Context: an optimization exercise on an open-source flow, tuned for small area and a short achievable clock period. The choices shown serve that exercise and are no tape-out recipe. The RTL was checked by simulation tests, not by an equivalence proof against the original design. Some runs may be left out. An edit can pass the tests and still lose a function that they never use. No activity file was given, so power comes from the tool's default toggle rates.

File: flow/design.v
module alu (
    input wire [31:0] inst,
    input wire [31:0] regA, regB,
    input wire C_in, V_in,
    output reg [31:0] out,
    output wire update_CPSR, ignore_C_flag,
    output reg N_flag, Z_flag, C_flag, V_flag
  );
  wire reg_shift;
  assign reg_shift = inst[25];
  wire [3:0] opcode;
  assign opcode = inst[24:21];
  assign update_CPSR = (opcode == 4'b1000) || (opcode == 4'b1001) ||
                       (opcode == 4'b1010) || (opcode == 4'b1011) ||
                       inst[20];
  wire shifter_carry;
  wire [31:0] shifter_out;
  shifter s (.inst(inst), .reg_shift_value(regB), .ignore_C_flag(ignore_C_flag),
             .result(shifter_out), .carry(shifter_carry));
  always @(*) begin
    N_flag = out[31];
    Z_flag = (out == 0);
  end
  always @(*) begin
    case (opcode)
      4'b0000: begin out = regA & shifter_out; C_flag = shifter_carry; V_flag = V_in; end
      4'b0001: begin out = regA ^ shifter_out; C_flag = shifter_carry; V_flag = V_in; end
      4'b0010: begin out = regA + (~shifter_out + 1); C_flag = ~(regA < shifter_out);  V_flag = (regA[31] == ~(shifter_out[31])) & ( regA[31] != out[31]); end
      4'b0011: begin out = shifter_out + (~regA + 1); C_flag = ~(regA > shifter_out); V_flag = (~(regA[31]) == shifter_out[31]) & ( shifter_out[31] != out[31]); end
      4'b0100: begin {C_flag, out} = regA + shifter_out; V_flag = (regA[31] == shifter_out[31]) & ( regA[31] != out[31]); end
      4'b0101: begin {C_flag, out} = regA + shifter_out + C_in; V_flag = (regA[31] == shifter_out[31]) & ( regA[31] != out[31]); end
      4'b0110: begin out = regA + (~shifter_out + 1) + (~{31'b0,~C_in} + 1); C_flag = ~(regA < shifter_out);  V_flag = (regA[31] == ~(shifter_out[31])) & ( regA[31] != out[31]); end
      4'b0111: begin out = shifter_out + (~regA + 1) + (~{31'b0,~C_in} + 1); C_flag = ~( regA < (~C_in + shifter_out)); V_flag = (~(regA[31]) == shifter_out[31]) & ( shifter_out[31] != out[31]); end
      4'b1000: begin out = regA & shifter_out; C_flag = shifter_carry; V_flag = V_in; end
      4'b1001: begin out = regA ^ shifter_out; C_flag = shifter_carry; V_flag = V_in; end
      4'b1010: begin out = regA + (~shifter_out + 1); C_flag = ~(regA < shifter_out);  V_flag = (regA[31] == ~(shifter_out[31])) & ( regA[31] != out[31]); end
      4'b1011: begin {C_flag, out} = regA + shifter_out; V_flag = (regA[31] == shifter_out[31]) & ( regA[31] != out[31]); end
      4'b1110: begin out = regA | shifter_out; C_flag = shifter_carry;  V_flag = V_in; end
      4'b1101: begin out = shifter_out; C_flag = shifter_carry; V_flag = V_in; end
      4'b1110: begin out = regA & (~shifter_out); C_flag = shifter_carry; V_flag = V_in; end
      4'b1111: begin out = ~(regA); C_flag = shifter_carry; V_flag = V_in; end
      default: begin out = 32'b0; C_flag = 1'b0;  V_flag = 1'b0; end
    endcase
  end
endmodule
module shifter (
  	input wire [31:0]	inst, reg_shift_value,
  	output reg [31:0] result,
    output reg carry, ignore_C_flag
	);
  wire reg_shift;
  wire [1:0] reg_shift_code;
  wire [4:0] reg_shift_imm;
  wire [3:0] imm_rotate_imm;
  wire [7:0] imm_shift_val;
  reg [31:0] imm_rotate_result_temp;
  assign reg_shift = ~inst[25];
  assign reg_shift_code = inst[6:5];
  assign reg_shift_imm = inst[11:7];
  assign imm_rotate_imm = inst[11:8];
  assign imm_shift_val = inst[7:0];
  always @(*) begin
    if (reg_shift && reg_shift_imm == 0)
      ignore_C_flag = 1;
    else if (!reg_shift && imm_rotate_imm == 0)
      ignore_C_flag = 1;
    else
      ignore_C_flag = 0;
  end
	always @(*) begin
    if (reg_shift) begin
      case (reg_shift_code)
        2'b00: begin result = reg_shift_value >> reg_shift_imm; carry = (reg_shift_imm == 0) ? 1'b0 : reg_shift_value[reg_shift_imm-5'd1]; end
        2'b01: begin result = reg_shift_value << reg_shift_imm; carry = reg_shift_value[5'd31-reg_shift_imm]; end
        2'b10: begin result = reg_shift_value >>> reg_shift_imm; carry = (reg_shift_imm == 0) ? 1'b0 : reg_shift_value[reg_shift_imm-5'd1]; end
        2'b11: begin result = {reg_shift_value, reg_shift_value} >> reg_shift_imm; carry = (reg_shift_imm == 0) ? 1'b0 : reg_shift_value[reg_shift_imm-5'd1]; end
      endcase
      imm_rotate_result_temp = 32'b0;
    end
    else begin
      imm_rotate_result_temp = { 24'b0, imm_shift_val };
      result = {imm_rotate_result_temp, imm_rotate_result_temp} >> ({1'b0, imm_rotate_imm} << 1);
      case (imm_rotate_imm)
        4'd1: carry = imm_shift_val[1];
        4'd2: carry = imm_shift_val[3];
        4'd3: carry = imm_shift_val[5];
        4'd4: carry = imm_shift_val[7];
        default: carry = 1'b0;
      endcase
    end
	end
endmodule
module cpsr (
    input wire clk, reset, update_CPSR, ignore_C_flag,
    input wire N_flag_temp, Z_flag_temp, C_flag_temp, V_flag_temp,
    output reg N_flag, Z_flag, C_flag, V_flag
  );
  always @(posedge clk) begin
    if (reset) begin
      N_flag <= 0;
      Z_flag <= 0;
      V_flag <= 0;
      C_flag <= 0;
    end
    else if (update_CPSR) begin
      N_flag <= N_flag_temp;
      Z_flag <= Z_flag_temp;
      V_flag <= V_flag_temp;
      if (~ignore_C_flag)
        C_flag <= C_flag_temp;
    end
  end
endmodule
module decode_inst (
    input wire [31:0] inst,
    input wire Z_flag, N_flag, C_flag, V_flag,
    input wire noop_curr,
    output wire noop_next,
    output reg [16:0] ctrl
  );
  always @(*) begin
    case (inst[27:25])
      3'b101:        ctrl[15:14] = 3'b11;
      3'b000:    ctrl[15:14] = 3'b00;
      3'b001:    ctrl[15:14] = 3'b00;
      3'b010:   begin
                        if (inst[20])
                          ctrl[15:14] = 3'b01;
                        else
                          ctrl[15:14] = 3'b10;
                      end
      default: ctrl[15:14] = 3'b00;
    endcase
  end
  assign noop_next = ctrl[15:14] == 3'b11;
  always @(*) begin
    ctrl[13:10] = inst[19:16];
    if (ctrl[15:14] == 3'b11)
      ctrl[5:2] = 14;
    else
      ctrl[5:2] = inst[15:12];
    if (ctrl[15:14] == 3'b10)
      ctrl[9:6] = inst[15:12];
    else
      ctrl[9:6] = inst[3:0];
  end
  wire branch_link = ctrl[15:14] == 3'b11 && inst[24];
  wire data_write = ctrl[15:14] == 3'b00;
  wire load_write = ctrl[15:14] == 3'b01;
  wire ls_preindex = inst[24];
  wire writeback_bit = inst[21];
  wire str_reg_writeback = (ctrl[15:14] == 3'b10) && (!ls_preindex || writeback_bit);
  always @(*) begin
    ctrl[1:1] = ctrl[0:0] && (branch_link || data_write || load_write);
    ctrl[16:16] = ctrl[0:0] && (ctrl[15:14] == 3'b10);
  end
  reg cond_valid;
  always @(*) begin
    case (inst[31:28])
     	4'b0000: begin cond_valid =  Z_flag; end
  	  4'b0001: begin cond_valid = ~Z_flag; end
  	  4'b0010: begin cond_valid =  C_flag; end
  	  4'b0011: begin cond_valid = ~C_flag; end
  	  4'b0100: begin cond_valid =  N_flag; end
  	  4'b0101: begin cond_valid = ~N_flag; end
  	  4'b0110: begin cond_valid =  V_flag; end
  	  4'b0111: begin cond_valid = ~V_flag; end
  	  4'b1000: begin cond_valid =  C_flag && ~Z_flag; end
  	  4'b1001: begin cond_valid = ~C_flag || Z_flag; end
  	  4'b1010: begin cond_valid =  N_flag == V_flag; end
  	  4'b1011: begin cond_valid =  N_flag != V_flag; end
  	  4'b1100: begin cond_valid = (Z_flag == 0) && (N_flag == V_flag); end
  	  4'b1101: begin cond_valid = (Z_flag == 0) && (N_flag != V_flag); end
  	  4'b1110: begin cond_valid =  1'b1; end
  	  4'b1111: begin cond_valid =  1'b0; end
	     default: begin cond_valid =  1'b0; end
    endcase
  end
  always @(*) ctrl[0:0] = cond_valid && !noop_curr;
endmodule
module regfile (
    input wire clk,
    input wire reset,
    input wire write_en,
    input wire [3:0] write_reg,
    input wire [31:0] write_data,
    input wire [3:0] read_regA,
    input wire [3:0] read_regB,
    output reg [31:0] data_regA,
    output reg [31:0] data_regB
  );
  reg [31:0] data [0:15];
  integer i;
  always @(posedge clk) begin
    if (reset) begin
      for (i = 0; i < 16; i = i + 1)
        data[i] <= 32'b0;
      data_regA <= 32'b0;
      data_regB <= 32'b0;
    end else begin
      if (write_en)
        data[write_reg] <= write_data;
      data_regA <= (write_en && write_reg == read_regA) ? write_data : data[read_regA];
      data_regB <= (write_en && write_reg == read_regB) ? write_data : data[read_regB];
    end
  end
endmodule
module update_pc(
    input wire [16:0] ctrl,
    input wire stall,
    input wire [31:0] pc_in,
    input wire [31:0] inst,
    output reg [31:0] pc_out
  );
  wire branch_inst = ctrl[15:14] == 3'b11;
  wire cond_execute = ctrl[0:0];
  wire [23:0] offset_field;
  wire [31:0] extended_offset;
  assign offset_field = inst[23:0];
  sign_extend #(.IN(24), .OUT(32)) s (.in_wire(offset_field),
   .out_wire(extended_offset));
  always @ (*) begin
    if (stall)
      pc_out = pc_in;
    else if (branch_inst && cond_execute)
      pc_out = pc_in + (extended_offset << 2);  
    else
      pc_out = pc_in + 4;
  end
endmodule
module sign_extend
  #(parameter IN=8,
    parameter OUT=16) (
	input wire [IN-1:0] in_wire,
	output wire [OUT-1:0] out_wire
  );
  assign out_wire = { {OUT-IN {in_wire[IN-1]}}, in_wire };
endmodule
module datapath (
    input wire clk, reset,
    input wire [16:0] decd_ctrl, exec_ctrl, memw_ctrl, wrbk_ctrl,
    input wire [31:0] decd_inst, exec_inst, memw_inst, wrbk_inst, pc_curr, alu_output,
    input wire [31:0] mem_read_data, data_regA, data_regB,
    output wire [31:0] mem_read_addr, mem_write_addr,
    output reg [31:0] mem_write_data, reg_write_data,
    output reg [31:0] alu_inA, alu_inB,
    output reg stall
  );
  reg [31:0] adjusted_mem_address;
  reg [31:0] data_write_value;
  reg [31:0] memw_alu_out, wrbk_alu_out;
  reg [31:0] wrbk_prepost_index;
  reg [31:0] memw_store_addr_buffer, memw_store_data_buffer;
  reg [31:0] exec_bnl_target, memw_bnl_target, wrbk_bnl_target;
  wire [3:0] forwarding_reg = memw_ctrl[5:2];
  wire [31:0] forwarding_data = memw_alu_out;
  wire [3:0] regfile_bypass_reg = wrbk_ctrl[5:2];
  wire [31:0] regfile_bypass_data = reg_write_data;
  reg [3:0] str_delay_reg_buffer;
  reg [31:0] str_delay_data_buffer;
  reg str_delay_write_executed;
  wire [3:0] memw_store_addr_reg = memw_ctrl[13:10];
  wire [3:0] memw_store_data_reg = memw_ctrl[9:6];
  wire data_inst_after_ldr_to_reg = (exec_ctrl[5:2] == decd_ctrl[13:10] || exec_ctrl[5:2] == decd_ctrl[9:6])
         && exec_ctrl[15:14] == 3'b01 && exec_ctrl[0:0]
         && decd_ctrl[15:14] == 3'b00 && decd_ctrl[0:0];
  always @(*) begin
    if (data_inst_after_ldr_to_reg || 0)
      stall = 1;
    else 
      stall = 0;
  end
  always @(*) begin
    if (exec_ctrl[13:10] == forwarding_reg && memw_ctrl[0:0])
      alu_inA = forwarding_data;
    else if (exec_ctrl[13:10] == regfile_bypass_reg && wrbk_ctrl[0:0])
      alu_inA = regfile_bypass_data;
    else
      alu_inA = data_regA;
    if (exec_ctrl[9:6] == forwarding_reg && memw_ctrl[0:0])
      alu_inB = forwarding_data;
    else if (exec_ctrl[9:6] == regfile_bypass_reg && wrbk_ctrl[0:0])
      alu_inB = regfile_bypass_data;
    else
      alu_inB = data_regB;
  end
  reg [31:0] raw_mem_address;
  always @(*) begin
    if (memw_store_addr_reg == regfile_bypass_reg && wrbk_ctrl[0:0])
      raw_mem_address = regfile_bypass_data;
    else if (memw_store_addr_reg == str_delay_reg_buffer && str_delay_write_executed)
      raw_mem_address = str_delay_data_buffer;
    else
      raw_mem_address = memw_store_addr_buffer;
    if (memw_store_data_reg == regfile_bypass_reg && wrbk_ctrl[0:0])
      mem_write_data = regfile_bypass_data;
    else if (memw_store_data_reg == str_delay_reg_buffer && str_delay_write_executed)
      mem_write_data = str_delay_data_buffer;
    else
      mem_write_data = memw_store_data_buffer;
  end
  always @(posedge clk) begin
    exec_bnl_target <= pc_curr + 4;
    memw_bnl_target <= exec_bnl_target;
    wrbk_bnl_target <= memw_bnl_target;
    memw_alu_out <= alu_output;
    wrbk_alu_out <= memw_alu_out;
    str_delay_reg_buffer <= wrbk_ctrl[5:2];
    str_delay_data_buffer <= reg_write_data;
    str_delay_write_executed <= wrbk_ctrl[0:0];
    wrbk_prepost_index <= adjusted_mem_address;
  end
  wire wrbk_ldr_str = wrbk_ctrl[15:14] == 3'b01
                   || wrbk_ctrl[15:14] == 3'b10;
  always @(*) begin
    if (wrbk_ctrl[15:14] == 3'b11)  
      reg_write_data = wrbk_bnl_target;
    else if (wrbk_ctrl[15:14] == 3'b00)  
      reg_write_data = wrbk_alu_out;
    else if (wrbk_ctrl[15:14] == 3'b01)  
      reg_write_data = mem_read_data;
    else
      reg_write_data = 32'b0;
  end
  wire [11:0] ls_imm_offset = memw_inst[11:0];
  wire add_not_sub = memw_inst[23];
  wire memw_ldr_str = memw_ctrl[15:14] == 3'b01
                   || memw_ctrl[15:14] == 3'b10;
  reg [31:0] mem_access_addr;
  always @(posedge clk) begin
    memw_store_addr_buffer <= data_regA;
    memw_store_data_buffer <= data_regB;
  end
  assign mem_write_addr = mem_access_addr;
  assign mem_read_addr = mem_access_addr;
  always @(*) begin
    if (add_not_sub)
      adjusted_mem_address = raw_mem_address + ls_imm_offset;
    else
      adjusted_mem_address = raw_mem_address + ~{20'b0, ls_imm_offset} + 1;
  end
  wire ls_preindex = memw_inst[24];
  always @(*) begin
    if (memw_ldr_str)
      if (ls_preindex)
        mem_access_addr = adjusted_mem_address;
      else
        mem_access_addr = raw_mem_address;
    else
        mem_access_addr = 32'b0;
  end
endmodule
module cpu(
    input wire clk,
    input wire resetn,
    output wire [7:0] imem_addr,
    input wire [31:0] imem_rdata,
    output wire [9:0] dmem_addr,
    output wire dmem_we,
    output wire [31:0] dmem_wdata,
    input wire [31:0] dmem_rdata,
    output wire wb_en,
    output wire [3:0] wb_reg,
    output wire [31:0] wb_data
  );
  wire reset;
  assign reset = !resetn;
  reg [31:0] pc_curr;
  wire [31:0] pc_next;
  wire [31:0] next_inst;
  assign next_inst = pc_curr + 4;
  wire ftch_noop, stall;
  reg decd_noop;
  wire reg_write_en;
  wire [31:0] alu_output;
  wire [31:0] data_regA, data_regB;
  wire [3:0] read_regA, read_regB, write_reg;
  wire [31:0] reg_write_data;
  wire [31:0] alu_inA, alu_inB;
  wire update_CPSR, ignore_C_flag;
  wire N_flag, Z_flag, C_flag, V_flag;
  wire N_flag_temp, Z_flag_temp, C_flag_temp, V_flag_temp;
  wire [31:0] mem_access_addr, mem_read_addr, mem_write_addr;
  wire [31:0] mem_read_data, mem_write_data;
  wire mem_write_en;
  wire [31:0] code_mem_out;
  reg [31:0] ftch_inst, decd_inst, exec_inst, wrbk_inst, memw_inst;
  always @(*) begin
    ftch_inst = imem_rdata;
  end
  always @(posedge clk) begin
    if (reset) begin
      decd_inst <= 32'b0;
      exec_inst <= 32'b0;
      wrbk_inst <= 32'b0;
      memw_inst <= 32'b0;
    end else if (stall) begin
      decd_inst <= decd_inst;
      exec_inst <= 32'b0;
      memw_inst <= exec_inst;
      wrbk_inst <= memw_inst;
    end else begin
      decd_inst <= ftch_inst;
      exec_inst <= decd_inst;
      memw_inst <= exec_inst;
      wrbk_inst <= memw_inst;
    end
  end
  wire [16:0] decd_ctrl;
  reg [16:0] exec_ctrl;
  reg [16:0] memw_ctrl;
  reg [16:0] wrbk_ctrl;
  always @(posedge clk) begin
    if (reset) begin
      exec_ctrl <= (17'b0);
      memw_ctrl <= (17'b0);
      wrbk_ctrl <= (17'b0);
    end else if (stall) begin
      exec_ctrl <= (17'b0);
      memw_ctrl <= exec_ctrl;
      wrbk_ctrl <= memw_ctrl;
    end else begin
      exec_ctrl <= decd_ctrl;
      memw_ctrl <= exec_ctrl;
      wrbk_ctrl <= memw_ctrl;
    end
  end
  assign mem_write_en = memw_ctrl[16:16];
  assign read_regA = decd_ctrl[13:10];
  assign read_regB = decd_ctrl[9:6];
  assign write_reg = wrbk_ctrl[5:2];
  assign reg_write_en = wrbk_ctrl[1:1] && wrbk_ctrl[0:0];
  always @(posedge clk) begin
    if (reset)
      decd_noop <= 1;
    else if (pc_curr == 0)
      decd_noop <= 0;
    else
      decd_noop <= ftch_noop;
  end
  update_pc u (.inst(decd_inst), .stall(stall), .ctrl(decd_ctrl), .pc_in(pc_curr), .pc_out(pc_next));
  cpsr c (.clk(clk), .reset(reset), .update_CPSR(update_CPSR), .ignore_C_flag(ignore_C_flag),
      .N_flag_temp(N_flag_temp), .Z_flag_temp(Z_flag_temp), .C_flag_temp(C_flag_temp), .V_flag_temp(V_flag_temp),
      .N_flag(N_flag), .Z_flag(Z_flag), .C_flag(C_flag), .V_flag(V_flag));
  assign imem_addr = reset ? 8'b0 : pc_next[9:2];
  decode_inst di (.inst(decd_inst), .ctrl(decd_ctrl), .noop_curr(decd_noop), .noop_next(ftch_noop),
      .Z_flag(Z_flag), .C_flag(C_flag), .N_flag(N_flag), .V_flag(V_flag));
  regfile r (.clk(clk), .reset(reset), .write_en(reg_write_en),
      .write_reg(write_reg), .write_data(reg_write_data), .read_regA(read_regA),
      .data_regA(data_regA), .read_regB(read_regB), .data_regB(data_regB));
  alu a (.inst(exec_inst), .regA(alu_inA), .regB(alu_inB),
      .C_in(C_flag), .V_in(V_flag),
      .out(alu_output), .update_CPSR(update_CPSR), .ignore_C_flag(ignore_C_flag),
      .N_flag(N_flag_temp), .Z_flag(Z_flag_temp), .C_flag(C_flag_temp), .V_flag(V_flag_temp));
  assign dmem_addr = mem_read_addr[11:2];
  assign dmem_we = mem_write_en;
  assign dmem_wdata = mem_write_data;
  assign mem_read_data = dmem_rdata;
  datapath d (.clk(clk), .reset(reset), .decd_inst(decd_inst), .exec_inst(exec_inst), .memw_inst(memw_inst), .wrbk_inst(wrbk_inst),
      .decd_ctrl(decd_ctrl), .exec_ctrl(exec_ctrl), .memw_ctrl(memw_ctrl), .wrbk_ctrl(wrbk_ctrl),
      .pc_curr(pc_curr), .alu_output(alu_output), .alu_inA(alu_inA), .alu_inB(alu_inB), .stall(stall),
      .mem_read_data(mem_read_data), .data_regA(data_regA), .data_regB(data_regB), .reg_write_data(reg_write_data),
      .mem_write_addr(mem_write_addr), .mem_read_addr(mem_read_addr), .mem_write_data(mem_write_data));
  always @(posedge clk) begin
    if (reset)
      pc_curr <= 0;
    else
      if (!stall)
        if (write_reg == 15)
          pc_curr <= alu_output;
        else
          pc_curr <= pc_next;
  end
  assign wb_en = reg_write_en;
  assign wb_reg = write_reg;
  assign wb_data = reg_write_data;
endmodule
File: flow/config.mk
export PLATFORM = sky130hd
export DESIGN_NAME = cpu
export DESIGN_NICKNAME = cpu
export VERILOG_FILES = /design/flow/design.v
export SDC_FILE = /design/flow/constraint.sdc
export NUM_CORES = 4
export LEC_CHECK = 0
export CAP_MARGIN = 20
export CORE_MARGIN = 2
export CORE_UTILIZATION = 40
export PLACE_DENSITY = 0.6
export SLEW_MARGIN = 20
File: flow/constraint.sdc
create_clock -name core_clock -period 13.0 [get_ports {clk}]
set_input_delay 2.6000 -clock core_clock [delete_from_list [all_inputs] [get_ports {clk}]]
set_output_delay 2.6000 -clock core_clock [all_outputs]
set_load 0.01 [all_outputs]
File: flow/run.sh
#!/bin/bash
# synth_recipe.tcl (not shown) runs the flow's synth.tcl, then flattens the netlist and writes it again
# the make line also repeats each setting of config.mk as NAME=value (left out here)
make -C /OpenROAD-flow-scripts/flow DESIGN_CONFIG=/design/flow/config.mk WORK_HOME=/design/flow/orfs CLKGATE_MAP_FILE= SYNTH_SCRIPT=/design/flow/synth_recipe.tcl finish
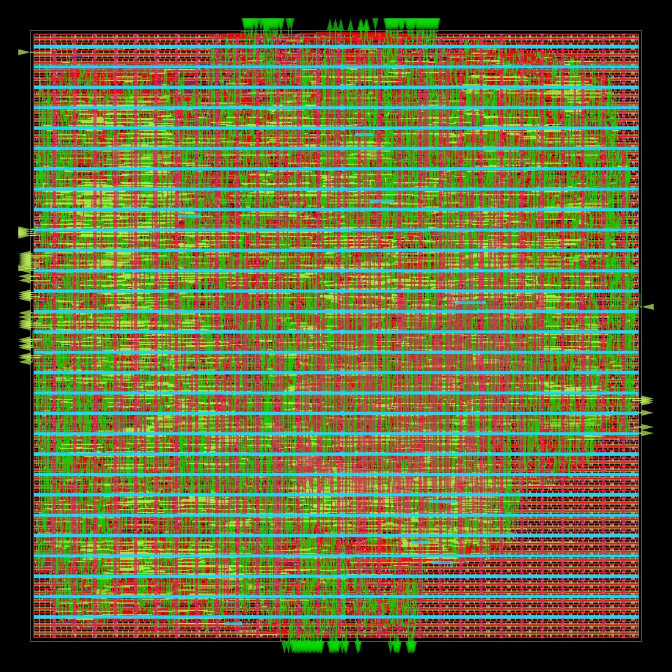
Fig. 1. The whole layout, all layers (run 1).
final std cells w/o fill: 9828
WL final: 324 mm
Die Area: 0.166 mm²
final core utilization: 45.8%

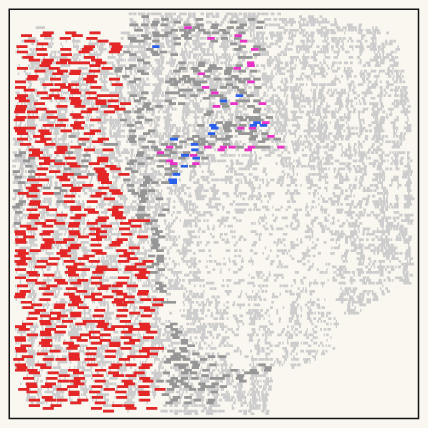
Fig. 2. Sequential cells coloured by netlist name (run 1).
(1 px per µm) Other sequential cells in the stronger grey, the rest of the logic in the fainter grey.
[blue] exec_inst | flops: 18
[red] r.data | flops: 512
[magenta] d.memw_alu_out | flops: 32

==> summary.txt, run 1 <==
CTS
  – TritonCTS clock tree: yes
  – H-Tree Depth: 3
  – Root Driver: clkbuf_16
  – Post-cts resize count: 0
  – # hold bufs at CTS: 0

Die
  – Num ports: 154
  – Die Width: 408 µm
  – Die H: 408 µm
  – Row count: 148

Synth
  – Dominant synthesized flop cell: edfxtp_1
  – Share of async-settable or async-resettable flops after synthesis: 0%
  – Synth area leader: edfxtp_1
  – Yosys warnings: 8
  – Cells after Synth: 7417
  – Synth top area cells: edfxtp_1 (24%), dfxtp_1 (14%), mux4_2 (6.6%), nand2_1 (5.8%), ha_1 (5.4%)
  – Synth top area share: 23.6%
  – Seq cells post-synth: 960
  – Syn Std Cell Area: 0.0652 mm²
  – Post-synth top cells: nand2_1 (1007), nor2_1 (919), edfxtp_1 (512)

Placed design
  – Post-DP HPWL: 229 mm
  – Post-DP Area: 0.0713 mm²
  – Dpl cells: 9643

Route
  – Pre-antenna DRT Iters: 9
  – Initial DRC Count: 8832
  – Met3 routed WL: 31.8 mm
  – Number of antenna-violating nets in the routed design: 0
  – Number of vias per cell: 6.51
  – Vias: 63998

Pwr
  – Pint: 6700 µW
  – Pleak: 0.0280 µW
  – Logic pwr share: 43.9%

Run status
  – Status: no timing/DRC/antenna violations

STA
  – Final setup viols: 0
  – Final max-slew violation count: 0
  – Final worst path period share: 93.1%
  – Max Fclk: 82.6 MHz
  – Unrepaired setup endpoints after global routing: no
  – Endpoints failing hold: 0
  – Min Tclk post-route: 12.10 ns
  – Worst-Margin Slew: 1.35 ns

Final layout
  – Area Growth Syn to Fin: 14.0%
  – Final-stage net count: 7919

Global route
  – First-pass GRT wire length: 455 mm
  – GRT Overall Usage: 37.6%
  – Largest net degree at the start of global routing: 161
  – Vias in the first global route: 61097
  – Initial antenna violation count: 16

Min path
  – Worst min path class: flip-flop to flip-flop

Job
  – Max cap viols: 0

Setup path
  – Required time of the critical path: 13.63 ns
  – Max stage delay on crit path: 0.87 ns
  – Critical Path AT: 12.73 ns
  – Slowest cell on the critical path: o31ai_1
  – CP Max Fanout: 7
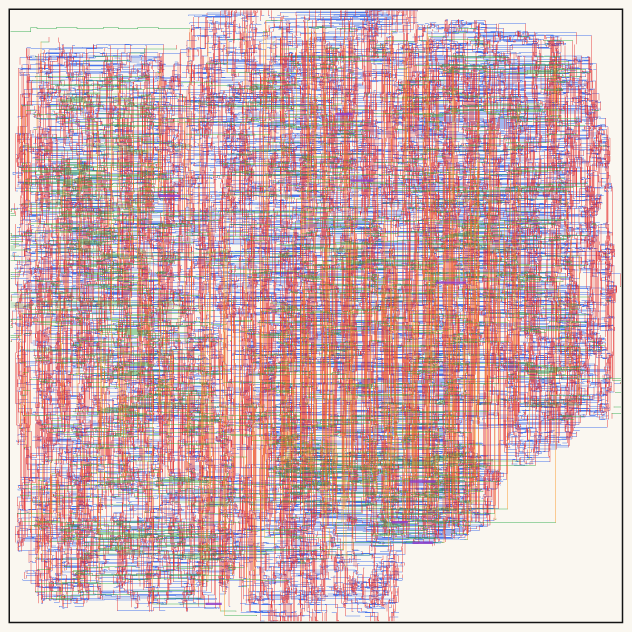
Fig. 3. Routed metal, one colour a layer (run 1).
(1.5 px per µm)
[blue] metal 1 | wire length: 121 mm
[orange] metal 4 | wire length: 26.4 mm
[red] metal 2 | wire length: 145 mm
[green] metal 3 | wire length: 31.8 mm
[purple] metal 5 | wire length: 101 µm

==> run 1: cells in the final DEF (no fill, tap or decap), types with 132 or more instances in the layout <==
master,Yosys,layout
inv_1,193,192
and3_1,134,132
o21ai_0,302,298
nor2_1,919,910
nand3_1,286,280
nor2b_1,138,138
a21oi_1,419,419
edfxtp_1,512,512
buf_4,10,464
mux2i_1,139,135
xnor2_1,220,219
clkdlybuf4s50_1,0,152
dfxtp_1,448,436
mux4_2,192,192
nand2_1,1007,978
ha_1,280,280
==> run 1: metrics by stage <==
step           worst slack, ns  hold WS (ns)
2_1_floorplan             2.99         0.310
6_report                 0.899         0.322
3_5_place_dp             0.399         0.312
4_1_cts                   1.09         0.326
5_1_grt                  0.488         0.327
3_3_place_gp             0.423         0.310
==> run 1: registers in the layout, summed over array words and instances, names as in the netlist, 8 cells and up <==
name,flops
d.memw_alu_out,32
wrbk_ctrl,8
d.exec_bnl_target,32
decd_inst,32
pc_curr,32
exec_ctrl,17
d.memw_bnl_target,32
r.data,512
r.data_regA,32
d.wrbk_bnl_target,32
memw_inst,14
exec_inst,18
d.str_delay_data_buffer,32
r.data_regB,32
d.memw_store_addr_buffer,12
memw_ctrl,17
d.wrbk_alu_out,32
d.memw_store_data_buffer,32
==> run 1: cell families after synthesis <==
kind of cell,Yosys count,share of synthesized area [%]
AO/OA/AOI/OAI,1789,18.8
XOR/XNOR,300,4.04
adder cells (fa/ha/maj),286,5.55
buffers and inverters,779,4.69
flip-flops,960,37.3
multiplexers,362,9.30
AND/OR/NAND/NOR,2941,20.3
==> run 1: metal layers <==
layer | GRT usage (%) | vias up
met3 | 7.39 | 1046
li1 | - | 27390
met4 | 25.7 | 16
met2 | 59.0 | 4179
met5 | 0 | -
met1 | 46.7 | 31367
==> run 1: power groups by stage <==
| stage | Sequential, µW | Combinational [µW] | Clock, µW |
|---|---|---|---|
| after floorplan | 3510 | 2800 | 0 |
| after global placement | 3600 | 4730 | 0 |
| after detailed placement | 3610 | 4740 | 0 |
| after CTS | 3540 | 4770 | 2760 |
| after global routing | 3560 | 5200 | 2870 |
| final | 3550 | 4930 | 2740 |
==> run 1: layout make-up <==
class,instances,area [µm²]
multi-input combinational,5678,38300
inverter,208,781
sequential,960,24400
clock inverter,43,382
timing repair buffer,624,5160
fill,15855,88000
clock buffer,133,2690
antenna,7,17.5
tap,2175,2720
==> run 1: worst paths after layout <==
kind,slack (ns),depth (start not counted),end,start
setup reg to reg,1.87,37,c.Z_flag,wrbk_ctrl[2]
hold / removal,0.32,0,d.memw_bnl_target[11],d.exec_bnl_target[11]
hold reg to reg,0.32,0,d.memw_bnl_target[11],d.exec_bnl_target[11]
setup / recovery,0.90,37,c.Z_flag,dmem_rdata[22]
==> run 1: critical path: cells and delay by family <==
family / cells / cell delay, ns
multiplexers: 3 / 0.85
AND/OR/NAND/NOR: 8 / 1.72
XOR/XNOR: 2 / 0.45
AO/OA/AOI/OAI: 16 / 4.82
adder cells (fa/ha/maj): 2 / 0.89
buffers and inverters: 6 / 1.37
--- run 2 (changed files replaced; the others as in run 1) ---
==> flow/design.v <==
module cpu(
    input wire clk,
    input wire resetn,
    output wire [7:0] imem_addr,
    input wire [31:0] imem_rdata,
    output wire [9:0] dmem_addr,
    output wire dmem_we,
    output wire [31:0] dmem_wdata,
    input wire [31:0] dmem_rdata,
    output wire wb_en,
    output wire [3:0] wb_reg,
    output wire [31:0] wb_data
  );
  wire rst = !resetn;
  reg [31:0] pc;
  reg [31:0] d_inst;
  reg        d_noop;
  reg        fN, fZ, fC, fV;
  reg [25:0] e_inst;           
  reg [1:0]  e_type;
  reg [3:0]  e_ra, e_rb, e_wr;
  reg        e_rwe, e_mwe, e_ex;
  reg [31:0] e_opA, e_opB;     
  reg [1:0]  m_type;
  reg [3:0]  m_ra, m_rb, m_wr;
  reg        m_rwe, m_mwe, m_ex;
  reg [31:0] m_alu;
  reg [11:0] m_off;            
  reg [11:0] m_base;           
  reg [31:0] m_sdata;          
  reg        w_load;
  reg [3:0]  w_wr;
  reg        w_rwe, w_ex;
  reg [31:0] w_res;            
  reg [31:0] e_bnl, m_bnl;
  reg [31:0] rf [0:15];
  wire [2:0] d_code = d_inst[27:25];
  wire d_is_b  = (d_code == 3'b101);
  wire d_is_ls = (d_code == 3'b010);
  wire [1:0] d_type = d_is_b ? 2'b11 :
                      d_is_ls ? (d_inst[20] ? 2'b01 : 2'b10) : 2'b00;
  wire d_is_data  = (d_type == 2'b00);
  wire d_is_load  = (d_type == 2'b01);
  wire d_is_store = (d_type == 2'b10);
  wire [3:0] d_ra = d_inst[19:16];
  wire [3:0] d_wr = d_is_b ? 4'd14 : d_inst[15:12];
  wire [3:0] d_rb = d_is_store ? d_inst[15:12] : d_inst[3:0];
  reg cond_valid;
  always @(*) begin
    case (d_inst[31:28])
      4'b0000: cond_valid =  fZ;
      4'b0001: cond_valid = ~fZ;
      4'b0010: cond_valid =  fC;
      4'b0011: cond_valid = ~fC;
      4'b0100: cond_valid =  fN;
      4'b0101: cond_valid = ~fN;
      4'b0110: cond_valid =  fV;
      4'b0111: cond_valid = ~fV;
      4'b1000: cond_valid =  fC & ~fZ;
      4'b1001: cond_valid = ~fC | fZ;
      4'b1010: cond_valid =  fN == fV;
      4'b1011: cond_valid =  fN != fV;
      4'b1100: cond_valid = ~fZ & (fN == fV);
      4'b1101: cond_valid = ~fZ & (fN != fV);
      4'b1110: cond_valid =  1'b1;
      default: cond_valid =  1'b0;
    endcase
  end
  wire d_ex  = cond_valid & ~d_noop;
  wire d_rwe = d_ex & ((d_is_b & d_inst[24]) | d_is_data | d_is_load);
  wire d_mwe = d_ex & d_is_store;
  wire stall = (e_type == 2'b01) & e_ex & d_is_data & d_ex &
               ((e_wr == d_ra) | (e_wr == d_rb));
  wire [31:0] pc_inc = pc + 32'd4;
  wire [31:0] pc_br  = pc + {{6{d_inst[23]}}, d_inst[23:0], 2'b00};
  wire take_b = d_is_b & d_ex;
  wire [31:0] pc_next = stall ? pc : (take_b ? pc_br : pc_inc);
  assign imem_addr = rst ? 8'b0 : pc_next[9:2];
  wire [31:0] rwd = w_load ? dmem_rdata : w_res;
  wire rf_we = w_rwe;
  wire fwdA_m = (e_ra == m_wr) & m_ex;
  wire fwdA_w = (e_ra == w_wr) & w_ex;
  wire fwdB_m = (e_rb == m_wr) & m_ex;
  wire fwdB_w = (e_rb == w_wr) & w_ex;
  wire [31:0] A = fwdA_m ? m_alu : fwdA_w ? rwd : e_opA;
  wire [31:0] B = fwdB_m ? m_alu : fwdB_w ? rwd : e_opB;
  wire [3:0] op   = e_inst[24:21];
  wire       imm  = e_inst[25];
  wire       upd  = (op[3:2] == 2'b10) | e_inst[20];
  wire [4:0] n    = e_inst[11:7];
  wire [1:0] sc   = e_inst[6:5];
  wire [3:0] rr   = e_inst[11:8];
  wire [4:0] rot_amt = imm ? {rr, 1'b0} : ((sc == 2'b01) ? (5'd0 - n) : n);
  wire [31:0] rot_in = imm ? {24'b0, e_inst[7:0]} : B;
  wire [31:0] r0 = rot_amt[0] ? {rot_in[0],    rot_in[31:1]}  : rot_in;
  wire [31:0] r1 = rot_amt[1] ? {r0[1:0],   r0[31:2]}   : r0;
  wire [31:0] r2 = rot_amt[2] ? {r1[3:0],   r1[31:4]}   : r1;
  wire [31:0] r3 = rot_amt[3] ? {r2[7:0],   r2[31:8]}   : r2;
  wire [31:0] r4 = rot_amt[4] ? {r3[15:0],  r3[31:16]}  : r3;
  wire [31:0] mask = imm ? 32'hFFFFFFFF :
                     (sc == 2'b11) ? 32'hFFFFFFFF :
                     (sc == 2'b01) ? (32'hFFFFFFFF << n) : (32'hFFFFFFFF >> n);
  wire [31:0] S = r4 & mask;
  wire sh_carry = r4[31];
  wire ignC = imm ? (rr == 4'd0) : (n == 5'd0);
  wire is_sub = (op == 4'd2) | (op == 4'd6) | (op == 4'd10);
  wire is_rsb = (op == 4'd3) | (op == 4'd7);
  wire use_c  = (op == 4'd5) | (op == 4'd6) | (op == 4'd7);
  wire cin    = use_c ? fC : (is_sub | is_rsb);
  wire [31:0] X = A ^ {32{is_rsb}};
  wire [31:0] Y = S ^ {32{is_sub}};
  wire [33:0] sum_full = {1'b0, X, 1'b1} + {1'b0, Y, cin};
  wire [31:0] sum = sum_full[32:1];
  wire        cout = sum_full[33];
  wire [31:0] xy_x = X ^ Y;
  wire [31:0] xy_o = X | Y;
  wire hz = ~sum[2] & (xy_x[31:3] == xy_o[30:2]);
  wire sum_small = hz & (fC ? (sum[1:0] != 2'b11) : (sum[1:0] == 2'b00));
  wire sum_zero  = hz & (sum[1:0] == 2'b00);
  wire s_wrap = (S[31:1] == 31'b0) & (~S[0] | fC);
  wire c_rsc  = s_wrap ? (~cout & sum_small) : (~cout | sum_small);
  wire c_sbc  = cout | (~fC & (A == S));
  wire is_arith = (op[3:1] == 3'b001) | (op[3:2] == 2'b01) | (op[3:1] == 3'b101);
  reg [31:0] logic_out;
  always @(*) begin
    case (op)
      4'd0, 4'd8:  logic_out = A & S;
      4'd1, 4'd9:  logic_out = A ^ S;
      4'd13:       logic_out = S;
      4'd14:       logic_out = A | S;
      4'd15:       logic_out = ~A;
      default:     logic_out = 32'b0;
    endcase
  end
  wire [31:0] alu_out = is_arith ? sum : logic_out;
  wire flag_N = alu_out[31];
  wire flag_Z = is_arith ? sum_zero : (logic_out == 32'b0);
  wire flag_C = (op == 4'd6) ? c_sbc :
                (op == 4'd7) ? c_rsc :
                is_arith ? cout :
                (op == 4'd12) ? 1'b0 : sh_carry;
  wire flag_V = is_arith ? ((X[31] == Y[31]) & (X[31] != sum[31])) :
                (op == 4'd12) ? 1'b0 : fV;
  wire fwdM_a = (m_ra == w_wr) & w_ex;
  wire fwdM_d = (m_rb == w_wr) & w_ex;
  wire [11:0] base = fwdM_a ? rwd[11:0] : m_base;
  wire [11:0] maddr = base + m_off;
  assign dmem_addr  = maddr[11:2];
  assign dmem_we    = m_mwe;
  assign dmem_wdata = fwdM_d ? rwd : m_sdata;
  wire [11:0] e_off = e_inst[11:0];
  wire [11:0] e_adj = ~e_inst[24] ? 12'd0 : (e_inst[23] ? e_off : (12'd0 - e_off));
  always @(posedge clk) begin
    if (rst)
      d_inst <= 32'b0;
    else if (!stall)
      d_inst <= imem_rdata;
    if (rst)
      d_noop <= 1'b1;
    else if (pc == 32'b0)
      d_noop <= 1'b0;
    else
      d_noop <= d_is_b;
    if (rst)
      pc <= 32'b0;
    else if (!stall)
      pc <= (w_wr == 4'd15) ? alu_out : pc_next;
    e_bnl <= pc_inc;
    m_bnl <= e_bnl;
    if (stall) begin
      e_inst <= 26'b0;
      e_type <= 2'b0;
      e_ra <= 4'b0; e_rb <= 4'b0; e_wr <= 4'b0;
      e_rwe <= 1'b0; e_mwe <= 1'b0; e_ex <= 1'b0;
    end else begin
      e_inst <= d_inst[25:0];
      e_type <= d_type;
      e_ra <= d_ra; e_rb <= d_rb; e_wr <= d_wr;
      e_rwe <= d_rwe; e_mwe <= d_mwe; e_ex <= d_ex;
    end
    if (rst) begin
      fN <= 1'b0; fZ <= 1'b0; fC <= 1'b0; fV <= 1'b0;
    end else if (upd) begin
      fN <= flag_N; fZ <= flag_Z; fV <= flag_V;
      if (!ignC)
        fC <= flag_C;
    end
    m_type <= e_type;
    m_ra <= e_ra; m_rb <= e_rb; m_wr <= e_wr;
    m_rwe <= e_rwe; m_ex <= e_ex;
    m_mwe <= rst ? 1'b0 : e_mwe;
    m_alu <= alu_out;
    m_off <= e_adj;
    m_base  <= ((e_ra == w_wr) & w_ex) ? rwd[11:0] : e_opA[11:0];
    m_sdata <= ((e_rb == w_wr) & w_ex) ? rwd : e_opB;
    w_load <= (m_type == 2'b01);
    w_wr <= m_wr;
    w_ex <= m_ex;
    w_rwe <= rst ? 1'b0 : m_rwe;
    w_res <= (m_type == 2'b11) ? m_bnl :
             (m_type == 2'b10) ? 32'b0 : m_alu;
  end
  wire [31:0] rf_wd = rwd & {32{resetn}};
  genvar gi;
  generate
    for (gi = 0; gi < 16; gi = gi + 1) begin : g_rf
      always @(posedge clk)
        if (rst | (rf_we & (w_wr == gi)))
          rf[gi] <= rf_wd;
    end
  endgenerate
  always @(posedge clk) begin
    e_opA <= (rf_we & (w_wr == d_ra)) ? rwd : rf[d_ra];
    e_opB <= (rf_we & (w_wr == d_rb)) ? rwd : rf[d_rb];
  end
  assign wb_en   = w_rwe;
  assign wb_reg  = w_wr;
  assign wb_data = rwd;
endmodule
==> run 2 against run 1 <==
  * Critical path type is now input pin to output pin
  * Area after synthesis fell by 29%
  * Critical path depth fell by 21
  * Worst setup slack improved by 2.1 ns
  * Sequential power rose by 7.3%
  * Highest routed layer unchanged
  * Clock power rose by 5%
  * Fmax rose by 21%
  * Flip-flop and latch count fell by 72
==> summary.txt, run 2 <==
Die
  – Die Width: 345 µm
  – Num ports: 154
  – Die Area: 0.119 mm²

Final layout
  – Top reg by flops: rf
  – # fillers: 10668
  – Most common cell after layout, fill and taps aside: edfxtp_1
  – Area Growth Syn to Fin: 15.3%
  – Most frequent cells in the layout: edfxtp_1 (512), a22oi_1 (391), a21oi_1 (379)

CTS
  – # hold bufs at CTS: 0
  – Root Driver: clkbuf_16

STA
  – Final worst path period share: 76.6%
  – Min Tclk post-route: 9.96 ns
  – Endpoints failing hold: 0
  – Final setup viols: 0
  – Max Fclk: 100 MHz
  – Final max-slew violation count: 0

Placed design
  – Post-DP Area: 0.0501 mm²
  – Worst slack at placement: 2.67 ns
  – Post-DP HPWL: 141 mm

Run status
  – Status: no timing/DRC/antenna violations

Synth
  – Share of async-settable or async-resettable flops after synthesis: 0%
  – Syn Std Cell Area: 0.0464 mm²
  – Synth top area share: 33.1%
  – Synth top area cells: edfxtp_1 (33%), dfxtp_1 (16%), a22oi_1 (6.3%), ha_1 (4.6%), a21oi_1 (4.1%)

Pwr
  – Pleak: 0.0198 µW
  – Logic pwr share: 32.1%

Global route
  – GRT Overall Usage: 35.2%
  – First-pass GRT wire length: 297 mm

Setup path
  – Required time of the critical path: 10.40 ns

Route
  – Vias: 42544
## run 2: changes by cell type in the layout (fill, tap and decap cells not counted), sizes merged, moves of 72 or more
cell,delta
a311oi,-100
mux4,-185
nand2,-660
nor2,-605
nand3,-131
and3,-111
and2,-81
buf,-331
nor2b,-119
a22oi,+365
ha,-108
a211oi,-75
dfxtp,-72
xnor2,-86
## run 2: cells by family (layout without fill, tap and decap cells)
kind of cell	Yosys count	count (layout)	synth area share, %
AOI/OAI and AO/OA	1567	1567	22.4
and+or+nand+nor	1204	1204	12.2
DFF	888	888	49.4
buffers and inverters	536	694	4.40
xor gates and xnor gates	229	229	4.32
adders and majority gates	175	175	4.75
muxes	105	105	2.57
other	0	2	0
## run 2: worst paths after layout
path | from | endpoint | slack [ns] | cells past startpoint
max | dmem_rdata[0] | dmem_addr[9] | 3.04 | 16
min | e_bnl[16] | m_bnl[16] | 0.31 | 0
max reg2reg | w_wr[0] | fC | 4.19 | 27
min reg2reg | e_bnl[16] | m_bnl[16] | 0.31 | 0
## run 2: power by group through the flow
| stage | registers, µW | logic [µW] | clock network [µW] |
|---|---|---|---|
| finish | 3810 | 3160 | 2880 |
| CTS | 3790 | 3030 | 2880 |
| detailed placement | 3850 | 3010 | 0 |
| global route | 3840 | 3280 | 2990 |
| global placement | 3850 | 3020 | 0 |
| floorplan | 3720 | 1670 | 0 |
## run 2: cell type report
class                      count  area, µm²  share of cell area, %
antenna                        2       5.00                0.00935
clock inverter                53        658                   1.23
multi-input combinational   3280      22000                   41.1
inverter                     221        831                   1.55
sequential                   888      22900                   42.8
clock buffer                 127       2670                   4.99
timing repair buffer         293       2580                   4.82
tap                         1512       1890                   3.54
## run 2: per-stage QoR
stage / power (µW) / hold slack [ns]
2_1_floorplan: 5400 / 0.310
3_3_place_gp: 6860 / 0.312
3_5_place_dp: 6860 / 0.312
4_1_cts: 9700 / 0.308
5_1_grt: 10100 / 0.322
6_report: 9850 / 0.314
## run 2: critical path, stage by stage
cell and delay [ns]:
clkdlybuf4s50_1 0.40, mux2i_1 0.73, inv_1 0.26, or4_1 0.57
a41oi_1 0.31, o21bai_1 0.13, a21o_1 0.26, a21o_1 0.23
a21o_1 0.20, and2_1 0.17, o21a_1 0.21, o31a_1 0.28
o21a_1 0.20, nor2_1 0.11, xnor2_1 0.12, clkdlybuf4s50_1 0.55
## run 2: routing by layer
layer | wire (µm) | track usage [%] | part of all wire, %
met5 | 109 | 0 | 0.051
met4 | 13800 | 19.9 | 6.4
met3 | 29700 | 9.83 | 14
met2 | 85900 | 48.9 | 40
met1 | 85000 | 48.9 | 40
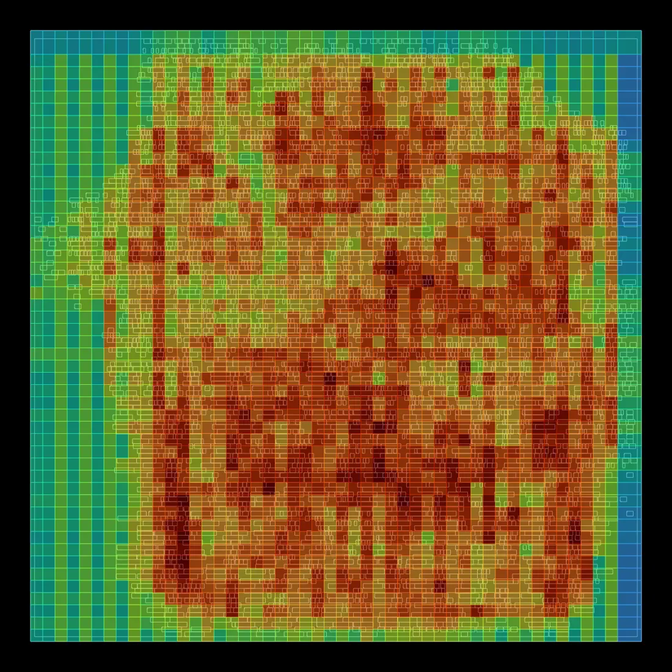
Fig. 4. Routing congestion map (run 2).
final core utilization: 46.7%
busiest grt layer: met2
met3 Use GR: 9.83%

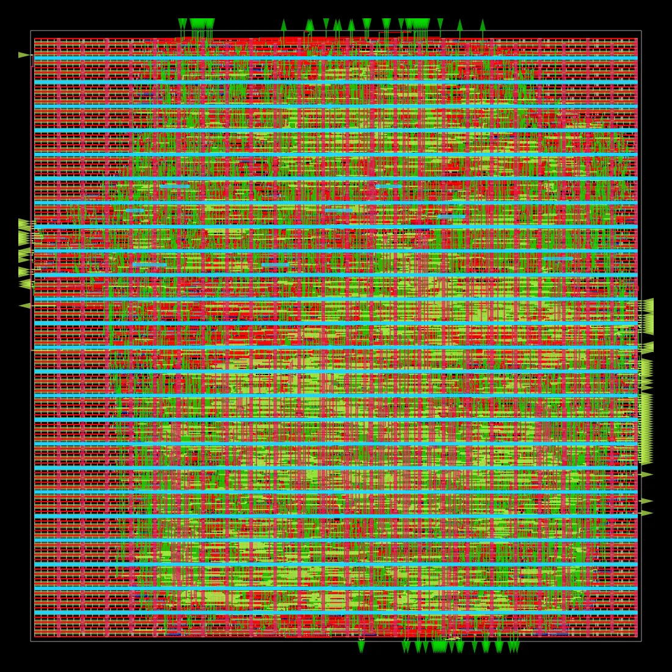
Fig. 5. The whole layout, all layers (run 2).
final std cells w/o fill: 6376
Die H: 345 µm
cell area after layout: 0.0535 mm²

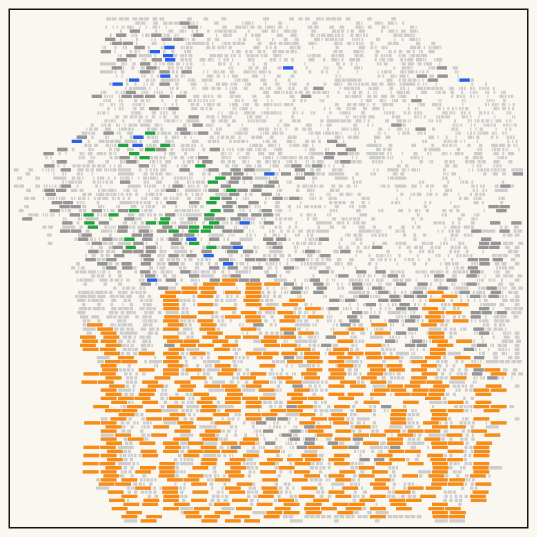
Fig. 6. Sequential cells coloured by netlist name (run 2).
(1.5 px per µm) Other sequential cells in the stronger grey, the rest of the logic in the fainter grey.
[blue] e_inst | flops: 19
[orange] rf | flops: 512
[green] e_bnl | flops: 32
not coloured: 325

==> run 3: changes to the inputs <==
--- a/flow/config.mk
+++ b/flow/config.mk
@@ -10,3 +10,4 @@
 export CORE_UTILIZATION = 40
 export PLACE_DENSITY = 0.6
+export SETUP_SLACK_MARGIN = 5
 export SLEW_MARGIN = 20
==> run 3 against run 2 <==
  * Total power increased by 2.9%
  * Sequential power is essentially flat
  * Final cell count up 1.3%
  * Register-to-register slack improved by 0.96 ns
  * Via count grew 1.7%
  * Critical path type unchanged
  * Clock power shrank 2%
  * Clock skew up 0.012 ns
  * Critical endpoint is now dmem_addr[8]
  * Flip-flop and latch count unchanged
  * Core utilization is 1.5 points higher
  * Non-clock buffer count rose by 87
  * Worst setup slack improved by 1.8 ns
  * Synthesized cell count unchanged
==> summary.txt, run 3 <==
Run status
  – Status: no timing/DRC/antenna violations

Placed design
  – Post-DP Area: 0.0502 mm²
  – Dpl cells: 6197

Route
  – Initial DRC Count: 7678
  – Vias: 43272
  – WL final: 218 mm
  – Pre-antenna DRT Iters: 9

Setup path
  – CP startpoint: dmem_rdata[0]
  – RR Endpoint: pc[13]
  – Required time of the critical path: 10.40 ns
  – Worst reg2reg setup slack: 5.15 ns
  – CP Max Fanout: 3
  – Max stage delay on crit path: 0.42 ns
  – Most used cell, CP: a21o_1

Synth
  – Post-synth top cells: edfxtp_1 (512), a22oi_1 (391), a21oi_1 (379)
  – Yosys warnings: 2
  – Dominant synthesized flop cell: edfxtp_1
  – Seq cells post-synth: 888
  – Synth top area cells: edfxtp_1 (33%), dfxtp_1 (16%), a22oi_1 (6.3%), ha_1 (4.6%), a21oi_1 (4.1%)
  – Synth top area share: 33.1%
  – Share of async-settable or async-resettable flops after synthesis: 0%

Global route
  – GRT Overall Usage: 35.7%

STA
  – Min Tclk post-route: 8.20 ns
  – Final worst path period share: 63.0%
  – Unrepaired setup endpoints after global routing: yes
  – Max Fclk: 122 MHz

Min path
  – Hold_sp: e_bnl[21]
  – Worst min path class: flip-flop to flip-flop

Die
  – Num ports: 154

Final layout
  – Top reg by flops: rf
  – FF+latch area: 0.0229 mm²
  – Most common cell after layout, fill and taps aside: edfxtp_1
  – Most frequent cells in the layout: edfxtp_1 (512), a22oi_1 (381), dfxtp_1 (374)

CTS
  – TritonCTS clock tree: yes
  – Root Driver: clkbuf_16
  – H-Tree Depth: 3
run 3: changes by cell type in the layout (fill, tap and decap cells not counted), moves of 14 or more:
cell | previous run | this run
mux2i_4 | 1 | 18
o22ai_1 | 115 | 98
mux2i_1 | 65 | 45
o22ai_2 | 0 | 14
clkdlybuf4s50_1 | 152 | 132
buf_4 | 140 | 224
run 3: kinds of logic (layout without fill, tap and decap cells):
kind of cell / after synthesis / after routing / synth area share, %
mux: 105 / 105 / 2.57
flops: 888 / 888 / 49.4
fa+ha+maj: 175 / 175 / 4.75
simple gates: 1204 / 1205 / 12.2
other cells: 0 / 3 / 0
compound gates: 1567 / 1567 / 22.4
buf+inv: 536 / 773 / 4.40
xor+xnor: 229 / 229 / 4.32
run 3: area by class of cell:
cell class	count	share of cell area, %
multi-input cells	3281	41.9
diodes	3	0.0136
clock buffers	122	4.56
well taps	1512	3.43
flip-flops and latches	888	41.5
clock inverters	50	1.24
repair buffers	380	5.87
inverters	221	1.51
run 3: worst max-delay path by stage:
stage / to / slack [ns] / depth (start not counted)
floorplan: dmem_addr[9] / 5.00 / 14
detailed placement: fC / 2.60 / 25
finish: dmem_addr[8] / 4.80 / 17
CTS: dmem_addr[9] / 4.87 / 16
global placement: pc[25] / 2.75 / 24
global route: dmem_addr[9] / 4.67 / 16
run 3: metrics by stage:
step           hold slack [ns]  setup WS [ns]  total power [µW]
2_1_floorplan            0.310           5.00              5400
3_3_place_gp             0.311           2.75              6900
3_5_place_dp             0.312           2.60              6900
4_1_cts                  0.321           4.87              9800
5_1_grt                  0.331           4.67             10400
6_report                 0.321           4.80             10100
run 3: timing repair:
item,4_1_cts,5_1_grt
hold buffers,0,0
pin swaps,29,58
setup buffers,34,49
gates resized for setup,122,139
gates cloned,1,0
setup endpoints to repair,68,41
run 3: power breakdown:
group          internal [µW]  switching (µW)
registers               3520             309
clock network           1600            1210
logic                   1170            2320
total                   6290            3830
run 3: routing by layer:
metal	routed length (µm)	track usage (%)	vias up
li1	-	-	18050
met1	84400	49.0	20954
met2	88700	50.5	3577
met3	31400	11.0	683
met4	13500	17.8	8
met5	94	0	-
run 3: critical path, delay by kind of cell:
| kind | cells | cell delay (ns) |
|---|---|---|
| AOI/OAI and AO/OA | 7 | 1.44 |
| muxes | 1 | 0.23 |
| buffers and inverters | 5 | 0.55 |
| and+or+nand+nor | 4 | 0.75 |
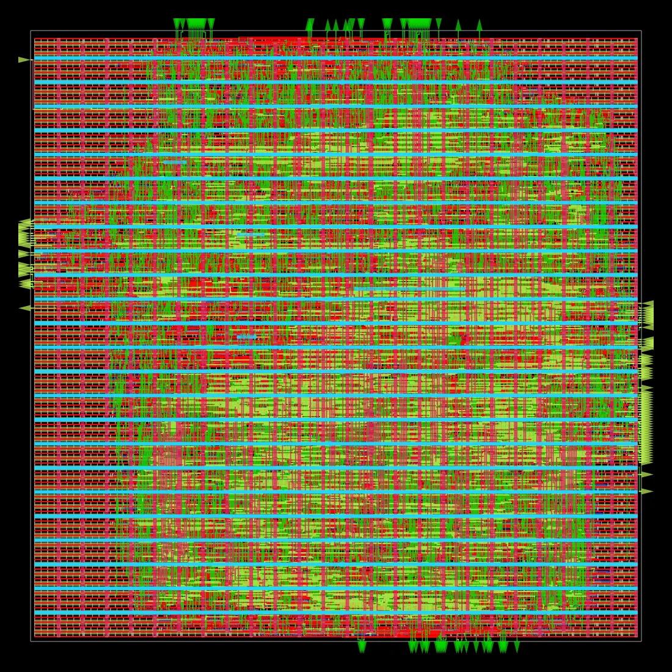
Fig. 7. The whole layout, all layers (run 3).
Die Area: 0.119 mm²
row count: 124
cell area after layout: 0.0552 mm²
Die Width: 345 µm

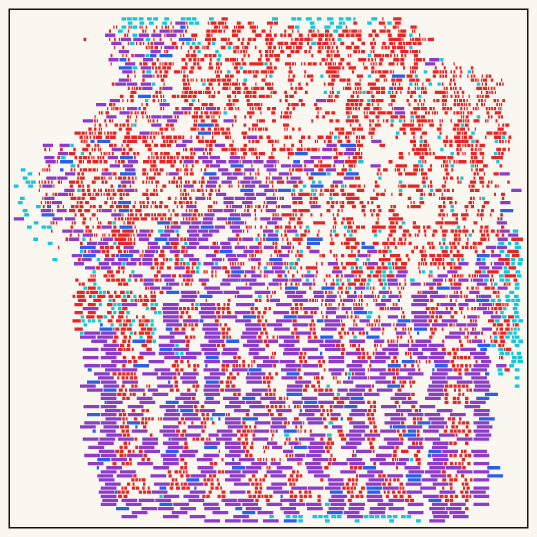
Fig. 8. Cell classes on the final placement (run 3).
(1.5 px per µm)
[purple] sequential cells | cells: 888
[cyan] remaining buffers and delay cells | cells: 380
[blue] clock drivers and dummy loads | cells: 172
[red] combinational and other logic | cells: 3502

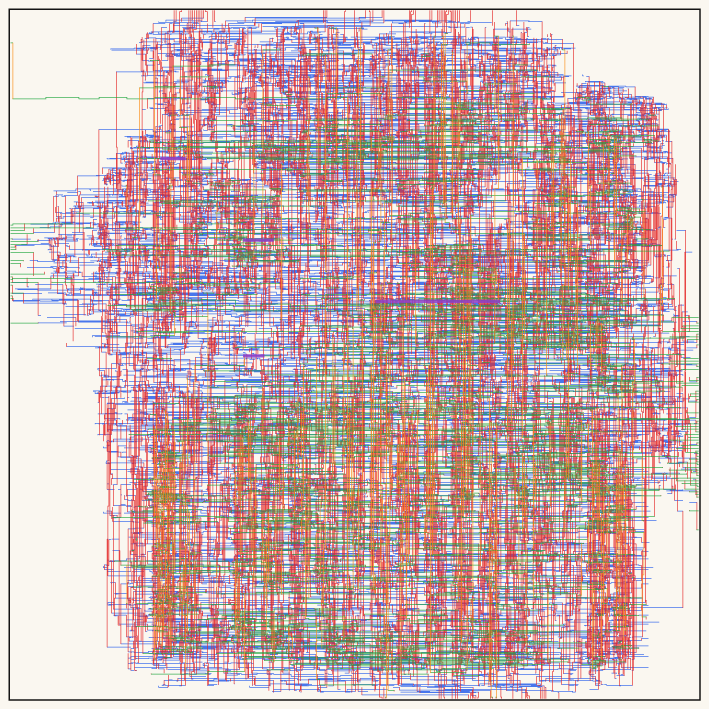
Fig. 9. Routed metal, one colour a layer (run 3).
(2 px per µm)
[purple] metal 5 | wire length: 94.8 µm
[red] metal 2 | wire length: 88.7 mm
[blue] metal 1 | wire length: 84.4 mm
[orange] metal 4 | wire length: 13500 µm
[green] metal 3 | wire length: 31.4 mm

==> run 4: a larger rewrite; changed files in full <==
==> flow/design.v <==
module alu_unit (
    input wire [25:0] inst,            
    input wire sA_m, sA_l, sA_w, sA_r,
    input wire sB_m, sB_l, sB_w, sB_r,
    input wire [31:0] m_alu, rdata, w_res, opA, opB,
    input wire fC, fV,
    output wire [31:0] alu_out,
    output wire upd, ignC,
    output wire flag_N, flag_Z, flag_C, flag_V
  );
  wire [31:0] A = ({32{sA_m}} & m_alu) | ({32{sA_l}} & rdata) |
                  ({32{sA_w}} & w_res) | ({32{sA_r}} & opA);
  wire [3:0] op   = inst[24:21];
  wire       imm  = inst[25];
  wire [4:0] n    = inst[11:7];
  wire [1:0] sc   = inst[6:5];
  wire [3:0] rr   = inst[11:8];
  assign upd = (op[3:2] == 2'b10) | inst[20];
  wire [4:0] rot_amt = imm ? {rr, 1'b0} : ((sc == 2'b01) ? (5'd0 - n) : n);
  wire [31:0] rot_in = ({32{sB_m}} & m_alu) | ({32{sB_l}} & rdata) |
                       ({32{sB_w}} & w_res) | ({32{sB_r}} & opB) |
                       ({32{imm}} & {24'b0, inst[7:0]});
  wire [31:0] r0 = rot_amt[0] ? {rot_in[0],    rot_in[31:1]}  : rot_in;
  wire [31:0] r1 = rot_amt[1] ? {r0[1:0],   r0[31:2]}   : r0;
  wire [31:0] r2 = rot_amt[2] ? {r1[3:0],   r1[31:4]}   : r1;
  wire [31:0] r3 = rot_amt[3] ? {r2[7:0],   r2[31:8]}   : r2;
  wire [31:0] r4 = rot_amt[4] ? {r3[15:0],  r3[31:16]}  : r3;
  wire [31:0] mask = imm ? 32'hFFFFFFFF :
                     (sc == 2'b11) ? 32'hFFFFFFFF :
                     (sc == 2'b01) ? (32'hFFFFFFFF << n) : (32'hFFFFFFFF >> n);
  wire [31:0] S = r4 & mask;
  wire sh_carry = r4[31];
  assign ignC = imm ? (rr == 4'd0) : (n == 5'd0);
  wire is_sub = (op == 4'd2) | (op == 4'd6) | (op == 4'd10);
  wire is_rsb = (op == 4'd3) | (op == 4'd7);
  wire use_c  = (op == 4'd5) | (op == 4'd6) | (op == 4'd7);
  wire cin    = use_c ? fC : (is_sub | is_rsb);
  wire [31:0] X = A ^ {32{is_rsb}};
  wire [31:0] Y = S ^ {32{is_sub}};
  wire [33:0] sum_full = {1'b0, X, 1'b1} + {1'b0, Y, cin};
  wire [31:0] sum = sum_full[32:1];
  wire        cout = sum_full[33];
  wire [31:0] xy_x = X ^ Y;
  wire [31:0] xy_o = X | Y;
  wire hz = ~sum[2] & (xy_x[31:3] == xy_o[30:2]);
  wire sum_small = hz & (fC ? (sum[1:0] != 2'b11) : (sum[1:0] == 2'b00));
  wire sum_zero  = hz & (sum[1:0] == 2'b00);
  wire s_wrap = (S[31:1] == 31'b0) & (~S[0] | fC);
  wire c_rsc  = s_wrap ? (~cout & sum_small) : (~cout | sum_small);
  wire c_sbc  = cout | (~fC & (A == S));
  wire is_arith = (op[3:1] == 3'b001) | (op[3:2] == 2'b01) | (op[3:1] == 3'b101);
  reg [31:0] logic_out;
  always @(*) begin
    case (op)
      4'd0, 4'd8:  logic_out = A & S;
      4'd1, 4'd9:  logic_out = A ^ S;
      4'd13:       logic_out = S;
      4'd14:       logic_out = A | S;
      4'd15:       logic_out = ~A;
      default:     logic_out = 32'b0;
    endcase
  end
  assign alu_out = is_arith ? sum : logic_out;
  assign flag_N = alu_out[31];
  assign flag_Z = is_arith ? sum_zero : (logic_out == 32'b0);
  assign flag_C = (op == 4'd6) ? c_sbc :
                  (op == 4'd7) ? c_rsc :
                  is_arith ? cout :
                  (op == 4'd12) ? 1'b0 : sh_carry;
  assign flag_V = is_arith ? ((X[31] == Y[31]) & (X[31] != sum[31])) :
                  (op == 4'd12) ? 1'b0 : fV;
endmodule
module decode_inst (
    input wire [31:0] inst,
    input wire noop,
    input wire fN, fZ, fC, fV,
    input wire [1:0] e_type,
    input wire e_ex,
    input wire [3:0] e_wr,
    output wire [1:0] d_type,
    output wire [3:0] d_ra, d_rb, d_wr,
    output wire d_ex, d_rwe, d_mwe, d_is_b,
    output wire stall, take_b
  );
  wire [2:0] code = inst[27:25];
  assign d_is_b  = (code == 3'b101);
  wire is_ls = (code == 3'b010);
  assign d_type = d_is_b ? 2'b11 :
                  is_ls ? (inst[20] ? 2'b01 : 2'b10) : 2'b00;
  wire is_data  = (d_type == 2'b00);
  wire is_load  = (d_type == 2'b01);
  wire is_store = (d_type == 2'b10);
  assign d_ra = inst[19:16];
  assign d_wr = d_is_b ? 4'd14 : inst[15:12];
  assign d_rb = is_store ? inst[15:12] : inst[3:0];
  reg cond_valid;
  always @(*) begin
    case (inst[31:28])
      4'b0000: cond_valid =  fZ;
      4'b0001: cond_valid = ~fZ;
      4'b0010: cond_valid =  fC;
      4'b0011: cond_valid = ~fC;
      4'b0100: cond_valid =  fN;
      4'b0101: cond_valid = ~fN;
      4'b0110: cond_valid =  fV;
      4'b0111: cond_valid = ~fV;
      4'b1000: cond_valid =  fC & ~fZ;
      4'b1001: cond_valid = ~fC | fZ;
      4'b1010: cond_valid =  fN == fV;
      4'b1011: cond_valid =  fN != fV;
      4'b1100: cond_valid = ~fZ & (fN == fV);
      4'b1101: cond_valid = ~fZ & (fN != fV);
      4'b1110: cond_valid =  1'b1;
      default: cond_valid =  1'b0;
    endcase
  end
  assign d_ex  = cond_valid & ~noop;
  assign d_rwe = d_ex & ((d_is_b & inst[24]) | is_data | is_load);
  assign d_mwe = d_ex & is_store;
  assign stall = (e_type == 2'b01) & e_ex & is_data & d_ex &
                 ((e_wr == d_ra) | (e_wr == d_rb));
  assign take_b = d_is_b & d_ex;
endmodule
module fetch_addr (
    input wire rst, stall, take_b,
    input wire [7:0] pc_w,        
    input wire [7:0] off,         
    output wire [7:0] imem_addr
  );
  wire [7:0] nxt = stall ? pc_w : (take_b ? (pc_w + off) : (pc_w + 8'd1));
  assign imem_addr = rst ? 8'b0 : nxt;
endmodule
module mem_addr (
    input wire fwd,                    
    input wire [11:0] rdata, base_reg, off,
    output wire [9:0] addr
  );
  wire [11:0] base = fwd ? rdata : base_reg;
  wire [11:0] sum = base + off;
  assign addr = sum[11:2];
endmodule
module cpu(
    input wire clk,
    input wire resetn,
    output wire [7:0] imem_addr,
    input wire [31:0] imem_rdata,
    output wire [9:0] dmem_addr,
    output wire dmem_we,
    output wire [31:0] dmem_wdata,
    input wire [31:0] dmem_rdata,
    output wire wb_en,
    output wire [3:0] wb_reg,
    output wire [31:0] wb_data
  );
  wire rst = !resetn;
  reg [31:0] pc;
  reg [31:0] d_inst;
  reg        d_noop;
  reg        fN, fZ, fC, fV;
  reg [25:0] e_inst;           
  reg [1:0]  e_type;
  reg [3:0]  e_ra, e_rb, e_wr;
  reg        e_rwe, e_mwe, e_ex;
  reg [3:0]  x_ra, x_rb;       
  reg [1:0]  m_type;
  reg [3:0]  m_ra, m_rb, m_wr;
  reg        m_rwe, m_mwe, m_ex;
  reg [31:0] m_alu;
  reg [11:0] m_off;            
  reg [11:0] m_base;           
  reg [31:0] m_sdata;          
  reg        sM_a, sM_d;       
  reg sA_m, sA_l, sA_w, sB_m, sB_l, sB_w;
  reg        w_load;
  reg [3:0]  w_wr;
  reg        w_rwe, w_ex;
  reg [31:0] w_res;            
  reg [31:0] e_bnl, m_bnl;
  reg [511:0] rf;
  wire [1:0] d_type;
  wire [3:0] d_ra, d_rb, d_wr;
  wire d_ex, d_rwe, d_mwe, d_is_b, stall, take_b;
  decode_inst u_dec (.inst(d_inst), .noop(d_noop),
      .fN(fN), .fZ(fZ), .fC(fC), .fV(fV),
      .e_type(e_type), .e_ex(e_ex), .e_wr(e_wr),
      .d_type(d_type), .d_ra(d_ra), .d_rb(d_rb), .d_wr(d_wr),
      .d_ex(d_ex), .d_rwe(d_rwe), .d_mwe(d_mwe), .d_is_b(d_is_b),
      .stall(stall), .take_b(take_b));
  fetch_addr u_fa (.rst(rst), .stall(stall), .take_b(take_b),
      .pc_w(pc[9:2]), .off(d_inst[7:0]), .imem_addr(imem_addr));
  wire [31:0] pc_inc = pc + 32'd4;
  wire [31:0] pc_br  = pc + {{6{d_inst[23]}}, d_inst[23:0], 2'b00};
  wire [31:0] pc_nxt = take_b ? pc_br : pc_inc;
  wire [31:0] rwd = w_load ? dmem_rdata : w_res;
  wire rf_we = w_rwe;
  reg [31:0] e_opA, e_opB;
  integer ri;
  always @(*) begin
    e_opA = 32'b0;
    e_opB = 32'b0;
    for (ri = 0; ri < 16; ri = ri + 1) begin
      e_opA = e_opA | (rf[32*ri +: 32] & {32{x_ra == ri}});
      e_opB = e_opB | (rf[32*ri +: 32] & {32{x_rb == ri}});
    end
  end
  wire sA_r = ~(sA_m | sA_l | sA_w);
  wire sB_r = ~(sB_m | sB_l | sB_w | e_inst[25]);
  wire [31:0] alu_out;
  wire upd, ignC, flag_N, flag_Z, flag_C, flag_V;
  alu_unit u_alu (.inst(e_inst),
      .sA_m(sA_m), .sA_l(sA_l), .sA_w(sA_w), .sA_r(sA_r),
      .sB_m(sB_m), .sB_l(sB_l), .sB_w(sB_w), .sB_r(sB_r),
      .m_alu(m_alu), .rdata(dmem_rdata), .w_res(w_res), .opA(e_opA), .opB(e_opB),
      .fC(fC), .fV(fV), .alu_out(alu_out), .upd(upd), .ignC(ignC),
      .flag_N(flag_N), .flag_Z(flag_Z), .flag_C(flag_C), .flag_V(flag_V));
  mem_addr u_ma (.fwd(sM_a), .rdata(dmem_rdata[11:0]), .base_reg(m_base), .off(m_off),
      .addr(dmem_addr));
  assign dmem_we    = m_mwe;
  assign dmem_wdata = sM_d ? dmem_rdata : m_sdata;
  wire [3:0] n_ra = stall ? 4'd0 : d_ra;
  wire [3:0] n_rb = stall ? 4'd0 : d_rb;
  wire n_imm = ~stall & d_inst[25];
  wire n_wload = (m_type == 2'b01);
  wire nA_m = (n_ra == e_wr) & e_ex;
  wire nA_w = (n_ra == m_wr) & m_ex & ~nA_m;
  wire nB_m = (n_rb == e_wr) & e_ex & ~n_imm;
  wire nB_w = (n_rb == m_wr) & m_ex & ~(nB_m | n_imm);
  wire [31:0] n_wres = (m_type == 2'b11) ? m_bnl :
                       (m_type == 2'b10) ? 32'b0 : m_alu;
  wire nM_a = (e_ra == m_wr) & m_ex;
  wire nM_d = (e_rb == m_wr) & m_ex;
  wire [11:0] n_base  = ((e_ra == w_wr) & w_ex) ? rwd[11:0] : e_opA[11:0];
  wire [31:0] n_sdata = ((e_rb == w_wr) & w_ex) ? rwd : e_opB;
  wire [11:0] e_off = e_inst[11:0];
  wire [11:0] e_adj = ~e_inst[24] ? 12'd0 : (e_inst[23] ? e_off : (12'd0 - e_off));
  always @(posedge clk) begin
    if (rst)
      d_inst <= 32'b0;
    else if (!stall)
      d_inst <= imem_rdata;
    if (rst)
      d_noop <= 1'b1;
    else if (pc == 32'b0)
      d_noop <= 1'b0;
    else
      d_noop <= d_is_b;
    if (rst)
      pc <= 32'b0;
    else if (!stall)
      pc <= (w_wr == 4'd15) ? alu_out : pc_nxt;
    e_bnl <= pc_inc;
    m_bnl <= e_bnl;
    x_ra <= d_ra;
    x_rb <= d_rb;
    if (stall) begin
      e_inst <= 26'b0;
      e_type <= 2'b0;
      e_ra <= 4'b0; e_rb <= 4'b0; e_wr <= 4'b0;
      e_rwe <= 1'b0; e_mwe <= 1'b0; e_ex <= 1'b0;
    end else begin
      e_inst <= d_inst[25:0];
      e_type <= d_type;
      e_ra <= d_ra; e_rb <= d_rb; e_wr <= d_wr;
      e_rwe <= d_rwe; e_mwe <= d_mwe; e_ex <= d_ex;
    end
    if (rst) begin
      fN <= 1'b0; fZ <= 1'b0; fC <= 1'b0; fV <= 1'b0;
    end else if (upd) begin
      fN <= flag_N; fZ <= flag_Z; fV <= flag_V;
      if (!ignC)
        fC <= flag_C;
    end
    m_type <= e_type;
    m_ra <= e_ra; m_rb <= e_rb; m_wr <= e_wr;
    m_rwe <= e_rwe; m_ex <= e_ex;
    m_mwe <= rst ? 1'b0 : e_mwe;
    m_alu <= alu_out;
    m_off <= e_adj;
    m_base  <= (nM_a & ~n_wload) ? n_wres[11:0] : n_base;
    m_sdata <= (nM_d & ~n_wload) ? n_wres : n_sdata;
    sM_a <= nM_a & n_wload;
    sM_d <= nM_d & n_wload;
    sA_m <= nA_m; sA_l <= nA_w & n_wload; sA_w <= nA_w & ~n_wload;
    sB_m <= nB_m; sB_l <= nB_w & n_wload; sB_w <= nB_w & ~n_wload;
    w_load <= n_wload;
    w_wr <= m_wr;
    w_ex <= m_ex;
    w_rwe <= rst ? 1'b0 : m_rwe;
    w_res <= n_wres;
  end
  wire [31:0] rf_wd = rwd & {32{resetn}};
  genvar gi;
  generate
    for (gi = 0; gi < 16; gi = gi + 1) begin : g_rf
      always @(posedge clk)
        if (rst | (rf_we & (w_wr == gi)))
          rf[32*gi +: 32] <= rf_wd;
    end
  endgenerate
  assign wb_en   = w_rwe;
  assign wb_reg  = w_wr;
  assign wb_data = rwd;
endmodule
==> flow/config.mk <==
export PLATFORM = sky130hd
export DESIGN_NAME = cpu
export DESIGN_NICKNAME = cpu
export VERILOG_FILES = /design/flow/design.v
export SDC_FILE = /design/flow/constraint.sdc
export NUM_CORES = 4
export LEC_CHECK = 0
export ABC_AREA = 1
export CAP_MARGIN = 20
export CORE_MARGIN = 2
export CORE_UTILIZATION = 40
export PLACE_DENSITY = 0.6
export SETUP_SLACK_MARGIN = 5
export SLEW_MARGIN = 20
export SYNTH_HIERARCHICAL = 1
==> run 4 against run 3 <==
  * Synthesized cell count up 37%
  * Sequential power down 7.0%
  * Combinational power down 13%
  * Critical path depth up 22
  * Routed wire length up 0.76%
  * Global-route usage down 2.1 points
  * Flip-flop and latch count down 56
  * Critical path type is now flip-flop to flip-flop
  * Critical endpoint is now fC
  * Still clean on timing, DRC and antenna
  * Die area up 7.2%
  * Area after synthesis up 7.3%
  * First-iteration DRC count down 6.3%
==> summary.txt, run 4 <==
Die
  – Row count: 129
  – Die H: 357 µm
  – Die Area: 0.127 mm²
  – Num ports: 154

Pwr
  – Total power: 9210 µW
  – Pleak: 0.0249 µW

Final layout
  – # fillers: 12475
  – Cell area after layout: 0.0563 mm²
  – Final-stage net count: 6779
  – Final core utilization: 45.5%
  – Area Growth Syn to Fin: 13.0%
  – Most frequent cells in the layout: nand2_1 (1488), inv_1 (963), nor2_1 (625)
  – Number of flip-flops in the largest register: 512
  – Most common cell after layout, fill and taps aside: nand2_1
  – Top reg by flops: rf

Placed design
  – Post-DP HPWL: 153 mm
  – Worst slack at placement: 5.15 ns

STA
  – Min Tclk post-route: 7.69 ns
  – Worst-Margin Slew: 1.21 ns
  – Max Fclk: 130 MHz
  – Final setup viols: 0
  – Endpoints failing hold: 0
  – Unrepaired setup endpoints after global routing: no
  – Final max-slew violation count: 0

Synth
  – Syn Std Cell Area: 0.0498 mm²
  – Yosys warnings: 9

Route
  – Number of antenna-violating nets in the routed design: 0
  – Pre-antenna DRT Iters: 7
  – Initial DRC Count: 7191
  – Number of vias per cell: 5.86
  – WL final: 220 mm

Setup path
  – Slowest cell on the critical path: a2111oi_0
  – Delay-heaviest family, CP: simple AND/OR/NAND/NOR gates
  – CP Max Fanout: 25
  – Buf/Inv on CP: 6
  – Max stage delay on crit path: 0.68 ns
  – CP startpoint: x_rb[2]
  – Critical Path AT: 8.31 ns
  – RR Startpoint: x_rb[2]
  – Required time of the critical path: 13.62 ns

Run status
  – Status: no timing/DRC/antenna violations

Min path
  – Worst min path class: flip-flop to flip-flop
  – Hold_sp: e_bnl[25]

Global route
  – Initial antenna violation count: 20
  – Vias in the first global route: 44759
  – Largest net degree at the start of global routing: 91
  – First-pass GRT wire length: 310 mm
  – GRT Overall Usage: 33.6%

CTS
  – Root Driver: clkbuf_16
  – # hold bufs at CTS: 0
  – H-Tree Depth: 3
  – TritonCTS clock tree: yes

Job
  – Max cap viols: 0
-- run 4: cell types whose count changed in the layout (fill, tap and decap cells not counted), moves of 56 or more --
cell     before   now
a21oi_1     366   260
a22oi_1     381     0
buf_4       224   113
dfxtp_1     374   318
inv_1       215   963
nand2_1     344  1488
nand3_1     149   387
nor2_1      273   625
o21ai_0     215   334
o22ai_1      98   255
xnor2_1     131    37
-- run 4: cell type report --
cell class                 count  area [µm²]  share of cell area [%]
inverter                     999        3760                    6.68
tap                         1637        2050                    3.64
antenna                        5        12.5                  0.0222
timing repair buffer         266        2380                    4.23
multi-input combinational   4342       23300                    41.4
sequential                   832       21800                    38.7
clock buffer                 117        2480                    4.40
clock inverter                47         488                   0.867
-- run 4: timing repair --
action                                  4_1_cts  5_1_grt
resized for setup                             0        1
hold endpoints to repair                      0        0
buffers inserted                              0        3
endpoints found under the setup margin        0        1
-- run 4: path summary, 6_finish.rpt --
check                           cells past startpoint  slack (ns)         to
worst max register to register                     39        5.31         fC
worst min register to register                      0        0.30  m_bnl[25]
worst min-delay path                                0        0.30  m_bnl[25]
worst max-delay path                               39        5.31         fC
-- run 4: routing by layer --
metal | part of all wire (%) | GRT usage (%) | vias to the layer above | wire length [µm]
met5 | 0.046 | 0 | - | 101
met4 | 5.5 | 16.2 | 14 | 12100
met3 | 13 | 9.10 | 582 | 29400
met2 | 40 | 47.8 | 3210 | 88700
met1 | 41 | 47.0 | 22790 | 89600
li1 | - | - | 21693 | -
-- run 4: per-stage QoR --
stage / hold slack (ns) / cells
6_report: 0.300 / 8245
5_1_grt: 0.326 / 8242
4_1_cts: 0.302 / 8233
3_5_place_dp: 0.314 / 8069
3_3_place_gp: 0.310 / 8067
2_1_floorplan: 0.310 / 6432
-- run 4: power breakdown --
part	leakage (µW)	total (µW)	internal (µW)	switching, µW
combinational	0.0156	3020	884	2140
clock	0.00143	2630	1480	1150
sequential	0.00790	3560	3320	242
total	0.0249	9210	5670	3530
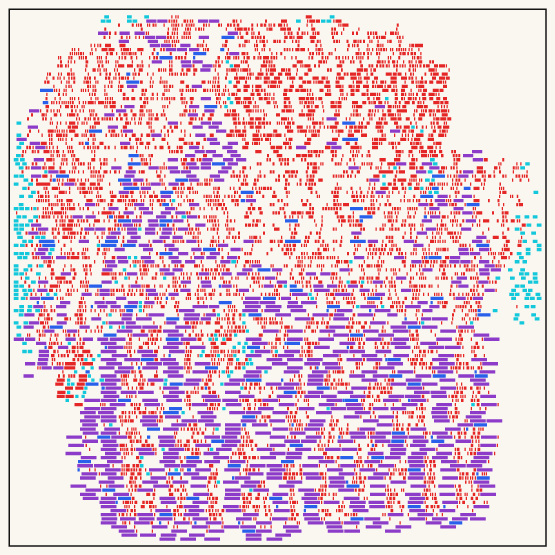
Fig. 10. Cell classes on the final placement (run 4).
(1.5 px per µm)
[purple] sequential cells | cells: 832
[cyan] remaining buffers and delay cells | cells: 266
[red] combinational and other logic | cells: 5341
[blue] clock drivers and dummy loads | cells: 164

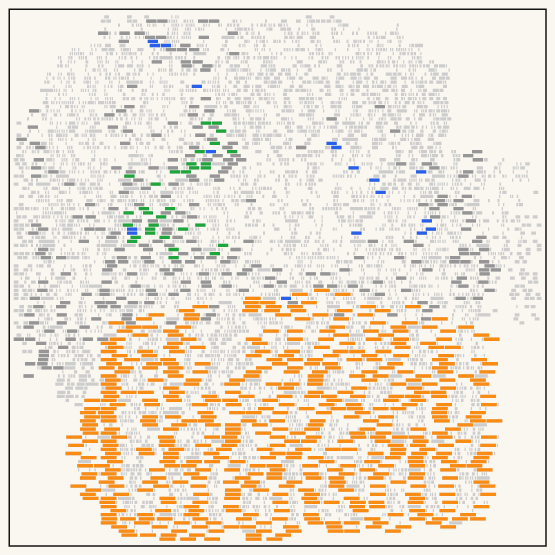
Fig. 11. Sequential cells coloured by netlist name (run 4).
(1.5 px per µm) Other sequential cells in the stronger grey, the rest of the logic in the fainter grey.
[blue] e_inst | flops: 18
[green] e_bnl | flops: 32
[orange] rf | flops: 512
not coloured: 270

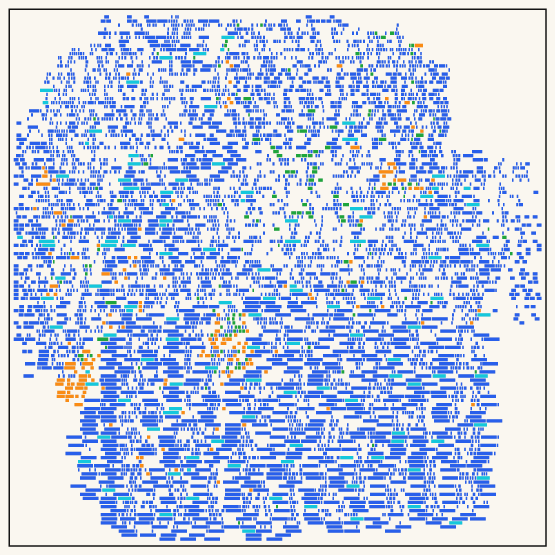
Fig. 12. Sizing map (run 4).
(1.5 px per µm)
[cyan] _6 and larger | cells: 117 | share: 1.8%
[blue] _0 and _1 cells | cells: 6176 | share: 94%
[orange] _3 and _4 cells | cells: 165 | share: 2.5%
[green] _2 cells | cells: 145 | share: 2.2%

==> run 5: changes to the inputs <==
==> flow/flow/run.sh (new file) <==
#!/bin/bash
set -euo pipefail
bash standard.sh SETUP_SLACK_MARGIN=6.5 finish > standard_flow.log 2>&1
==> flow/standard.sh (new file) <==
#!/bin/bash
# synth_recipe.tcl (not shown) runs the flow's synth.tcl, then flattens the netlist and writes it again
# the make line also repeats each setting of config.mk as NAME=value (left out here)
make -C /OpenROAD-flow-scripts/flow DESIGN_CONFIG=/design/flow/config.mk WORK_HOME=/design/flow/orfs CLKGATE_MAP_FILE= SYNTH_SCRIPT=/design/flow/synth_recipe.tcl "${@:-finish}"
removed: flow/run.sh
==> run 5 against run 4 <==
  * Hold slack better by 0.0023 ns
  * Final cell count up 0.64%
  * Count of clock-buffer cells in the layout unchanged
  * Largest power group unchanged
  * Register-to-register slack better by 1.2 ns
==> summary.txt, run 5 <==
Setup path
  – Slowest cell on the critical path: ha_4
  – CP Max Fanout: 4
  – Critical Path AT: 3.96 ns
  – Delay-heaviest family, CP: adder cells
  – Crit path cell chain: buf_8, nand2_2, nand2_2, ha_4, nand2_4, o21ai_4, inv_1, nand2_1, xor2_1, buf_2
  – Most used cell, CP: nand2_2
  – Buf/Inv on CP: 3
  – Required time of the critical path: 10.40 ns
  – Worst reg2reg setup slack: 6.50 ns

STA
  – Worst-Margin Slew: 1.25 ns
  – Min Tclk post-route: 6.56 ns
  – Max Fclk: 152 MHz
  – Endpoints failing hold: 0
  – Final setup viols: 0
  – Final worst path period share: 50.5%

Global route
  – Vias in the first global route: 45165
  – First-pass GRT wire length: 314 mm
  – Initial antenna violation count: 16
  – Largest net degree at the start of global routing: 91
  – GRT Overall Usage: 34.0%

Final layout
  – Final core utilization: 47.0%
  – Most common cell after layout, fill and taps aside: nand2_1
  – Most frequent cells in the layout: nand2_1 (1450), inv_1 (943), nor2_1 (605)
  – Top reg by flops: rf
  – Area Growth Syn to Fin: 16.6%
  – Number of flip-flops in the largest register: 512
  – Final-stage net count: 6833

Job
  – Max cap viols: 0

Synth
  – Yosys warnings: 9
  – Syn Std Cell Area: 0.0498 mm²

Run status
  – Status: no timing/DRC/antenna violations

Route
  – Pre-antenna DRT Iters: 8
  – Initial DRC Count: 7618
  – WL final: 223 mm
  – Number of antenna-violating nets in the routed design: 0
  – Vias: 48831

Placed design
  – Dpl cells: 8069
  – Post-DP HPWL: 153 mm

Die
  – Die Area: 0.127 mm²

CTS
  – # hold bufs at CTS: 0
  – Root Driver: clkbuf_16
  – TritonCTS clock tree: yes
  – H-Tree Depth: 3

Pwr
  – VDD IR max: 97.8 µV
run 5: final cells by class:
type	count	area [µm²]	share of cell area [%]
antenna	4	10.0	0.0172
clock buffer	117	2480	4.27
clock inverter	47	488	0.840
inverter	999	3790	6.53
multi-input combinational	4342	24400	42.0
sequential	832	21800	37.5
tap	1637	2050	3.53
timing repair buffer	320	3060	5.27
run 5: final timing paths:
| path | depth (start not counted) | to | from |
|---|---|---|---|
| min reg2reg | 0 | m_bnl[25] | e_bnl[25] |
| max reg2reg | 39 | fC | x_rb[0] |
| max | 10 | dmem_addr[5] | dmem_rdata[6] |
| min | 0 | m_bnl[25] | e_bnl[25] |
run 5: routing by layer:
metal  track usage (%)  share of wire [%]  vias up
met3              9.35                 14      654
met1              47.2                 40    22989
met5                 0              0.031        -
met2              48.4                 40     3380
li1                  -                  -    21800
met4              16.8                5.8        8
run 5: what timing repair did:
action                                 CTS  global route
gates resized for setup                353           148
endpoints found under the hold margin    0             0
setup endpoints to repair              118            83
setup buffers                           20            32
cloned                                   6             1
pin swaps                               51            59
run 5: metrics by stage:
stage	hold WS, ns	instance area, µm²	power, µW	worst slack, ns
global route	0.326	58100	9760	6.28
CTS	0.302	57200	9190	6.35
global placement	0.310	53200	6480	5.22
detailed placement	0.314	53200	6490	5.15
floorplan	0.310	49800	5190	6.72
finish	0.303	58100	9410	6.44
run 5: power breakdown:
part	switching (µW)	internal (µW)
combinational	2240	976
sequential	246	3320
clock	1160	1480
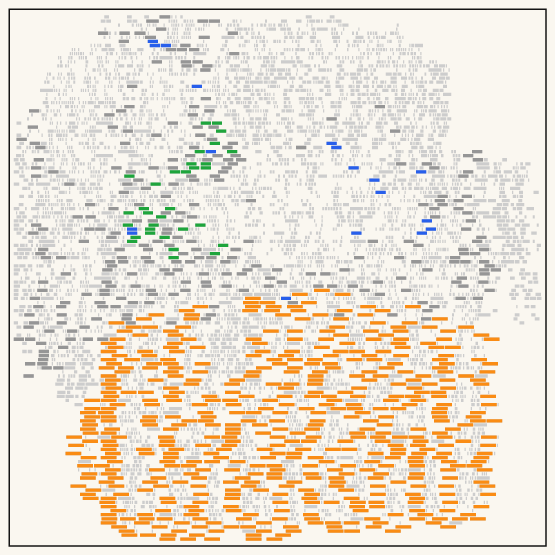
Fig. 13. Sequential cells coloured by netlist name (run 5).
(1.5 px per µm) Other sequential cells in the stronger grey, the rest of the logic in the fainter grey.
[orange] rf | flops: 512
[green] e_bnl | flops: 32
[blue] e_inst | flops: 18
not coloured: 270

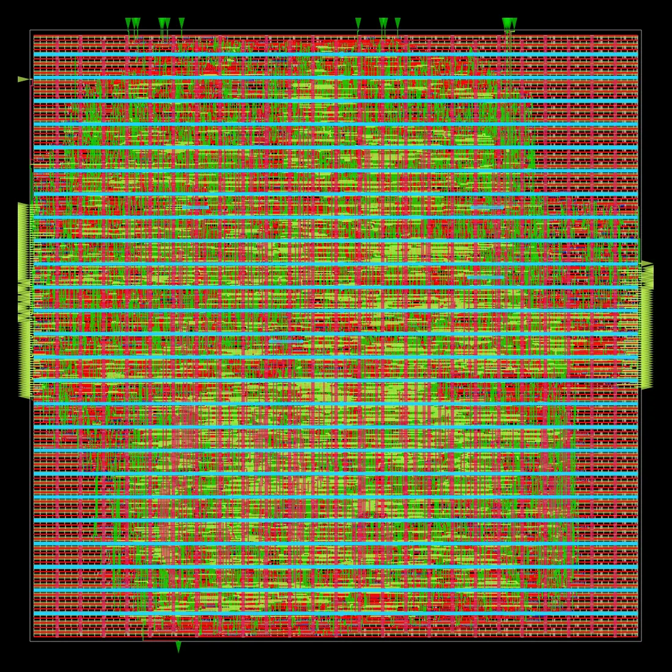
Fig. 14. The whole layout, all layers (run 5).
Die Width: 357 µm
row count: 129
num ports: 154

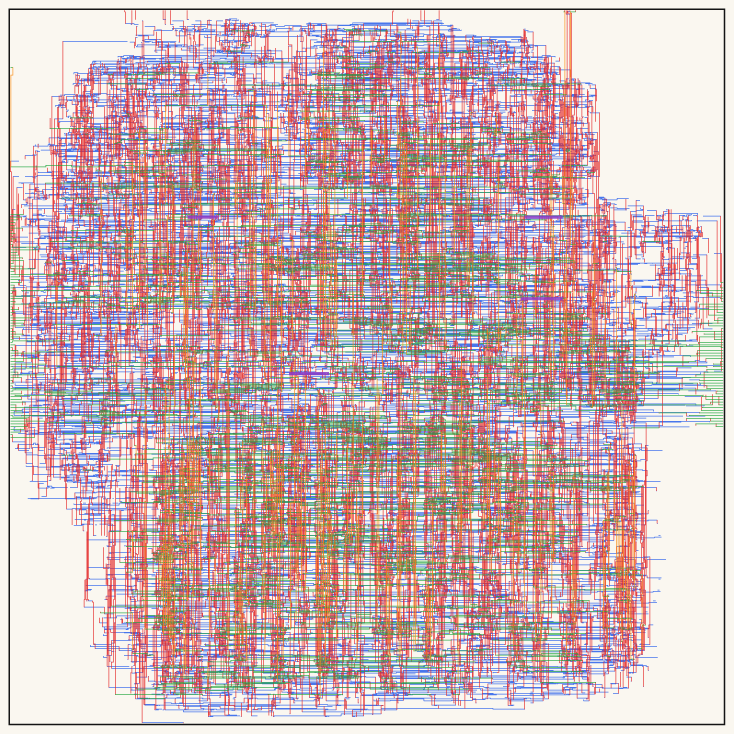
Fig. 15. Routed metal, one colour a layer (run 5).
(2 px per µm)
[purple] metal 5 | wire length: 69.0 µm
[green] metal 3 | wire length: 30.2 mm
[blue] metal 1 | wire length: 90.0 mm
[orange] metal 4 | wire length: 13000 µm
[red] metal 2 | wire length: 90.1 mm

==> run 6: changes to the inputs <==
--- a/flow/design.v
+++ b/flow/design.v
@@ -162,5 +162,5 @@
   reg [3:0]  e_ra, e_rb, e_wr;
   reg        e_rwe, e_mwe, e_ex;
-  reg [3:0]  x_ra, x_rb;       
+  reg [15:0] x_ra, x_rb;       
   reg [1:0]  m_type;
   reg [3:0]  m_ra, m_rb, m_wr;
@@ -200,6 +200,6 @@
     e_opB = 32'b0;
     for (ri = 0; ri < 16; ri = ri + 1) begin
-      e_opA = e_opA | (rf[32*ri +: 32] & {32{x_ra == ri}});
-      e_opB = e_opB | (rf[32*ri +: 32] & {32{x_rb == ri}});
+      e_opA = e_opA | (rf[32*ri +: 32] & {32{x_ra[ri]}});
+      e_opB = e_opB | (rf[32*ri +: 32] & {32{x_rb[ri]}});
     end
   end
@@ -251,6 +251,6 @@
     e_bnl <= pc_inc;
     m_bnl <= e_bnl;
-    x_ra <= d_ra;
-    x_rb <= d_rb;
+    x_ra <= 16'd1 << d_ra;
+    x_rb <= 16'd1 << d_rb;
     if (stall) begin
       e_inst <= 26'b0;
==> flow/run.sh (new file) <==
#!/bin/bash
# synth_recipe.tcl (not shown) runs the flow's synth.tcl, then flattens the netlist and writes it again
# the make line also repeats each setting of config.mk as NAME=value (left out here)
make -C /OpenROAD-flow-scripts/flow DESIGN_CONFIG=/design/flow/config.mk WORK_HOME=/design/flow/orfs CLKGATE_MAP_FILE= SYNTH_SCRIPT=/design/flow/synth_recipe.tcl finish
removed: flow/flow/run.sh
removed: flow/standard.sh
==> run 6 against run 5 <==
  * Critical endpoint unchanged
  * Global-route usage shrank 1.3 points
  * Design area shrank 3.7%
  * Worst setup slack lost 1.3 ns
  * Largest power group unchanged
  * First-iteration DRC count shrank 11%
  * Non-clock buffer count shrank 66
  * Synthesized cell count shrank 3.5%
  * Sequential power grew 3%
==> summary.txt, run 6 <==
Pwr
  – Pleak: 0.0242 µW
  – Logic pwr share: 31.1%
  – P_sw: 3470 µW
  – Pint: 5780 µW
  – Reg power frac: 39.6%
  – VDD IR max: 109 µV
  – Switching Share: 37.5%
  – Clock Power Share: 29.2%

Global route
  – Busiest grt layer: met2
  – Met3 Use GR: 8.51%
  – Met1 GRT Util: 44.9%
  – Largest net degree at the start of global routing: 71
  – Initial antenna violation count: 14
  – First-pass GRT wire length: 303 mm
  – Vias in the first global route: 44562
  – GR Util met2: 48.5%

Setup path
  – RR Startpoint: x_rb[11]
  – Critical Path AT: 5.23 ns
  – CP Max Fanout: 4
  – RR Endpoint: pc[9]
  – Required time of the critical path: 10.40 ns

Job
  – Max cap viols: 0

STA
  – Worst-Margin Slew: 1.20 ns
  – Final max-slew violation count: 0
  – Worst hold slack: 0.308 ns
  – Endpoints failing hold: 0
  – Final setup viols: 0
  – Unrepaired setup endpoints after global routing: no

Min path
  – Hold depth: 0
  – Worst min path class: flip-flop to flip-flop
  – Hold Path Sink: m_bnl[7]
  – Hold_sp: e_bnl[7]

CTS
  – TritonCTS clock tree: yes
  – # hold bufs at CTS: 0
  – H-Tree Depth: 3

Route
  – Number of vias per cell: 5.90
  – Pre-antenna DRT Iters: 6
  – Number of antenna-violating nets in the routed design: 0
  – Vias: 47078
  – Initial DRC Count: 6811

Synth
  – Cells after Synth: 6204
  – Syn Std Cell Area: 0.0493 mm²

Final layout
  – Final-stage net count: 6521
  – Top reg by flops: rf
  – Most common cell after layout, fill and taps aside: nand2_1
  – Number of flip-flops in the largest register: 512
  – # fillers: 12171
  – Most frequent cells in the layout: nand2_1 (1866), inv_1 (574), edfxtp_1 (512)

Placed design
  – Post-DP HPWL: 144 mm
  – Worst slack at placement: 4.98 ns

Die
  – Num ports: 154

Run status
  – Status: no timing/DRC/antenna violations
==> run 6: changes by cell type in the layout (fill, tap and decap cells not counted), moves of 61 or more <==
| cell | before | now |
|---|---|---|
| clkdlybuf4s50_1 | 86 | 151 |
| a221oi_1 | 56 | 134 |
| inv_1 | 943 | 574 |
| nand4_1 | 89 | 150 |
| nor2_1 | 605 | 463 |
| nand2_1 | 1450 | 1866 |
| o22ai_1 | 255 | 20 |
==> run 6: cell type report <==
| cell class | count | area, µm² | share of cell area [%] |
|---|---|---|---|
| inverter | 626 | 2350 | 4.21 |
| clock inverter | 54 | 509 | 0.911 |
| timing repair buffer | 254 | 2310 | 4.13 |
| sequential | 856 | 22300 | 39.9 |
| clock buffer | 121 | 2580 | 4.62 |
| antenna | 1 | 2.50 | 0.00448 |
| multi-input combinational | 4443 | 23800 | 42.6 |
| tap | 1625 | 2030 | 3.64 |
==> run 6: metal layers <==
layer / wire length (µm) / share of wire (%)
met5: 110 / 0.052
met4: 9830 / 4.6
met3: 25900 / 12
met2: 89000 / 42
met1: 86600 / 41
==> run 6: how the worst max path moves through the flow <==
stage | from | slack (ns) | to | cells past startpoint
finish | dmem_rdata[5] | 5.17 | dmem_addr[5] | 10
global route | dmem_rdata[9] | 5.03 | dmem_addr[9] | 11
CTS | dmem_rdata[6] | 5.02 | dmem_addr[5] | 10
detailed placement | dmem_rdata[2] | 4.98 | dmem_addr[7] | 10
global placement | dmem_rdata[2] | 4.95 | dmem_addr[7] | 10
floorplan | dmem_rdata[2] | 6.72 | dmem_addr[7] | 8
==> run 6: timing repair <==
item                       4_1_cts  5_1_grt
gates cloned                     0        0
setup endpoints to repair        1        3
buffers inserted                 0        0
hold endpoints to repair         0        0
pin swaps                        0        1
resized for setup                1        6
==> run 6: power groups by stage <==
| stage | sequential, µW | clock [µW] | combinational [µW] |
|---|---|---|---|
| after floorplan | 3610 | 0 | 1600 |
| after global placement | 3710 | 0 | 2750 |
| after detailed placement | 3710 | 0 | 2770 |
| after CTS | 3660 | 2720 | 2790 |
| after global routing | 3710 | 2820 | 3060 |
| final | 3670 | 2700 | 2880 |
==> run 6: through the flow <==
stage / area [µm²] / utilization, % / instances
after floorplan: 49300 / - / 6204
after global placement: 52700 / 43.2 / 7801
after detailed placement: 52700 / 43.2 / 7803
after CTS: 55800 / 45.7 / 7978
after global routing: 55900 / 45.8 / 7979
final: 55900 / 45.8 / 7980
==> run 6: worst max-delay path, cell delays in order <==
cell and delay, ns:
clkdlybuf4s50_1 0.50, nand2_1 0.11, nand2_1 0.09, ha_1 0.37, nand2_1 0.11, o21ai_0 0.27, inv_1 0.07, nand2_1 0.12
xor2_2 0.35, clkdlybuf4s50_1 0.63
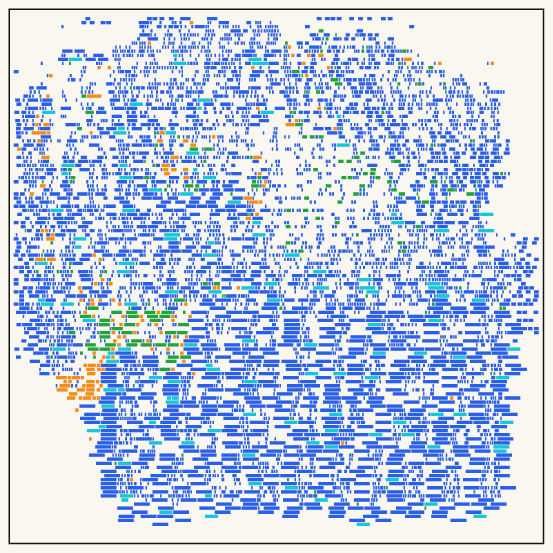
Fig. 16. Sizing map (run 6).
(1.5 px per µm)
[blue] _0 and _1 cells | cells: 5878 | share: 93%
[green] _2 cells | cells: 201 | share: 3.2%
[orange] _3 and _4 cells | cells: 148 | share: 2.3%
[cyan] _6 and larger | cells: 127 | share: 2.0%

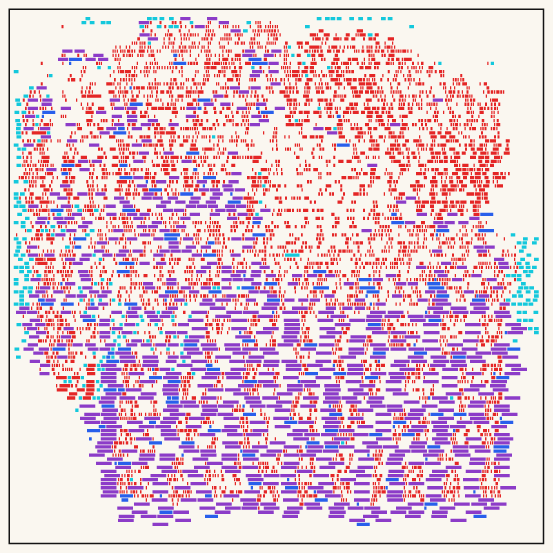
Fig. 17. Cell classes on the final placement (run 6).
(1.5 px per µm)
[cyan] remaining buffers and delay cells | cells: 254
[red] combinational and other logic | cells: 5069
[purple] sequential cells | cells: 856
[blue] clock drivers and dummy loads | cells: 175

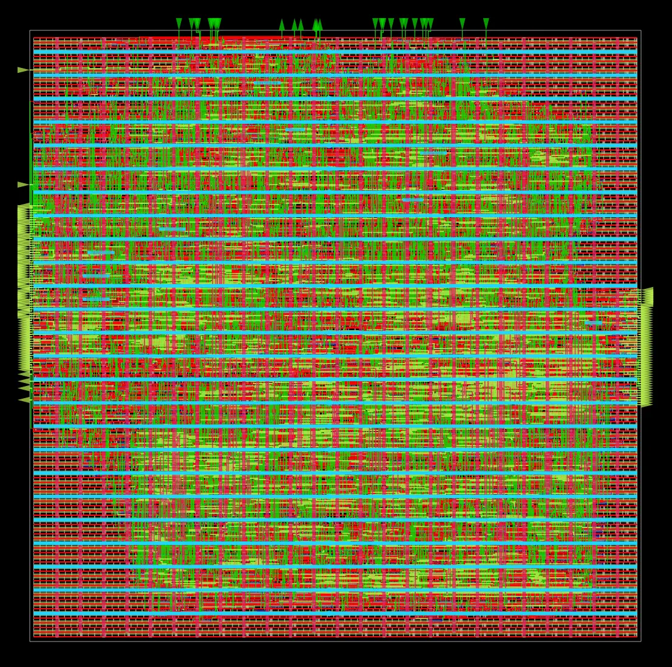
Fig. 18. The whole layout, all layers (run 6).
WL final: 211 mm
final core utilization: 45.8%
Die Area: 0.126 mm²
Die Width: 355 µm

==> run 7: changes to the inputs <==
--- a/flow/design.v
+++ b/flow/design.v
@@ -4,8 +4,11 @@
     input wire sB_m, sB_l, sB_w, sB_r,
     input wire [31:0] m_alu, rdata, w_res, opA, opB,
-    input wire fC, fV,
+    input wire fN, fZ, fC, fV,
+    input wire rst,
+    input wire pc_alu,                 
+    input wire [31:0] pc_other,        
     output wire [31:0] alu_out,
-    output wire upd, ignC,
-    output wire flag_N, flag_Z, flag_C, flag_V
+    output wire [31:0] pc_d,           
+    output wire fN_d, fZ_d, fC_d, fV_d   
   );
   wire [31:0] A = ({32{sA_m}} & m_alu) | ({32{sA_l}} & rdata) |
@@ -16,5 +19,5 @@
   wire [1:0] sc   = inst[6:5];
   wire [3:0] rr   = inst[11:8];
-  assign upd = (op[3:2] == 2'b10) | inst[20];
+  wire upd = (op[3:2] == 2'b10) | inst[20];
   wire [4:0] rot_amt = imm ? {rr, 1'b0} : ((sc == 2'b01) ? (5'd0 - n) : n);
   wire [31:0] rot_in = ({32{sB_m}} & m_alu) | ({32{sB_l}} & rdata) |
@@ -31,5 +34,5 @@
   wire [31:0] S = r4 & mask;
   wire sh_carry = r4[31];
-  assign ignC = imm ? (rr == 4'd0) : (n == 5'd0);
+  wire ignC = imm ? (rr == 4'd0) : (n == 5'd0);
   wire is_sub = (op == 4'd2) | (op == 4'd6) | (op == 4'd10);
   wire is_rsb = (op == 4'd3) | (op == 4'd7);
@@ -38,9 +41,21 @@
   wire [31:0] X = A ^ {32{is_rsb}};
   wire [31:0] Y = S ^ {32{is_sub}};
-  wire [33:0] sum_full = {1'b0, X, 1'b1} + {1'b0, Y, cin};
-  wire [31:0] sum = sum_full[32:1];
-  wire        cout = sum_full[33];
   wire [31:0] xy_x = X ^ Y;
+  wire [31:0] xy_a = X & Y;
   wire [31:0] xy_o = X | Y;
+  wire [31:0] g0 = {xy_a[31:1], xy_a[0] | (xy_x[0] & cin)};
+  wire [31:0] p0 = xy_x;
+  wire [31:0] g1, p1, g2, p2, g3, p3, g4, p4, g5;
+  assign g1 = g0 | (p0 & {g0[30:0], 1'b0});
+  assign p1 = p0 & {p0[30:0], 1'b0};
+  assign g2 = g1 | (p1 & {g1[29:0], 2'b0});
+  assign p2 = p1 & {p1[29:0], 2'b0};
+  assign g3 = g2 | (p2 & {g2[27:0], 4'b0});
+  assign p3 = p2 & {p2[27:0], 4'b0};
+  assign g4 = g3 | (p3 & {g3[23:0], 8'b0});
+  assign p4 = p3 & {p3[23:0], 8'b0};
+  assign g5 = g4 | (p4 & {g4[15:0], 16'b0});
+  wire [31:0] sum = xy_x ^ {g5[30:0], cin};
+  wire        cout = g5[31];
   wire hz = ~sum[2] & (xy_x[31:3] == xy_o[30:2]);
   wire sum_small = hz & (fC ? (sum[1:0] != 2'b11) : (sum[1:0] == 2'b00));
@@ -48,26 +63,33 @@
   wire s_wrap = (S[31:1] == 31'b0) & (~S[0] | fC);
   wire c_rsc  = s_wrap ? (~cout & sum_small) : (~cout | sum_small);
-  wire c_sbc  = cout | (~fC & (A == S));
+  wire c_sbc  = cout | (~fC & (&xy_x));
   wire is_arith = (op[3:1] == 3'b001) | (op[3:2] == 2'b01) | (op[3:1] == 3'b101);
   reg [31:0] logic_out;
   always @(*) begin
     case (op)
-      4'd0, 4'd8:  logic_out = A & S;
-      4'd1, 4'd9:  logic_out = A ^ S;
-      4'd13:       logic_out = S;
-      4'd14:       logic_out = A | S;
-      4'd15:       logic_out = ~A;
+      4'd0, 4'd8:  logic_out = xy_a;
+      4'd1, 4'd9:  logic_out = xy_x;
+      4'd13:       logic_out = Y;
+      4'd14:       logic_out = xy_o;
+      4'd15:       logic_out = ~X;
       default:     logic_out = 32'b0;
     endcase
   end
   assign alu_out = is_arith ? sum : logic_out;
-  assign flag_N = alu_out[31];
-  assign flag_Z = is_arith ? sum_zero : (logic_out == 32'b0);
-  assign flag_C = (op == 4'd6) ? c_sbc :
-                  (op == 4'd7) ? c_rsc :
-                  is_arith ? cout :
-                  (op == 4'd12) ? 1'b0 : sh_carry;
-  assign flag_V = is_arith ? ((X[31] == Y[31]) & (X[31] != sum[31])) :
-                  (op == 4'd12) ? 1'b0 : fV;
+  wire flag_N = alu_out[31];
+  wire flag_Z = is_arith ? sum_zero : (logic_out == 32'b0);
+  wire flag_C = (op == 4'd6) ? c_sbc :
+                (op == 4'd7) ? c_rsc :
+                is_arith ? cout :
+                (op == 4'd12) ? 1'b0 : sh_carry;
+  wire flag_V = is_arith ? ((X[31] == Y[31]) & (X[31] != sum[31])) :
+                (op == 4'd12) ? 1'b0 : fV;
+  wire wr_f = ~rst & upd;
+  wire wr_c = ~rst & upd & ~ignC;
+  assign fN_d = wr_f ? flag_N : (fN & ~rst);
+  assign fZ_d = wr_f ? flag_Z : (fZ & ~rst);
+  assign fV_d = wr_f ? flag_V : (fV & ~rst);
+  assign fC_d = wr_c ? flag_C : (fC & ~rst);
+  assign pc_d = pc_alu ? alu_out : pc_other;
 endmodule
 module decode_inst (
@@ -207,11 +229,15 @@
   wire sB_r = ~(sB_m | sB_l | sB_w | e_inst[25]);
   wire [31:0] alu_out;
-  wire upd, ignC, flag_N, flag_Z, flag_C, flag_V;
+  wire [31:0] pc_d;
+  wire fN_d, fZ_d, fC_d, fV_d;
+  wire pc_alu = ~rst & ~stall & (w_wr == 4'd15);
+  wire [31:0] pc_other = rst ? 32'b0 : (stall ? pc : pc_nxt);
   alu_unit u_alu (.inst(e_inst),
       .sA_m(sA_m), .sA_l(sA_l), .sA_w(sA_w), .sA_r(sA_r),
       .sB_m(sB_m), .sB_l(sB_l), .sB_w(sB_w), .sB_r(sB_r),
       .m_alu(m_alu), .rdata(dmem_rdata), .w_res(w_res), .opA(e_opA), .opB(e_opB),
-      .fC(fC), .fV(fV), .alu_out(alu_out), .upd(upd), .ignC(ignC),
-      .flag_N(flag_N), .flag_Z(flag_Z), .flag_C(flag_C), .flag_V(flag_V));
+      .fN(fN), .fZ(fZ), .fC(fC), .fV(fV), .rst(rst),
+      .pc_alu(pc_alu), .pc_other(pc_other), .alu_out(alu_out), .pc_d(pc_d),
+      .fN_d(fN_d), .fZ_d(fZ_d), .fC_d(fC_d), .fV_d(fV_d));
   mem_addr u_ma (.fwd(sM_a), .rdata(dmem_rdata[11:0]), .base_reg(m_base), .off(m_off),
       .addr(dmem_addr));
@@ -245,8 +271,5 @@
     else
       d_noop <= d_is_b;
-    if (rst)
-      pc <= 32'b0;
-    else if (!stall)
-      pc <= (w_wr == 4'd15) ? alu_out : pc_nxt;
+    pc <= pc_d;
     e_bnl <= pc_inc;
     m_bnl <= e_bnl;
@@ -264,11 +287,5 @@
       e_rwe <= d_rwe; e_mwe <= d_mwe; e_ex <= d_ex;
     end
-    if (rst) begin
-      fN <= 1'b0; fZ <= 1'b0; fC <= 1'b0; fV <= 1'b0;
-    end else if (upd) begin
-      fN <= flag_N; fZ <= flag_Z; fV <= flag_V;
-      if (!ignC)
-        fC <= flag_C;
-    end
+    fN <= fN_d; fZ <= fZ_d; fC <= fC_d; fV <= fV_d;
     m_type <= e_type;
     m_ra <= e_ra; m_rb <= e_rb; m_wr <= e_wr;
==> flow/flow/run.sh (new file) <==
#!/bin/bash
set -euo pipefail
bash standard.sh SETUP_SLACK_MARGIN=7 finish > standard_flow.log 2>&1
==> flow/standard.sh (new file) <==
#!/bin/bash
# synth_recipe.tcl (not shown) runs the flow's synth.tcl, then flattens the netlist and writes it again
# the make line also repeats each setting of config.mk as NAME=value (left out here)
make -C /OpenROAD-flow-scripts/flow DESIGN_CONFIG=/design/flow/config.mk WORK_HOME=/design/flow/orfs CLKGATE_MAP_FILE= SYNTH_SCRIPT=/design/flow/synth_recipe.tcl "${@:-finish}"
removed: flow/run.sh
==> run 7 against run 6 <==
  * Still clean on timing, DRC and antenna
  * Fmax rose by 17%
  * Clock skew is 0.025 ns higher
  * Sequential power barely moved
  * Final cell count is 2.9% higher
  * Global-route usage up 2.3 points
  * Sequential share of layout area is 2.0 points lower
  * Flip-flop and latch count stayed put
  * Core utilization increased by 3.1 points
  * Critical path depth fell by 1
  * First-iteration DRC count is 8.7% higher
==> summary.txt, run 7 <==
CTS
  – TritonCTS clock tree: yes

STA
  – Final worst path period share: 51.6%
  – Final setup viols: 0
  – Worst-Margin Slew: 1.25 ns
  – Endpoints failing hold: 0

Final layout
  – Final std cells w/o fill: 8212
  – # fillers: 11723
  – Final-stage net count: 6709
  – Most frequent cells in the layout: nand2_1 (1917), inv_1 (543), edfxtp_1 (512)
  – Most common cell after layout, fill and taps aside: nand2_1
  – Final core utilization: 48.9%
  – Area Growth Syn to Fin: 20.9%

Route
  – Number of antenna-violating nets in the routed design: 0
  – Number of vias per cell: 5.91
  – Vias: 48524
  – Pre-antenna DRT Iters: 8

Setup path
  – CP Max Fanout: 4
  – Worst reg2reg setup slack: 7.17 ns
  – Required time of the critical path: 10.40 ns

Synth
  – Syn Std Cell Area: 0.0486 mm²
  – Yosys warnings: 9

Pwr
  – VDD IR max: 119 µV

Global route
  – First-pass GRT wire length: 319 mm
  – Vias in the first global route: 45271

Die
  – Die H: 353 µm
  – Die Width: 353 µm
  – Num ports: 154

Run status
  – Status: no timing/DRC/antenna violations

Job
  – Max cap viols: 0

Min path
  – Worst min path class: flip-flop to flip-flop
run 7: routing by layer:
layer / global-route usage (%) / share of wire [%] / routed length [µm]
met1: 50.0 / 41 / 93300
met2: 50.5 / 41 / 93000
met3: 7.66 / 13 / 28500
met4: 15.6 / 5.1 / 11400
met5: 0 / 0.038 / 86
run 7: metrics by stage:
step           power [µW]  hold WS (ns)  worst slack (ns)
4_1_cts              9350         0.321              6.33
6_report             9750         0.321              6.29
5_1_grt             10100         0.329              6.27
2_1_floorplan        5130         0.310              6.85
3_5_place_dp         6450         0.312              5.11
3_3_place_gp         6460         0.311              5.09
run 7: final timing paths:
kind            startpoint           end  cells past startpoint
max          dmem_rdata[4]  dmem_addr[3]                      9
min              e_bnl[24]     m_bnl[24]                      0
max reg2reg       x_rb[11]        pc[13]                     28
min reg2reg      e_bnl[24]     m_bnl[24]                      0
run 7: area by class of cell:
class / instances / area [µm²] / area share (%)
Multi-Input combinational cell: 4515 / 25500 / 43.4
Sequential cell: 856 / 22300 / 38.0
Inverter: 642 / 2470 / 4.19
Tap cell: 1612 / 2020 / 3.43
Clock buffer: 116 / 2490 / 4.23
Clock inverter: 56 / 507 / 0.861
Timing Repair inverter: 3 / 40.0 / 0.0681
Timing Repair Buffer: 409 / 3430 / 5.84
Antenna cell: 3 / 7.51 / 0.0128
run 7: worst max-delay path: stages:
cell and delay [ns]:
buf_12 0.11, nand2_4 0.06, nand2_4 0.10, ha_4 0.34
nand2_4 0.09, o21ai_4 0.15, a21oi_2 0.06, xnor2_2 0.36
buf_2 0.22
run 7: what timing repair did:
action                     in CTS  in global routing
resized for setup             674                337
setup endpoints to repair     138                106
pin swaps                      99                101
setup buffers                 101                 53
cloned                          7                  0
hold endpoints to repair        0                  0
hold buffers                    0                  0
run 7: report_power, final:
group          switching, µW  internal [µW]  total [µW]  leakage [µW]
sequential               304           3380        3680       0.00811
combinational           2270           1140        3410        0.0157
clock                   1200           1450        2650       0.00146
total                   3780           5970        9750        0.0253
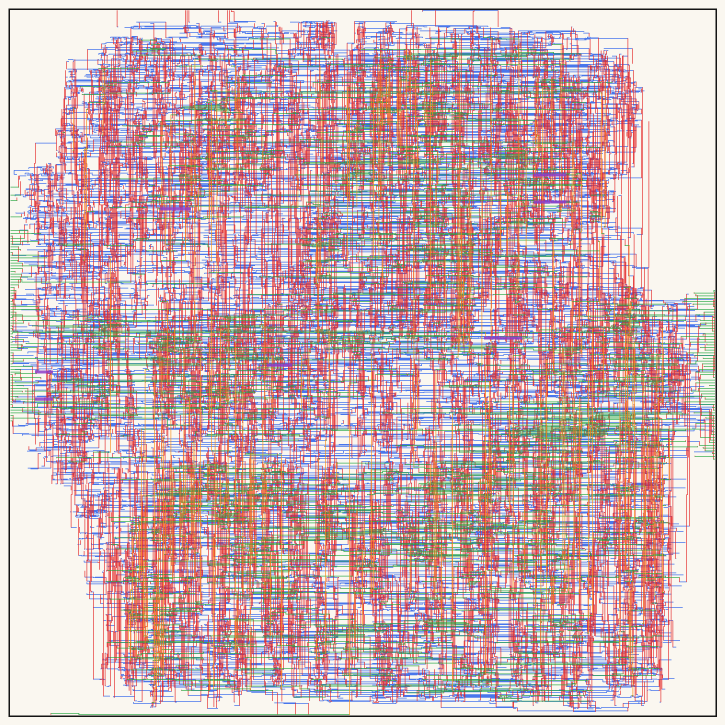
Fig. 19. Routed metal, one colour a layer (run 7).
(2 px per µm)
[green] metal 3 | wire length: 28.5 mm
[blue] metal 1 | wire length: 93.3 mm
[red] metal 2 | wire length: 93.0 mm
[purple] metal 5 | wire length: 86.5 µm
[orange] metal 4 | wire length: 11400 µm

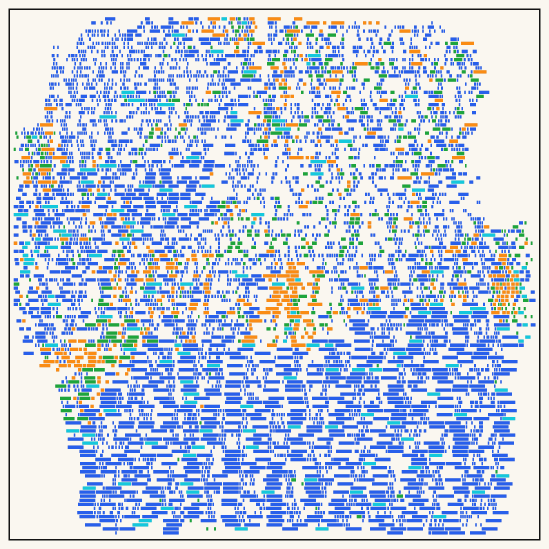
Fig. 20. Sizing map (run 7).
(1.5 px per µm)
[green] _2 cells | cells: 490 | share: 7.4%
[blue] _0 and _1 cells | cells: 5506 | share: 83%
[orange] _3 and _4 cells | cells: 453 | share: 6.9%
[cyan] _6 and larger | cells: 148 | share: 2.2%

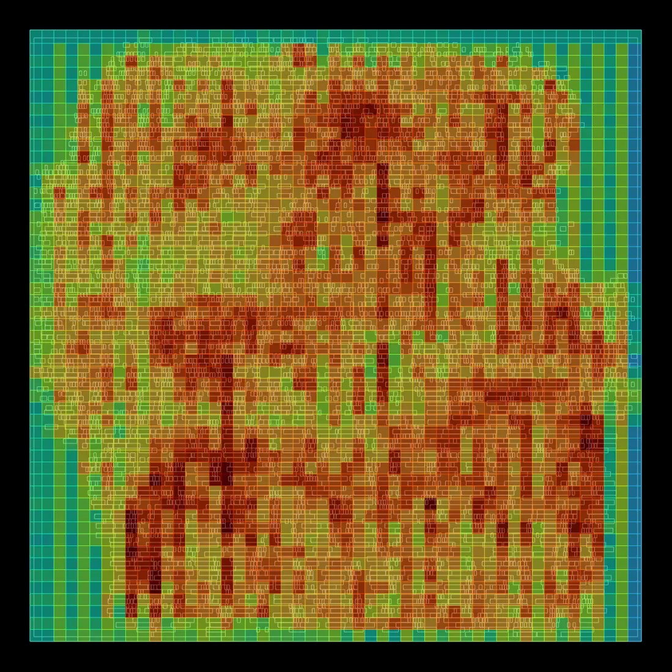
Fig. 21. Routing congestion map (run 7).
met3 Use GR: 7.66%
GR Util met2: 50.5%
GRT Overall Usage: 35.0%

==> run 8: changes to the inputs <==
--- a/flow/design.v
+++ b/flow/design.v
@@ -155,9 +155,9 @@
 module mem_addr (
     input wire fwd,                    
-    input wire [11:0] rdata, base_reg, off,
+    input wire [11:0] rdata,
+    input wire [11:0] pre,             
     output wire [9:0] addr
   );
-  wire [11:0] base = fwd ? rdata : base_reg;
-  wire [11:0] sum = base + off;
+  wire [11:0] sum = (rdata & {12{fwd}}) + pre;
   assign addr = sum[11:2];
 endmodule
@@ -189,6 +189,5 @@
   reg        m_rwe, m_mwe, m_ex;
   reg [31:0] m_alu;
-  reg [11:0] m_off;            
-  reg [11:0] m_base;           
+  reg [11:0] m_pre;            
   reg [31:0] m_sdata;          
   reg        sM_a, sM_d;       
@@ -214,5 +213,5 @@
   wire [31:0] pc_br  = pc + {{6{d_inst[23]}}, d_inst[23:0], 2'b00};
   wire [31:0] pc_nxt = take_b ? pc_br : pc_inc;
-  wire [31:0] rwd = w_load ? dmem_rdata : w_res;
+  wire [31:0] rwd = ({32{w_load}} & dmem_rdata) | w_res;
   wire rf_we = w_rwe;
   reg [31:0] e_opA, e_opB;
@@ -240,8 +239,7 @@
       .pc_alu(pc_alu), .pc_other(pc_other), .alu_out(alu_out), .pc_d(pc_d),
       .fN_d(fN_d), .fZ_d(fZ_d), .fC_d(fC_d), .fV_d(fV_d));
-  mem_addr u_ma (.fwd(sM_a), .rdata(dmem_rdata[11:0]), .base_reg(m_base), .off(m_off),
-      .addr(dmem_addr));
+  mem_addr u_ma (.fwd(sM_a), .rdata(dmem_rdata[11:0]), .pre(m_pre), .addr(dmem_addr));
   assign dmem_we    = m_mwe;
-  assign dmem_wdata = sM_d ? dmem_rdata : m_sdata;
+  assign dmem_wdata = ({32{sM_d}} & dmem_rdata) | m_sdata;
   wire [3:0] n_ra = stall ? 4'd0 : d_ra;
   wire [3:0] n_rb = stall ? 4'd0 : d_rb;
@@ -253,5 +251,5 @@
   wire nB_w = (n_rb == m_wr) & m_ex & ~(nB_m | n_imm);
   wire [31:0] n_wres = (m_type == 2'b11) ? m_bnl :
-                       (m_type == 2'b10) ? 32'b0 : m_alu;
+                       (m_type == 2'b00) ? m_alu : 32'b0;
   wire nM_a = (e_ra == m_wr) & m_ex;
   wire nM_d = (e_rb == m_wr) & m_ex;
@@ -293,7 +291,6 @@
     m_mwe <= rst ? 1'b0 : e_mwe;
     m_alu <= alu_out;
-    m_off <= e_adj;
-    m_base  <= (nM_a & ~n_wload) ? n_wres[11:0] : n_base;
-    m_sdata <= (nM_d & ~n_wload) ? n_wres : n_sdata;
+    m_pre   <= e_adj + ((nM_a & n_wload) ? 12'b0 : nM_a ? n_wres[11:0] : n_base);
+    m_sdata <= (nM_d & n_wload) ? 32'b0 : nM_d ? n_wres : n_sdata;
     sM_a <= nM_a & n_wload;
     sM_d <= nM_d & n_wload;
--- a/flow/config.mk
+++ b/flow/config.mk
@@ -10,4 +10,5 @@
 export CORE_MARGIN = 2
 export CORE_UTILIZATION = 40
+export CTS_BUF_LIST = sky130_fd_sc_hd__clkbuf_8
 export PLACE_DENSITY = 0.6
 export SETUP_SLACK_MARGIN = 5
==> run 8 against run 7 <==
  * Synthesized cell count decreased by 0.40%
  * Fmax increased by 3.4%
  * Final cell count about the same
  * Die area increased by 0.21%
  * Non-clock buffer count decreased by 77
  * Core utilization decreased by 1.8 points
  * Flip-flop and latch count decreased by 12
  * Sequential share of layout area increased by 0.65 points
  * Global-route usage decreased by 0.77 points
  * Total power decreased by 7.5%
  * Highest routed layer unchanged
  * Hold slack improved by 0.0035 ns
==> summary.txt, run 8 <==
Final layout
  – Final-stage net count: 6674
  – Number of flip-flops in the largest register: 512
  – Cell area after layout: 0.0572 mm²
  – Top reg by flops: rf
  – Most common cell after layout, fill and taps aside: nand2_1
  – # fillers: 11979
  – Most frequent cells in the layout: nand2_1 (1897), inv_1 (604), nand3_1 (514)

Die
  – Num ports: 154
  – Die Width: 353 µm
  – Row count: 128
  – Die Area: 0.125 mm²

STA
  – Final worst path period share: 49.9%
  – Worst-Margin Slew: 1.31 ns
  – Min Tclk post-route: 6.48 ns
  – Worst hold slack: 0.324 ns
  – Max Fclk: 154 MHz
  – Final setup viols: 0
  – Endpoints failing hold: 0
  – Final max-slew violation count: 0

Global route
  – Largest net degree at the start of global routing: 61
  – Vias in the first global route: 45031
  – GRT Overall Usage: 34.3%
  – First-pass GRT wire length: 312 mm

Route
  – Pre-antenna DRT Iters: 7
  – Number of vias per cell: 5.94
  – Number of antenna-violating nets in the routed design: 0
  – Vias: 48798
  – WL final: 221 mm
  – Initial DRC Count: 7678

Job
  – Max cap viols: 0

Setup path
  – RR Startpoint: x_rb[7]
  – CP startpoint: dmem_rdata[1]
  – Required time of the critical path: 10.40 ns
  – Critical Path AT: 3.88 ns
  – CP Max Fanout: 3

Synth
  – Cells after Synth: 6282
  – Yosys warnings: 9
  – Syn Std Cell Area: 0.0487 mm²

Placed design
  – Post-DP Area: 0.0523 mm²

CTS
  – TritonCTS clock tree: yes
  – # hold bufs at CTS: 0
  – H-Tree Depth: 4
  – Root Driver: clkbuf_8

Min path
  – Worst min path class: flip-flop to flip-flop
  – Hold_sp: e_bnl[13]

Run status
  – Status: no timing/DRC/antenna violations

Pwr
  – VDD IR max: 125 µV
  – Pleak: 0.0251 µW
run 8: metrics by stage:
| stage | total power (µW) | util (%) | std cells | setup WS [ns] |
|---|---|---|---|---|
| after floorplan | 5040 | - | 6282 | 6.87 |
| after global routing | 9320 | 47.1 | 8213 | 6.46 |
| after detailed placement | 6260 | 43.1 | 7878 | 5.10 |
| after global placement | 6260 | 43.1 | 7878 | 5.05 |
| after CTS | 8820 | 46.4 | 8185 | 6.54 |
| final | 9020 | 47.1 | 8214 | 6.52 |
run 8: worst max-delay path: stages:
cell and delay (ns):
buf_12 0.10, nand2_4 0.06, inv_2 0.05, ha_4 0.27
nand4_1 0.11, nand2_2 0.17, buf_6 0.13, a21oi_4 0.06
xnor2_2 0.17, buf_2 0.15
run 8: final timing paths:
path	slack [ns]	cells after the start	end
max	6.52	10	dmem_addr[4]
min	0.32	0	m_bnl[13]
max reg2reg	7.15	35	fC
min reg2reg	0.32	0	m_bnl[13]
run 8: where the power goes:
part	switching (µW)	total, µW	internal (µW)
clock network	1180	2480	1290
logic	1950	2860	912
registers	346	3680	3330
run 8: layer usage:
metal	part of all wire [%]	vias up	track usage, %
met1	40	23138	47.4
met3	14	584	9.60
met5	0.040	-	0
met4	5.6	14	16.3
met2	41	3496	49.3
li1	-	21566	-
run 8: what timing repair did:
item | 4_1_cts | 5_1_grt
gates cloned | 3 | 1
gates resized for setup | 539 | 173
endpoints found under the setup margin | 139 | 71
pin swaps | 65 | 69
buffers inserted | 43 | 24
run 8: layout make-up:
type	instances	area, µm²	share of cell area, %
Sequential cell	844	22100	38.6
Inverter	647	2460	4.30
Clock buffer	162	2230	3.90
Timing Repair Buffer	332	2900	5.07
Tap cell	1625	2030	3.55
Clock inverter	99	669	1.17
Antenna cell	2	5.00	0.00875
Multi-Input combinational cell	4503	24800	43.4
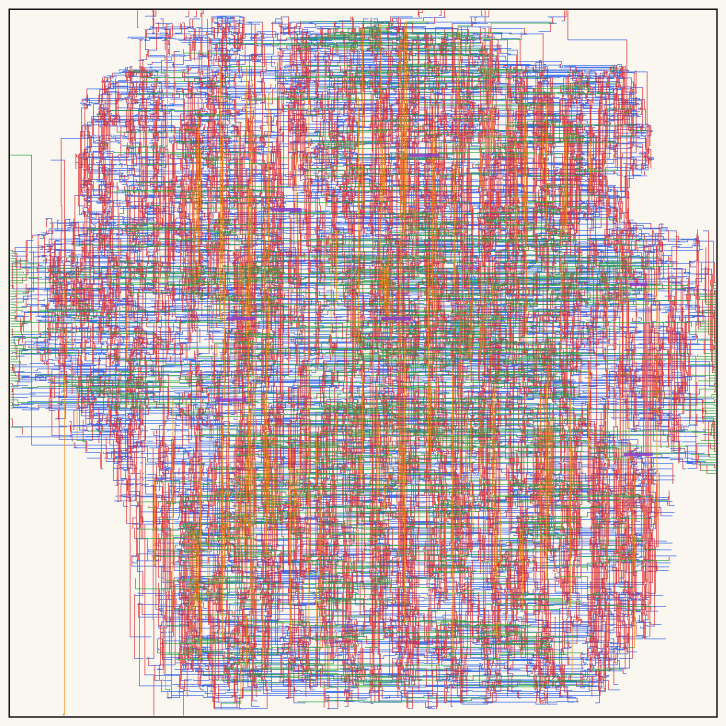
Fig. 22. Routed metal, one colour a layer (run 8).
(2 px per µm)
[red] metal 2 | wire length: 90.6 mm
[green] metal 3 | wire length: 30.0 mm
[purple] metal 5 | wire length: 88.3 µm
[orange] metal 4 | wire length: 12400 µm
[blue] metal 1 | wire length: 88.3 mm

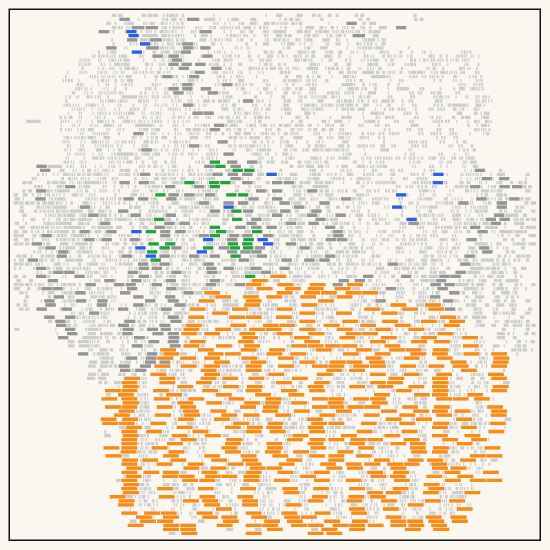
Fig. 23. Sequential cells coloured by netlist name (run 8).
(1.5 px per µm) Other sequential cells in the stronger grey, the rest of the logic in the fainter grey.
[green] e_bnl | flops: 32 | where: centre
[blue] e_inst | flops: 18
[orange] rf | flops: 512

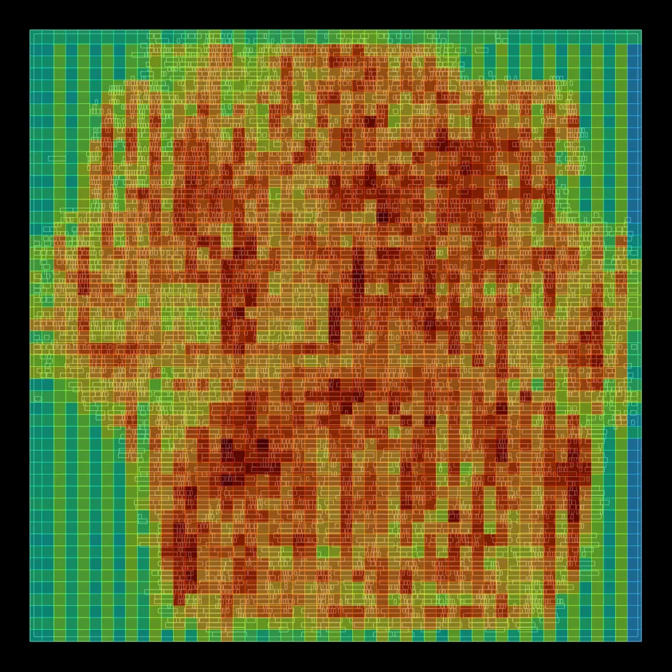
Fig. 24. Routing congestion map (run 8).
final core utilization: 47.1%
met3 Use GR: 9.60%

==> run 9: changes to the inputs <==
==> flow/flow/run.sh (replaced) <==
#!/bin/bash
# The standard layout (standard.sh: standard synthesis, floorplan, place,
# CTS, route) with three layout knobs changed; clock period and constraints
# are the standard flow's own:
#  - repair may resize a cell to one of another footprint;
#  - ports are buffered with buf_2 cells.
set -euo pipefail
bash standard.sh SETUP_SLACK_MARGIN=7 MATCH_CELL_FOOTPRINT=0 \
  "BUFFER_PORTS_ARGS=-buffer_cell sky130_fd_sc_hd__buf_2" finish > standard_flow.log 2>&1
==> run 9 against run 8 <==
  * Still clean
  * Area after synthesis is the same
  * Global-route usage grew 0.18 points
  * Die area is the same
  * Combinational power shrank 2%
  * Final cell count shrank 0.11%
  * First-iteration DRC count shrank 3.1%
  * Flip-flop and latch count is the same
  * Design area shrank 1.5%
  * Critical path type unchanged
==> summary.txt, run 9 <==
Route
  – Vias: 48566
  – Number of antenna-violating nets in the routed design: 0
  – WL final: 222 mm
  – Initial DRC Count: 7441
  – Pre-antenna DRT Iters: 8
  – Number of vias per cell: 5.92

Setup path
  – Worst reg2reg setup slack: 7.12 ns
  – Kind of critical path: input pin to output pin
  – Required time of the critical path: 10.40 ns
  – Critical Path AT: 3.88 ns
  – CP Max Fanout: 6

Final layout
  – Top reg by flops: rf
  – Area Growth Syn to Fin: 15.6%
  – Most common cell after layout, fill and taps aside: nand2_1
  – Final-stage net count: 6660
  – Most frequent cells in the layout: nand2_1 (1897), inv_1 (615), nand3_1 (515)

STA
  – Setup Total Neg Slack: 0 ns
  – Final worst path period share: 49.9%
  – Final setup viols: 0
  – Endpoints failing hold: 0
  – Max Fclk: 154 MHz
  – Min Tclk post-route: 6.48 ns
  – Unrepaired setup endpoints after global routing: yes
  – Max_slew headroom: 18.6%
  – Fin worst setup slack: 6.52 ns
  – Final max-slew violation count: 0
  – Worst-Margin Slew: 1.21 ns

Pwr
  – VDD IR max: 115 µV
  – Pleak: 0.0249 µW
  – Total power: 8930 µW

Global route
  – GR Overflow Total: 0
  – Vias in the first global route: 44963
  – GRT Overall Usage: 34.4%
  – Initial antenna violation count: 6
  – First-pass GRT wire length: 312 mm
  – Largest net degree at the start of global routing: 76

CTS
  – Root Driver: clkbuf_8
  – # hold bufs at CTS: 0
  – Clock sink total: 844
  – H-Tree Depth: 4
  – TritonCTS clock tree: yes

Die
  – Row count: 128
  – Die H: 353 µm
  – Die Area: 0.125 mm²
  – Num ports: 154
  – Die Width: 353 µm

Synth
  – Yosys warnings: 9
  – Cells after Synth: 6282
  – Syn Std Cell Area: 0.0487 mm²

Min path
  – Worst min path class: flip-flop to flip-flop

Job
  – Max cap viols: 0

Run status
  – Status: no timing/DRC/antenna violations

Placed design
  – Post-DP HPWL: 153 mm
  – Worst slack at placement: 5.58 ns
## run 9: cell types whose count changed in the layout (fill, tap and decap cells not counted), moves of 9 or more
cell | before | now
a21oi_1 | 218 | 227
buf_2 | 13 | 137
nor2_2 | 31 | 21
a21oi_4 | 32 | 19
buf_4 | 181 | 155
clkdlybuf4s50_1 | 40 | 0
inv_1 | 604 | 615
dlygate4sd2_1 | 52 | 0
nor2_1 | 395 | 404
## run 9: what timing repair did
item	CTS	global route
pin swaps	42	78
cloned	3	0
setup endpoints to repair	89	74
setup buffers	22	23
resized for setup	187	162
## run 9: layout make-up
class,count,area (µm²)
sequential,844,22100
inverter,647,2450
multi-input combinational,4503,24600
antenna,5,12.5
fill,12124,65100
clock inverter,99,648
tap,1625,2030
clock buffer,163,2240
timing repair buffer,319,2260
## run 9: worst max-delay path, stage by stage
cell and delay (ns):
buf_2 0.27, nand3_1 0.30, o21ai_4 0.30, nand3_2 0.11, nand3_2 0.07, nand2_1 0.06
nand2_2 0.09, buf_6 0.09
## run 9: path summary, 6_finish.rpt
check	startpoint	end	cells past startpoint
hold reg to reg	e_bnl[26]	m_bnl[26]	0
setup / recovery	dmem_rdata[0]	dmem_addr[9]	8
hold / removal	e_bnl[26]	m_bnl[26]	0
setup reg to reg	x_rb[2]	fC	29
## run 9: stage by stage
step / hold slack, ns / instances / cell area, µm² / util, %
4_1_cts: 0.326 / 8175 / 55500 / 45.7
6_report: 0.326 / 8205 / 56300 / 46.4
5_1_grt: 0.332 / 8203 / 56300 / 46.4
2_1_floorplan: 0.310 / 6282 / 48900 / -
3_5_place_dp: 0.312 / 7888 / 51700 / 42.5
3_3_place_gp: 0.312 / 7888 / 51600 / 42.5
## run 9: report_power, final
part	switching, µW	internal, µW	total (µW)
clock network	1170	1280	2450
registers	354	3330	3690
logic	1950	841	2790
## run 9: routing by layer
layer / track usage [%] / part of all wire (%)
met1: 46.9 / 40
met3: 9.63 / 13
met2: 49.6 / 41
met5: 0 / 0.0045
met4: 18.1 / 6.0
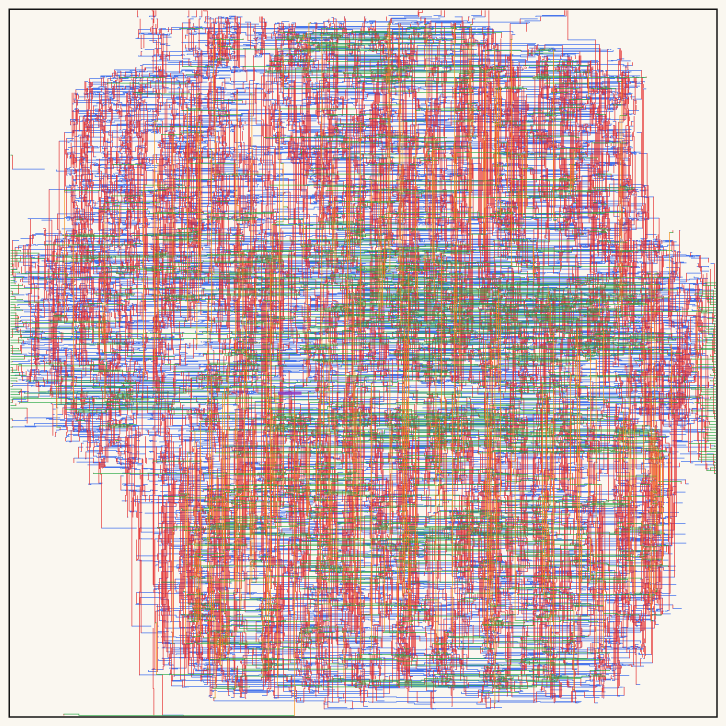
Fig. 25. Routed metal, one colour a layer (run 9).
(2 px per µm)
[orange] metal 4 | wire length: 13300 µm
[blue] metal 1 | wire length: 88.6 mm
[purple] metal 5 | wire length: 10.1 µm
[green] metal 3 | wire length: 29.6 mm
[red] metal 2 | wire length: 90.8 mm

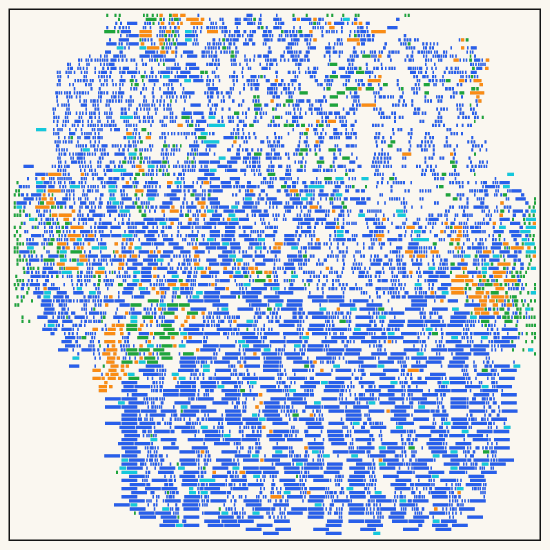
Fig. 26. Sizing map (run 9).
(1.5 px per µm)
[cyan] _6 and larger | cells: 202 | share: 3.1%
[blue] _0 and _1 cells | cells: 5632 | share: 86%
[orange] _3 and _4 cells | cells: 294 | share: 4.5%
[green] _2 cells | cells: 447 | share: 6.8%

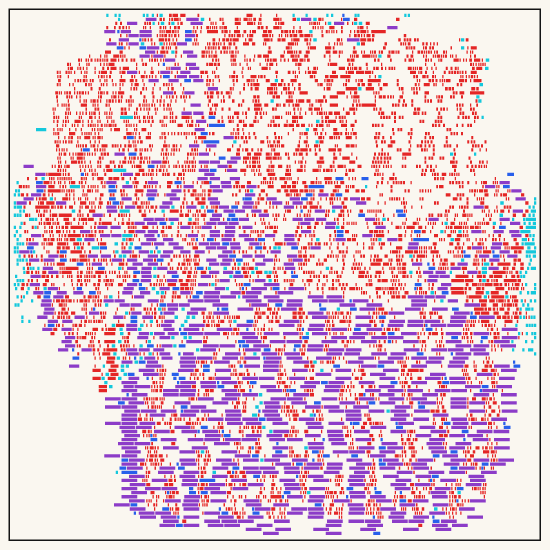
Fig. 27. Cell classes on the final placement (run 9).
(1.5 px per µm)
[purple] sequential cells | cells: 844
[cyan] remaining buffers and delay cells | cells: 319
[blue] clock drivers and dummy loads | cells: 262
[red] combinational and other logic | cells: 5150

## separate check: timing with driven ports
The results above use ideal ports. As a check the final layouts listed here were re-extracted and re-timed, cells and wires unchanged. Step 1, drivers: a clkbuf_16 drives clk and a buf_2 each remaining input, both assumed. Step 2 moves the port delays by t, midway between the first and last clock arrival at a register: inputs arrive t later, outputs are due t later. That takes back most of the time a late clock gives input paths. Slacks: no drivers / after step 1 / after step 2; pairs: no drivers / after step 1.
| run | shift t [ns] | slack for setup (ns) | worst register clock-pin slew, ns | worst data-port slew with drivers (ns) | pins driven straight from the clock port |
|---|---|---|---|---|---|
| run 1 | 0.780 | 0.899 / 0.918 / 0.138 | 0.07 / 0.07 | 0.12 | 1 |
| run 2 | 0.768 | 3.036 / 3.013 / 2.451 | 0.08 / 0.08 | 0.09 | 1 |
| run 3 | 0.758 | 4.804 / 4.764 / 4.307 | 0.07 / 0.07 | 0.08 | 1 |
| run 4 | 0.752 | 5.308 / 5.308 / 4.681 | 0.07 / 0.07 | 0.17 | 1 |
| run 5 | 0.759 | 6.437 / 6.293 / 5.673 | 0.07 / 0.07 | 0.27 | 1 |
| run 6 | 0.764 | 5.170 / 5.132 / 4.968 | 0.07 / 0.07 | 0.08 | 1 |
| run 7 | 0.762 | 6.294 / 6.229 / 6.131 | 0.07 / 0.07 | 0.30 | 1 |
| run 8 | 0.946 | 6.517 / 6.464 / 6.182 | 0.08 / 0.08 | 0.20 | 1 |
| run 9 | 0.930 | 6.518 / 6.482 / 6.133 | 0.07 / 0.07 | 0.16 | 1 |
After both steps setup and hold are still met in every run listed. For run 5, which loses most, drivers alone change the setup slack by -0.144 ns; drivers and shift together by -0.764 ns.
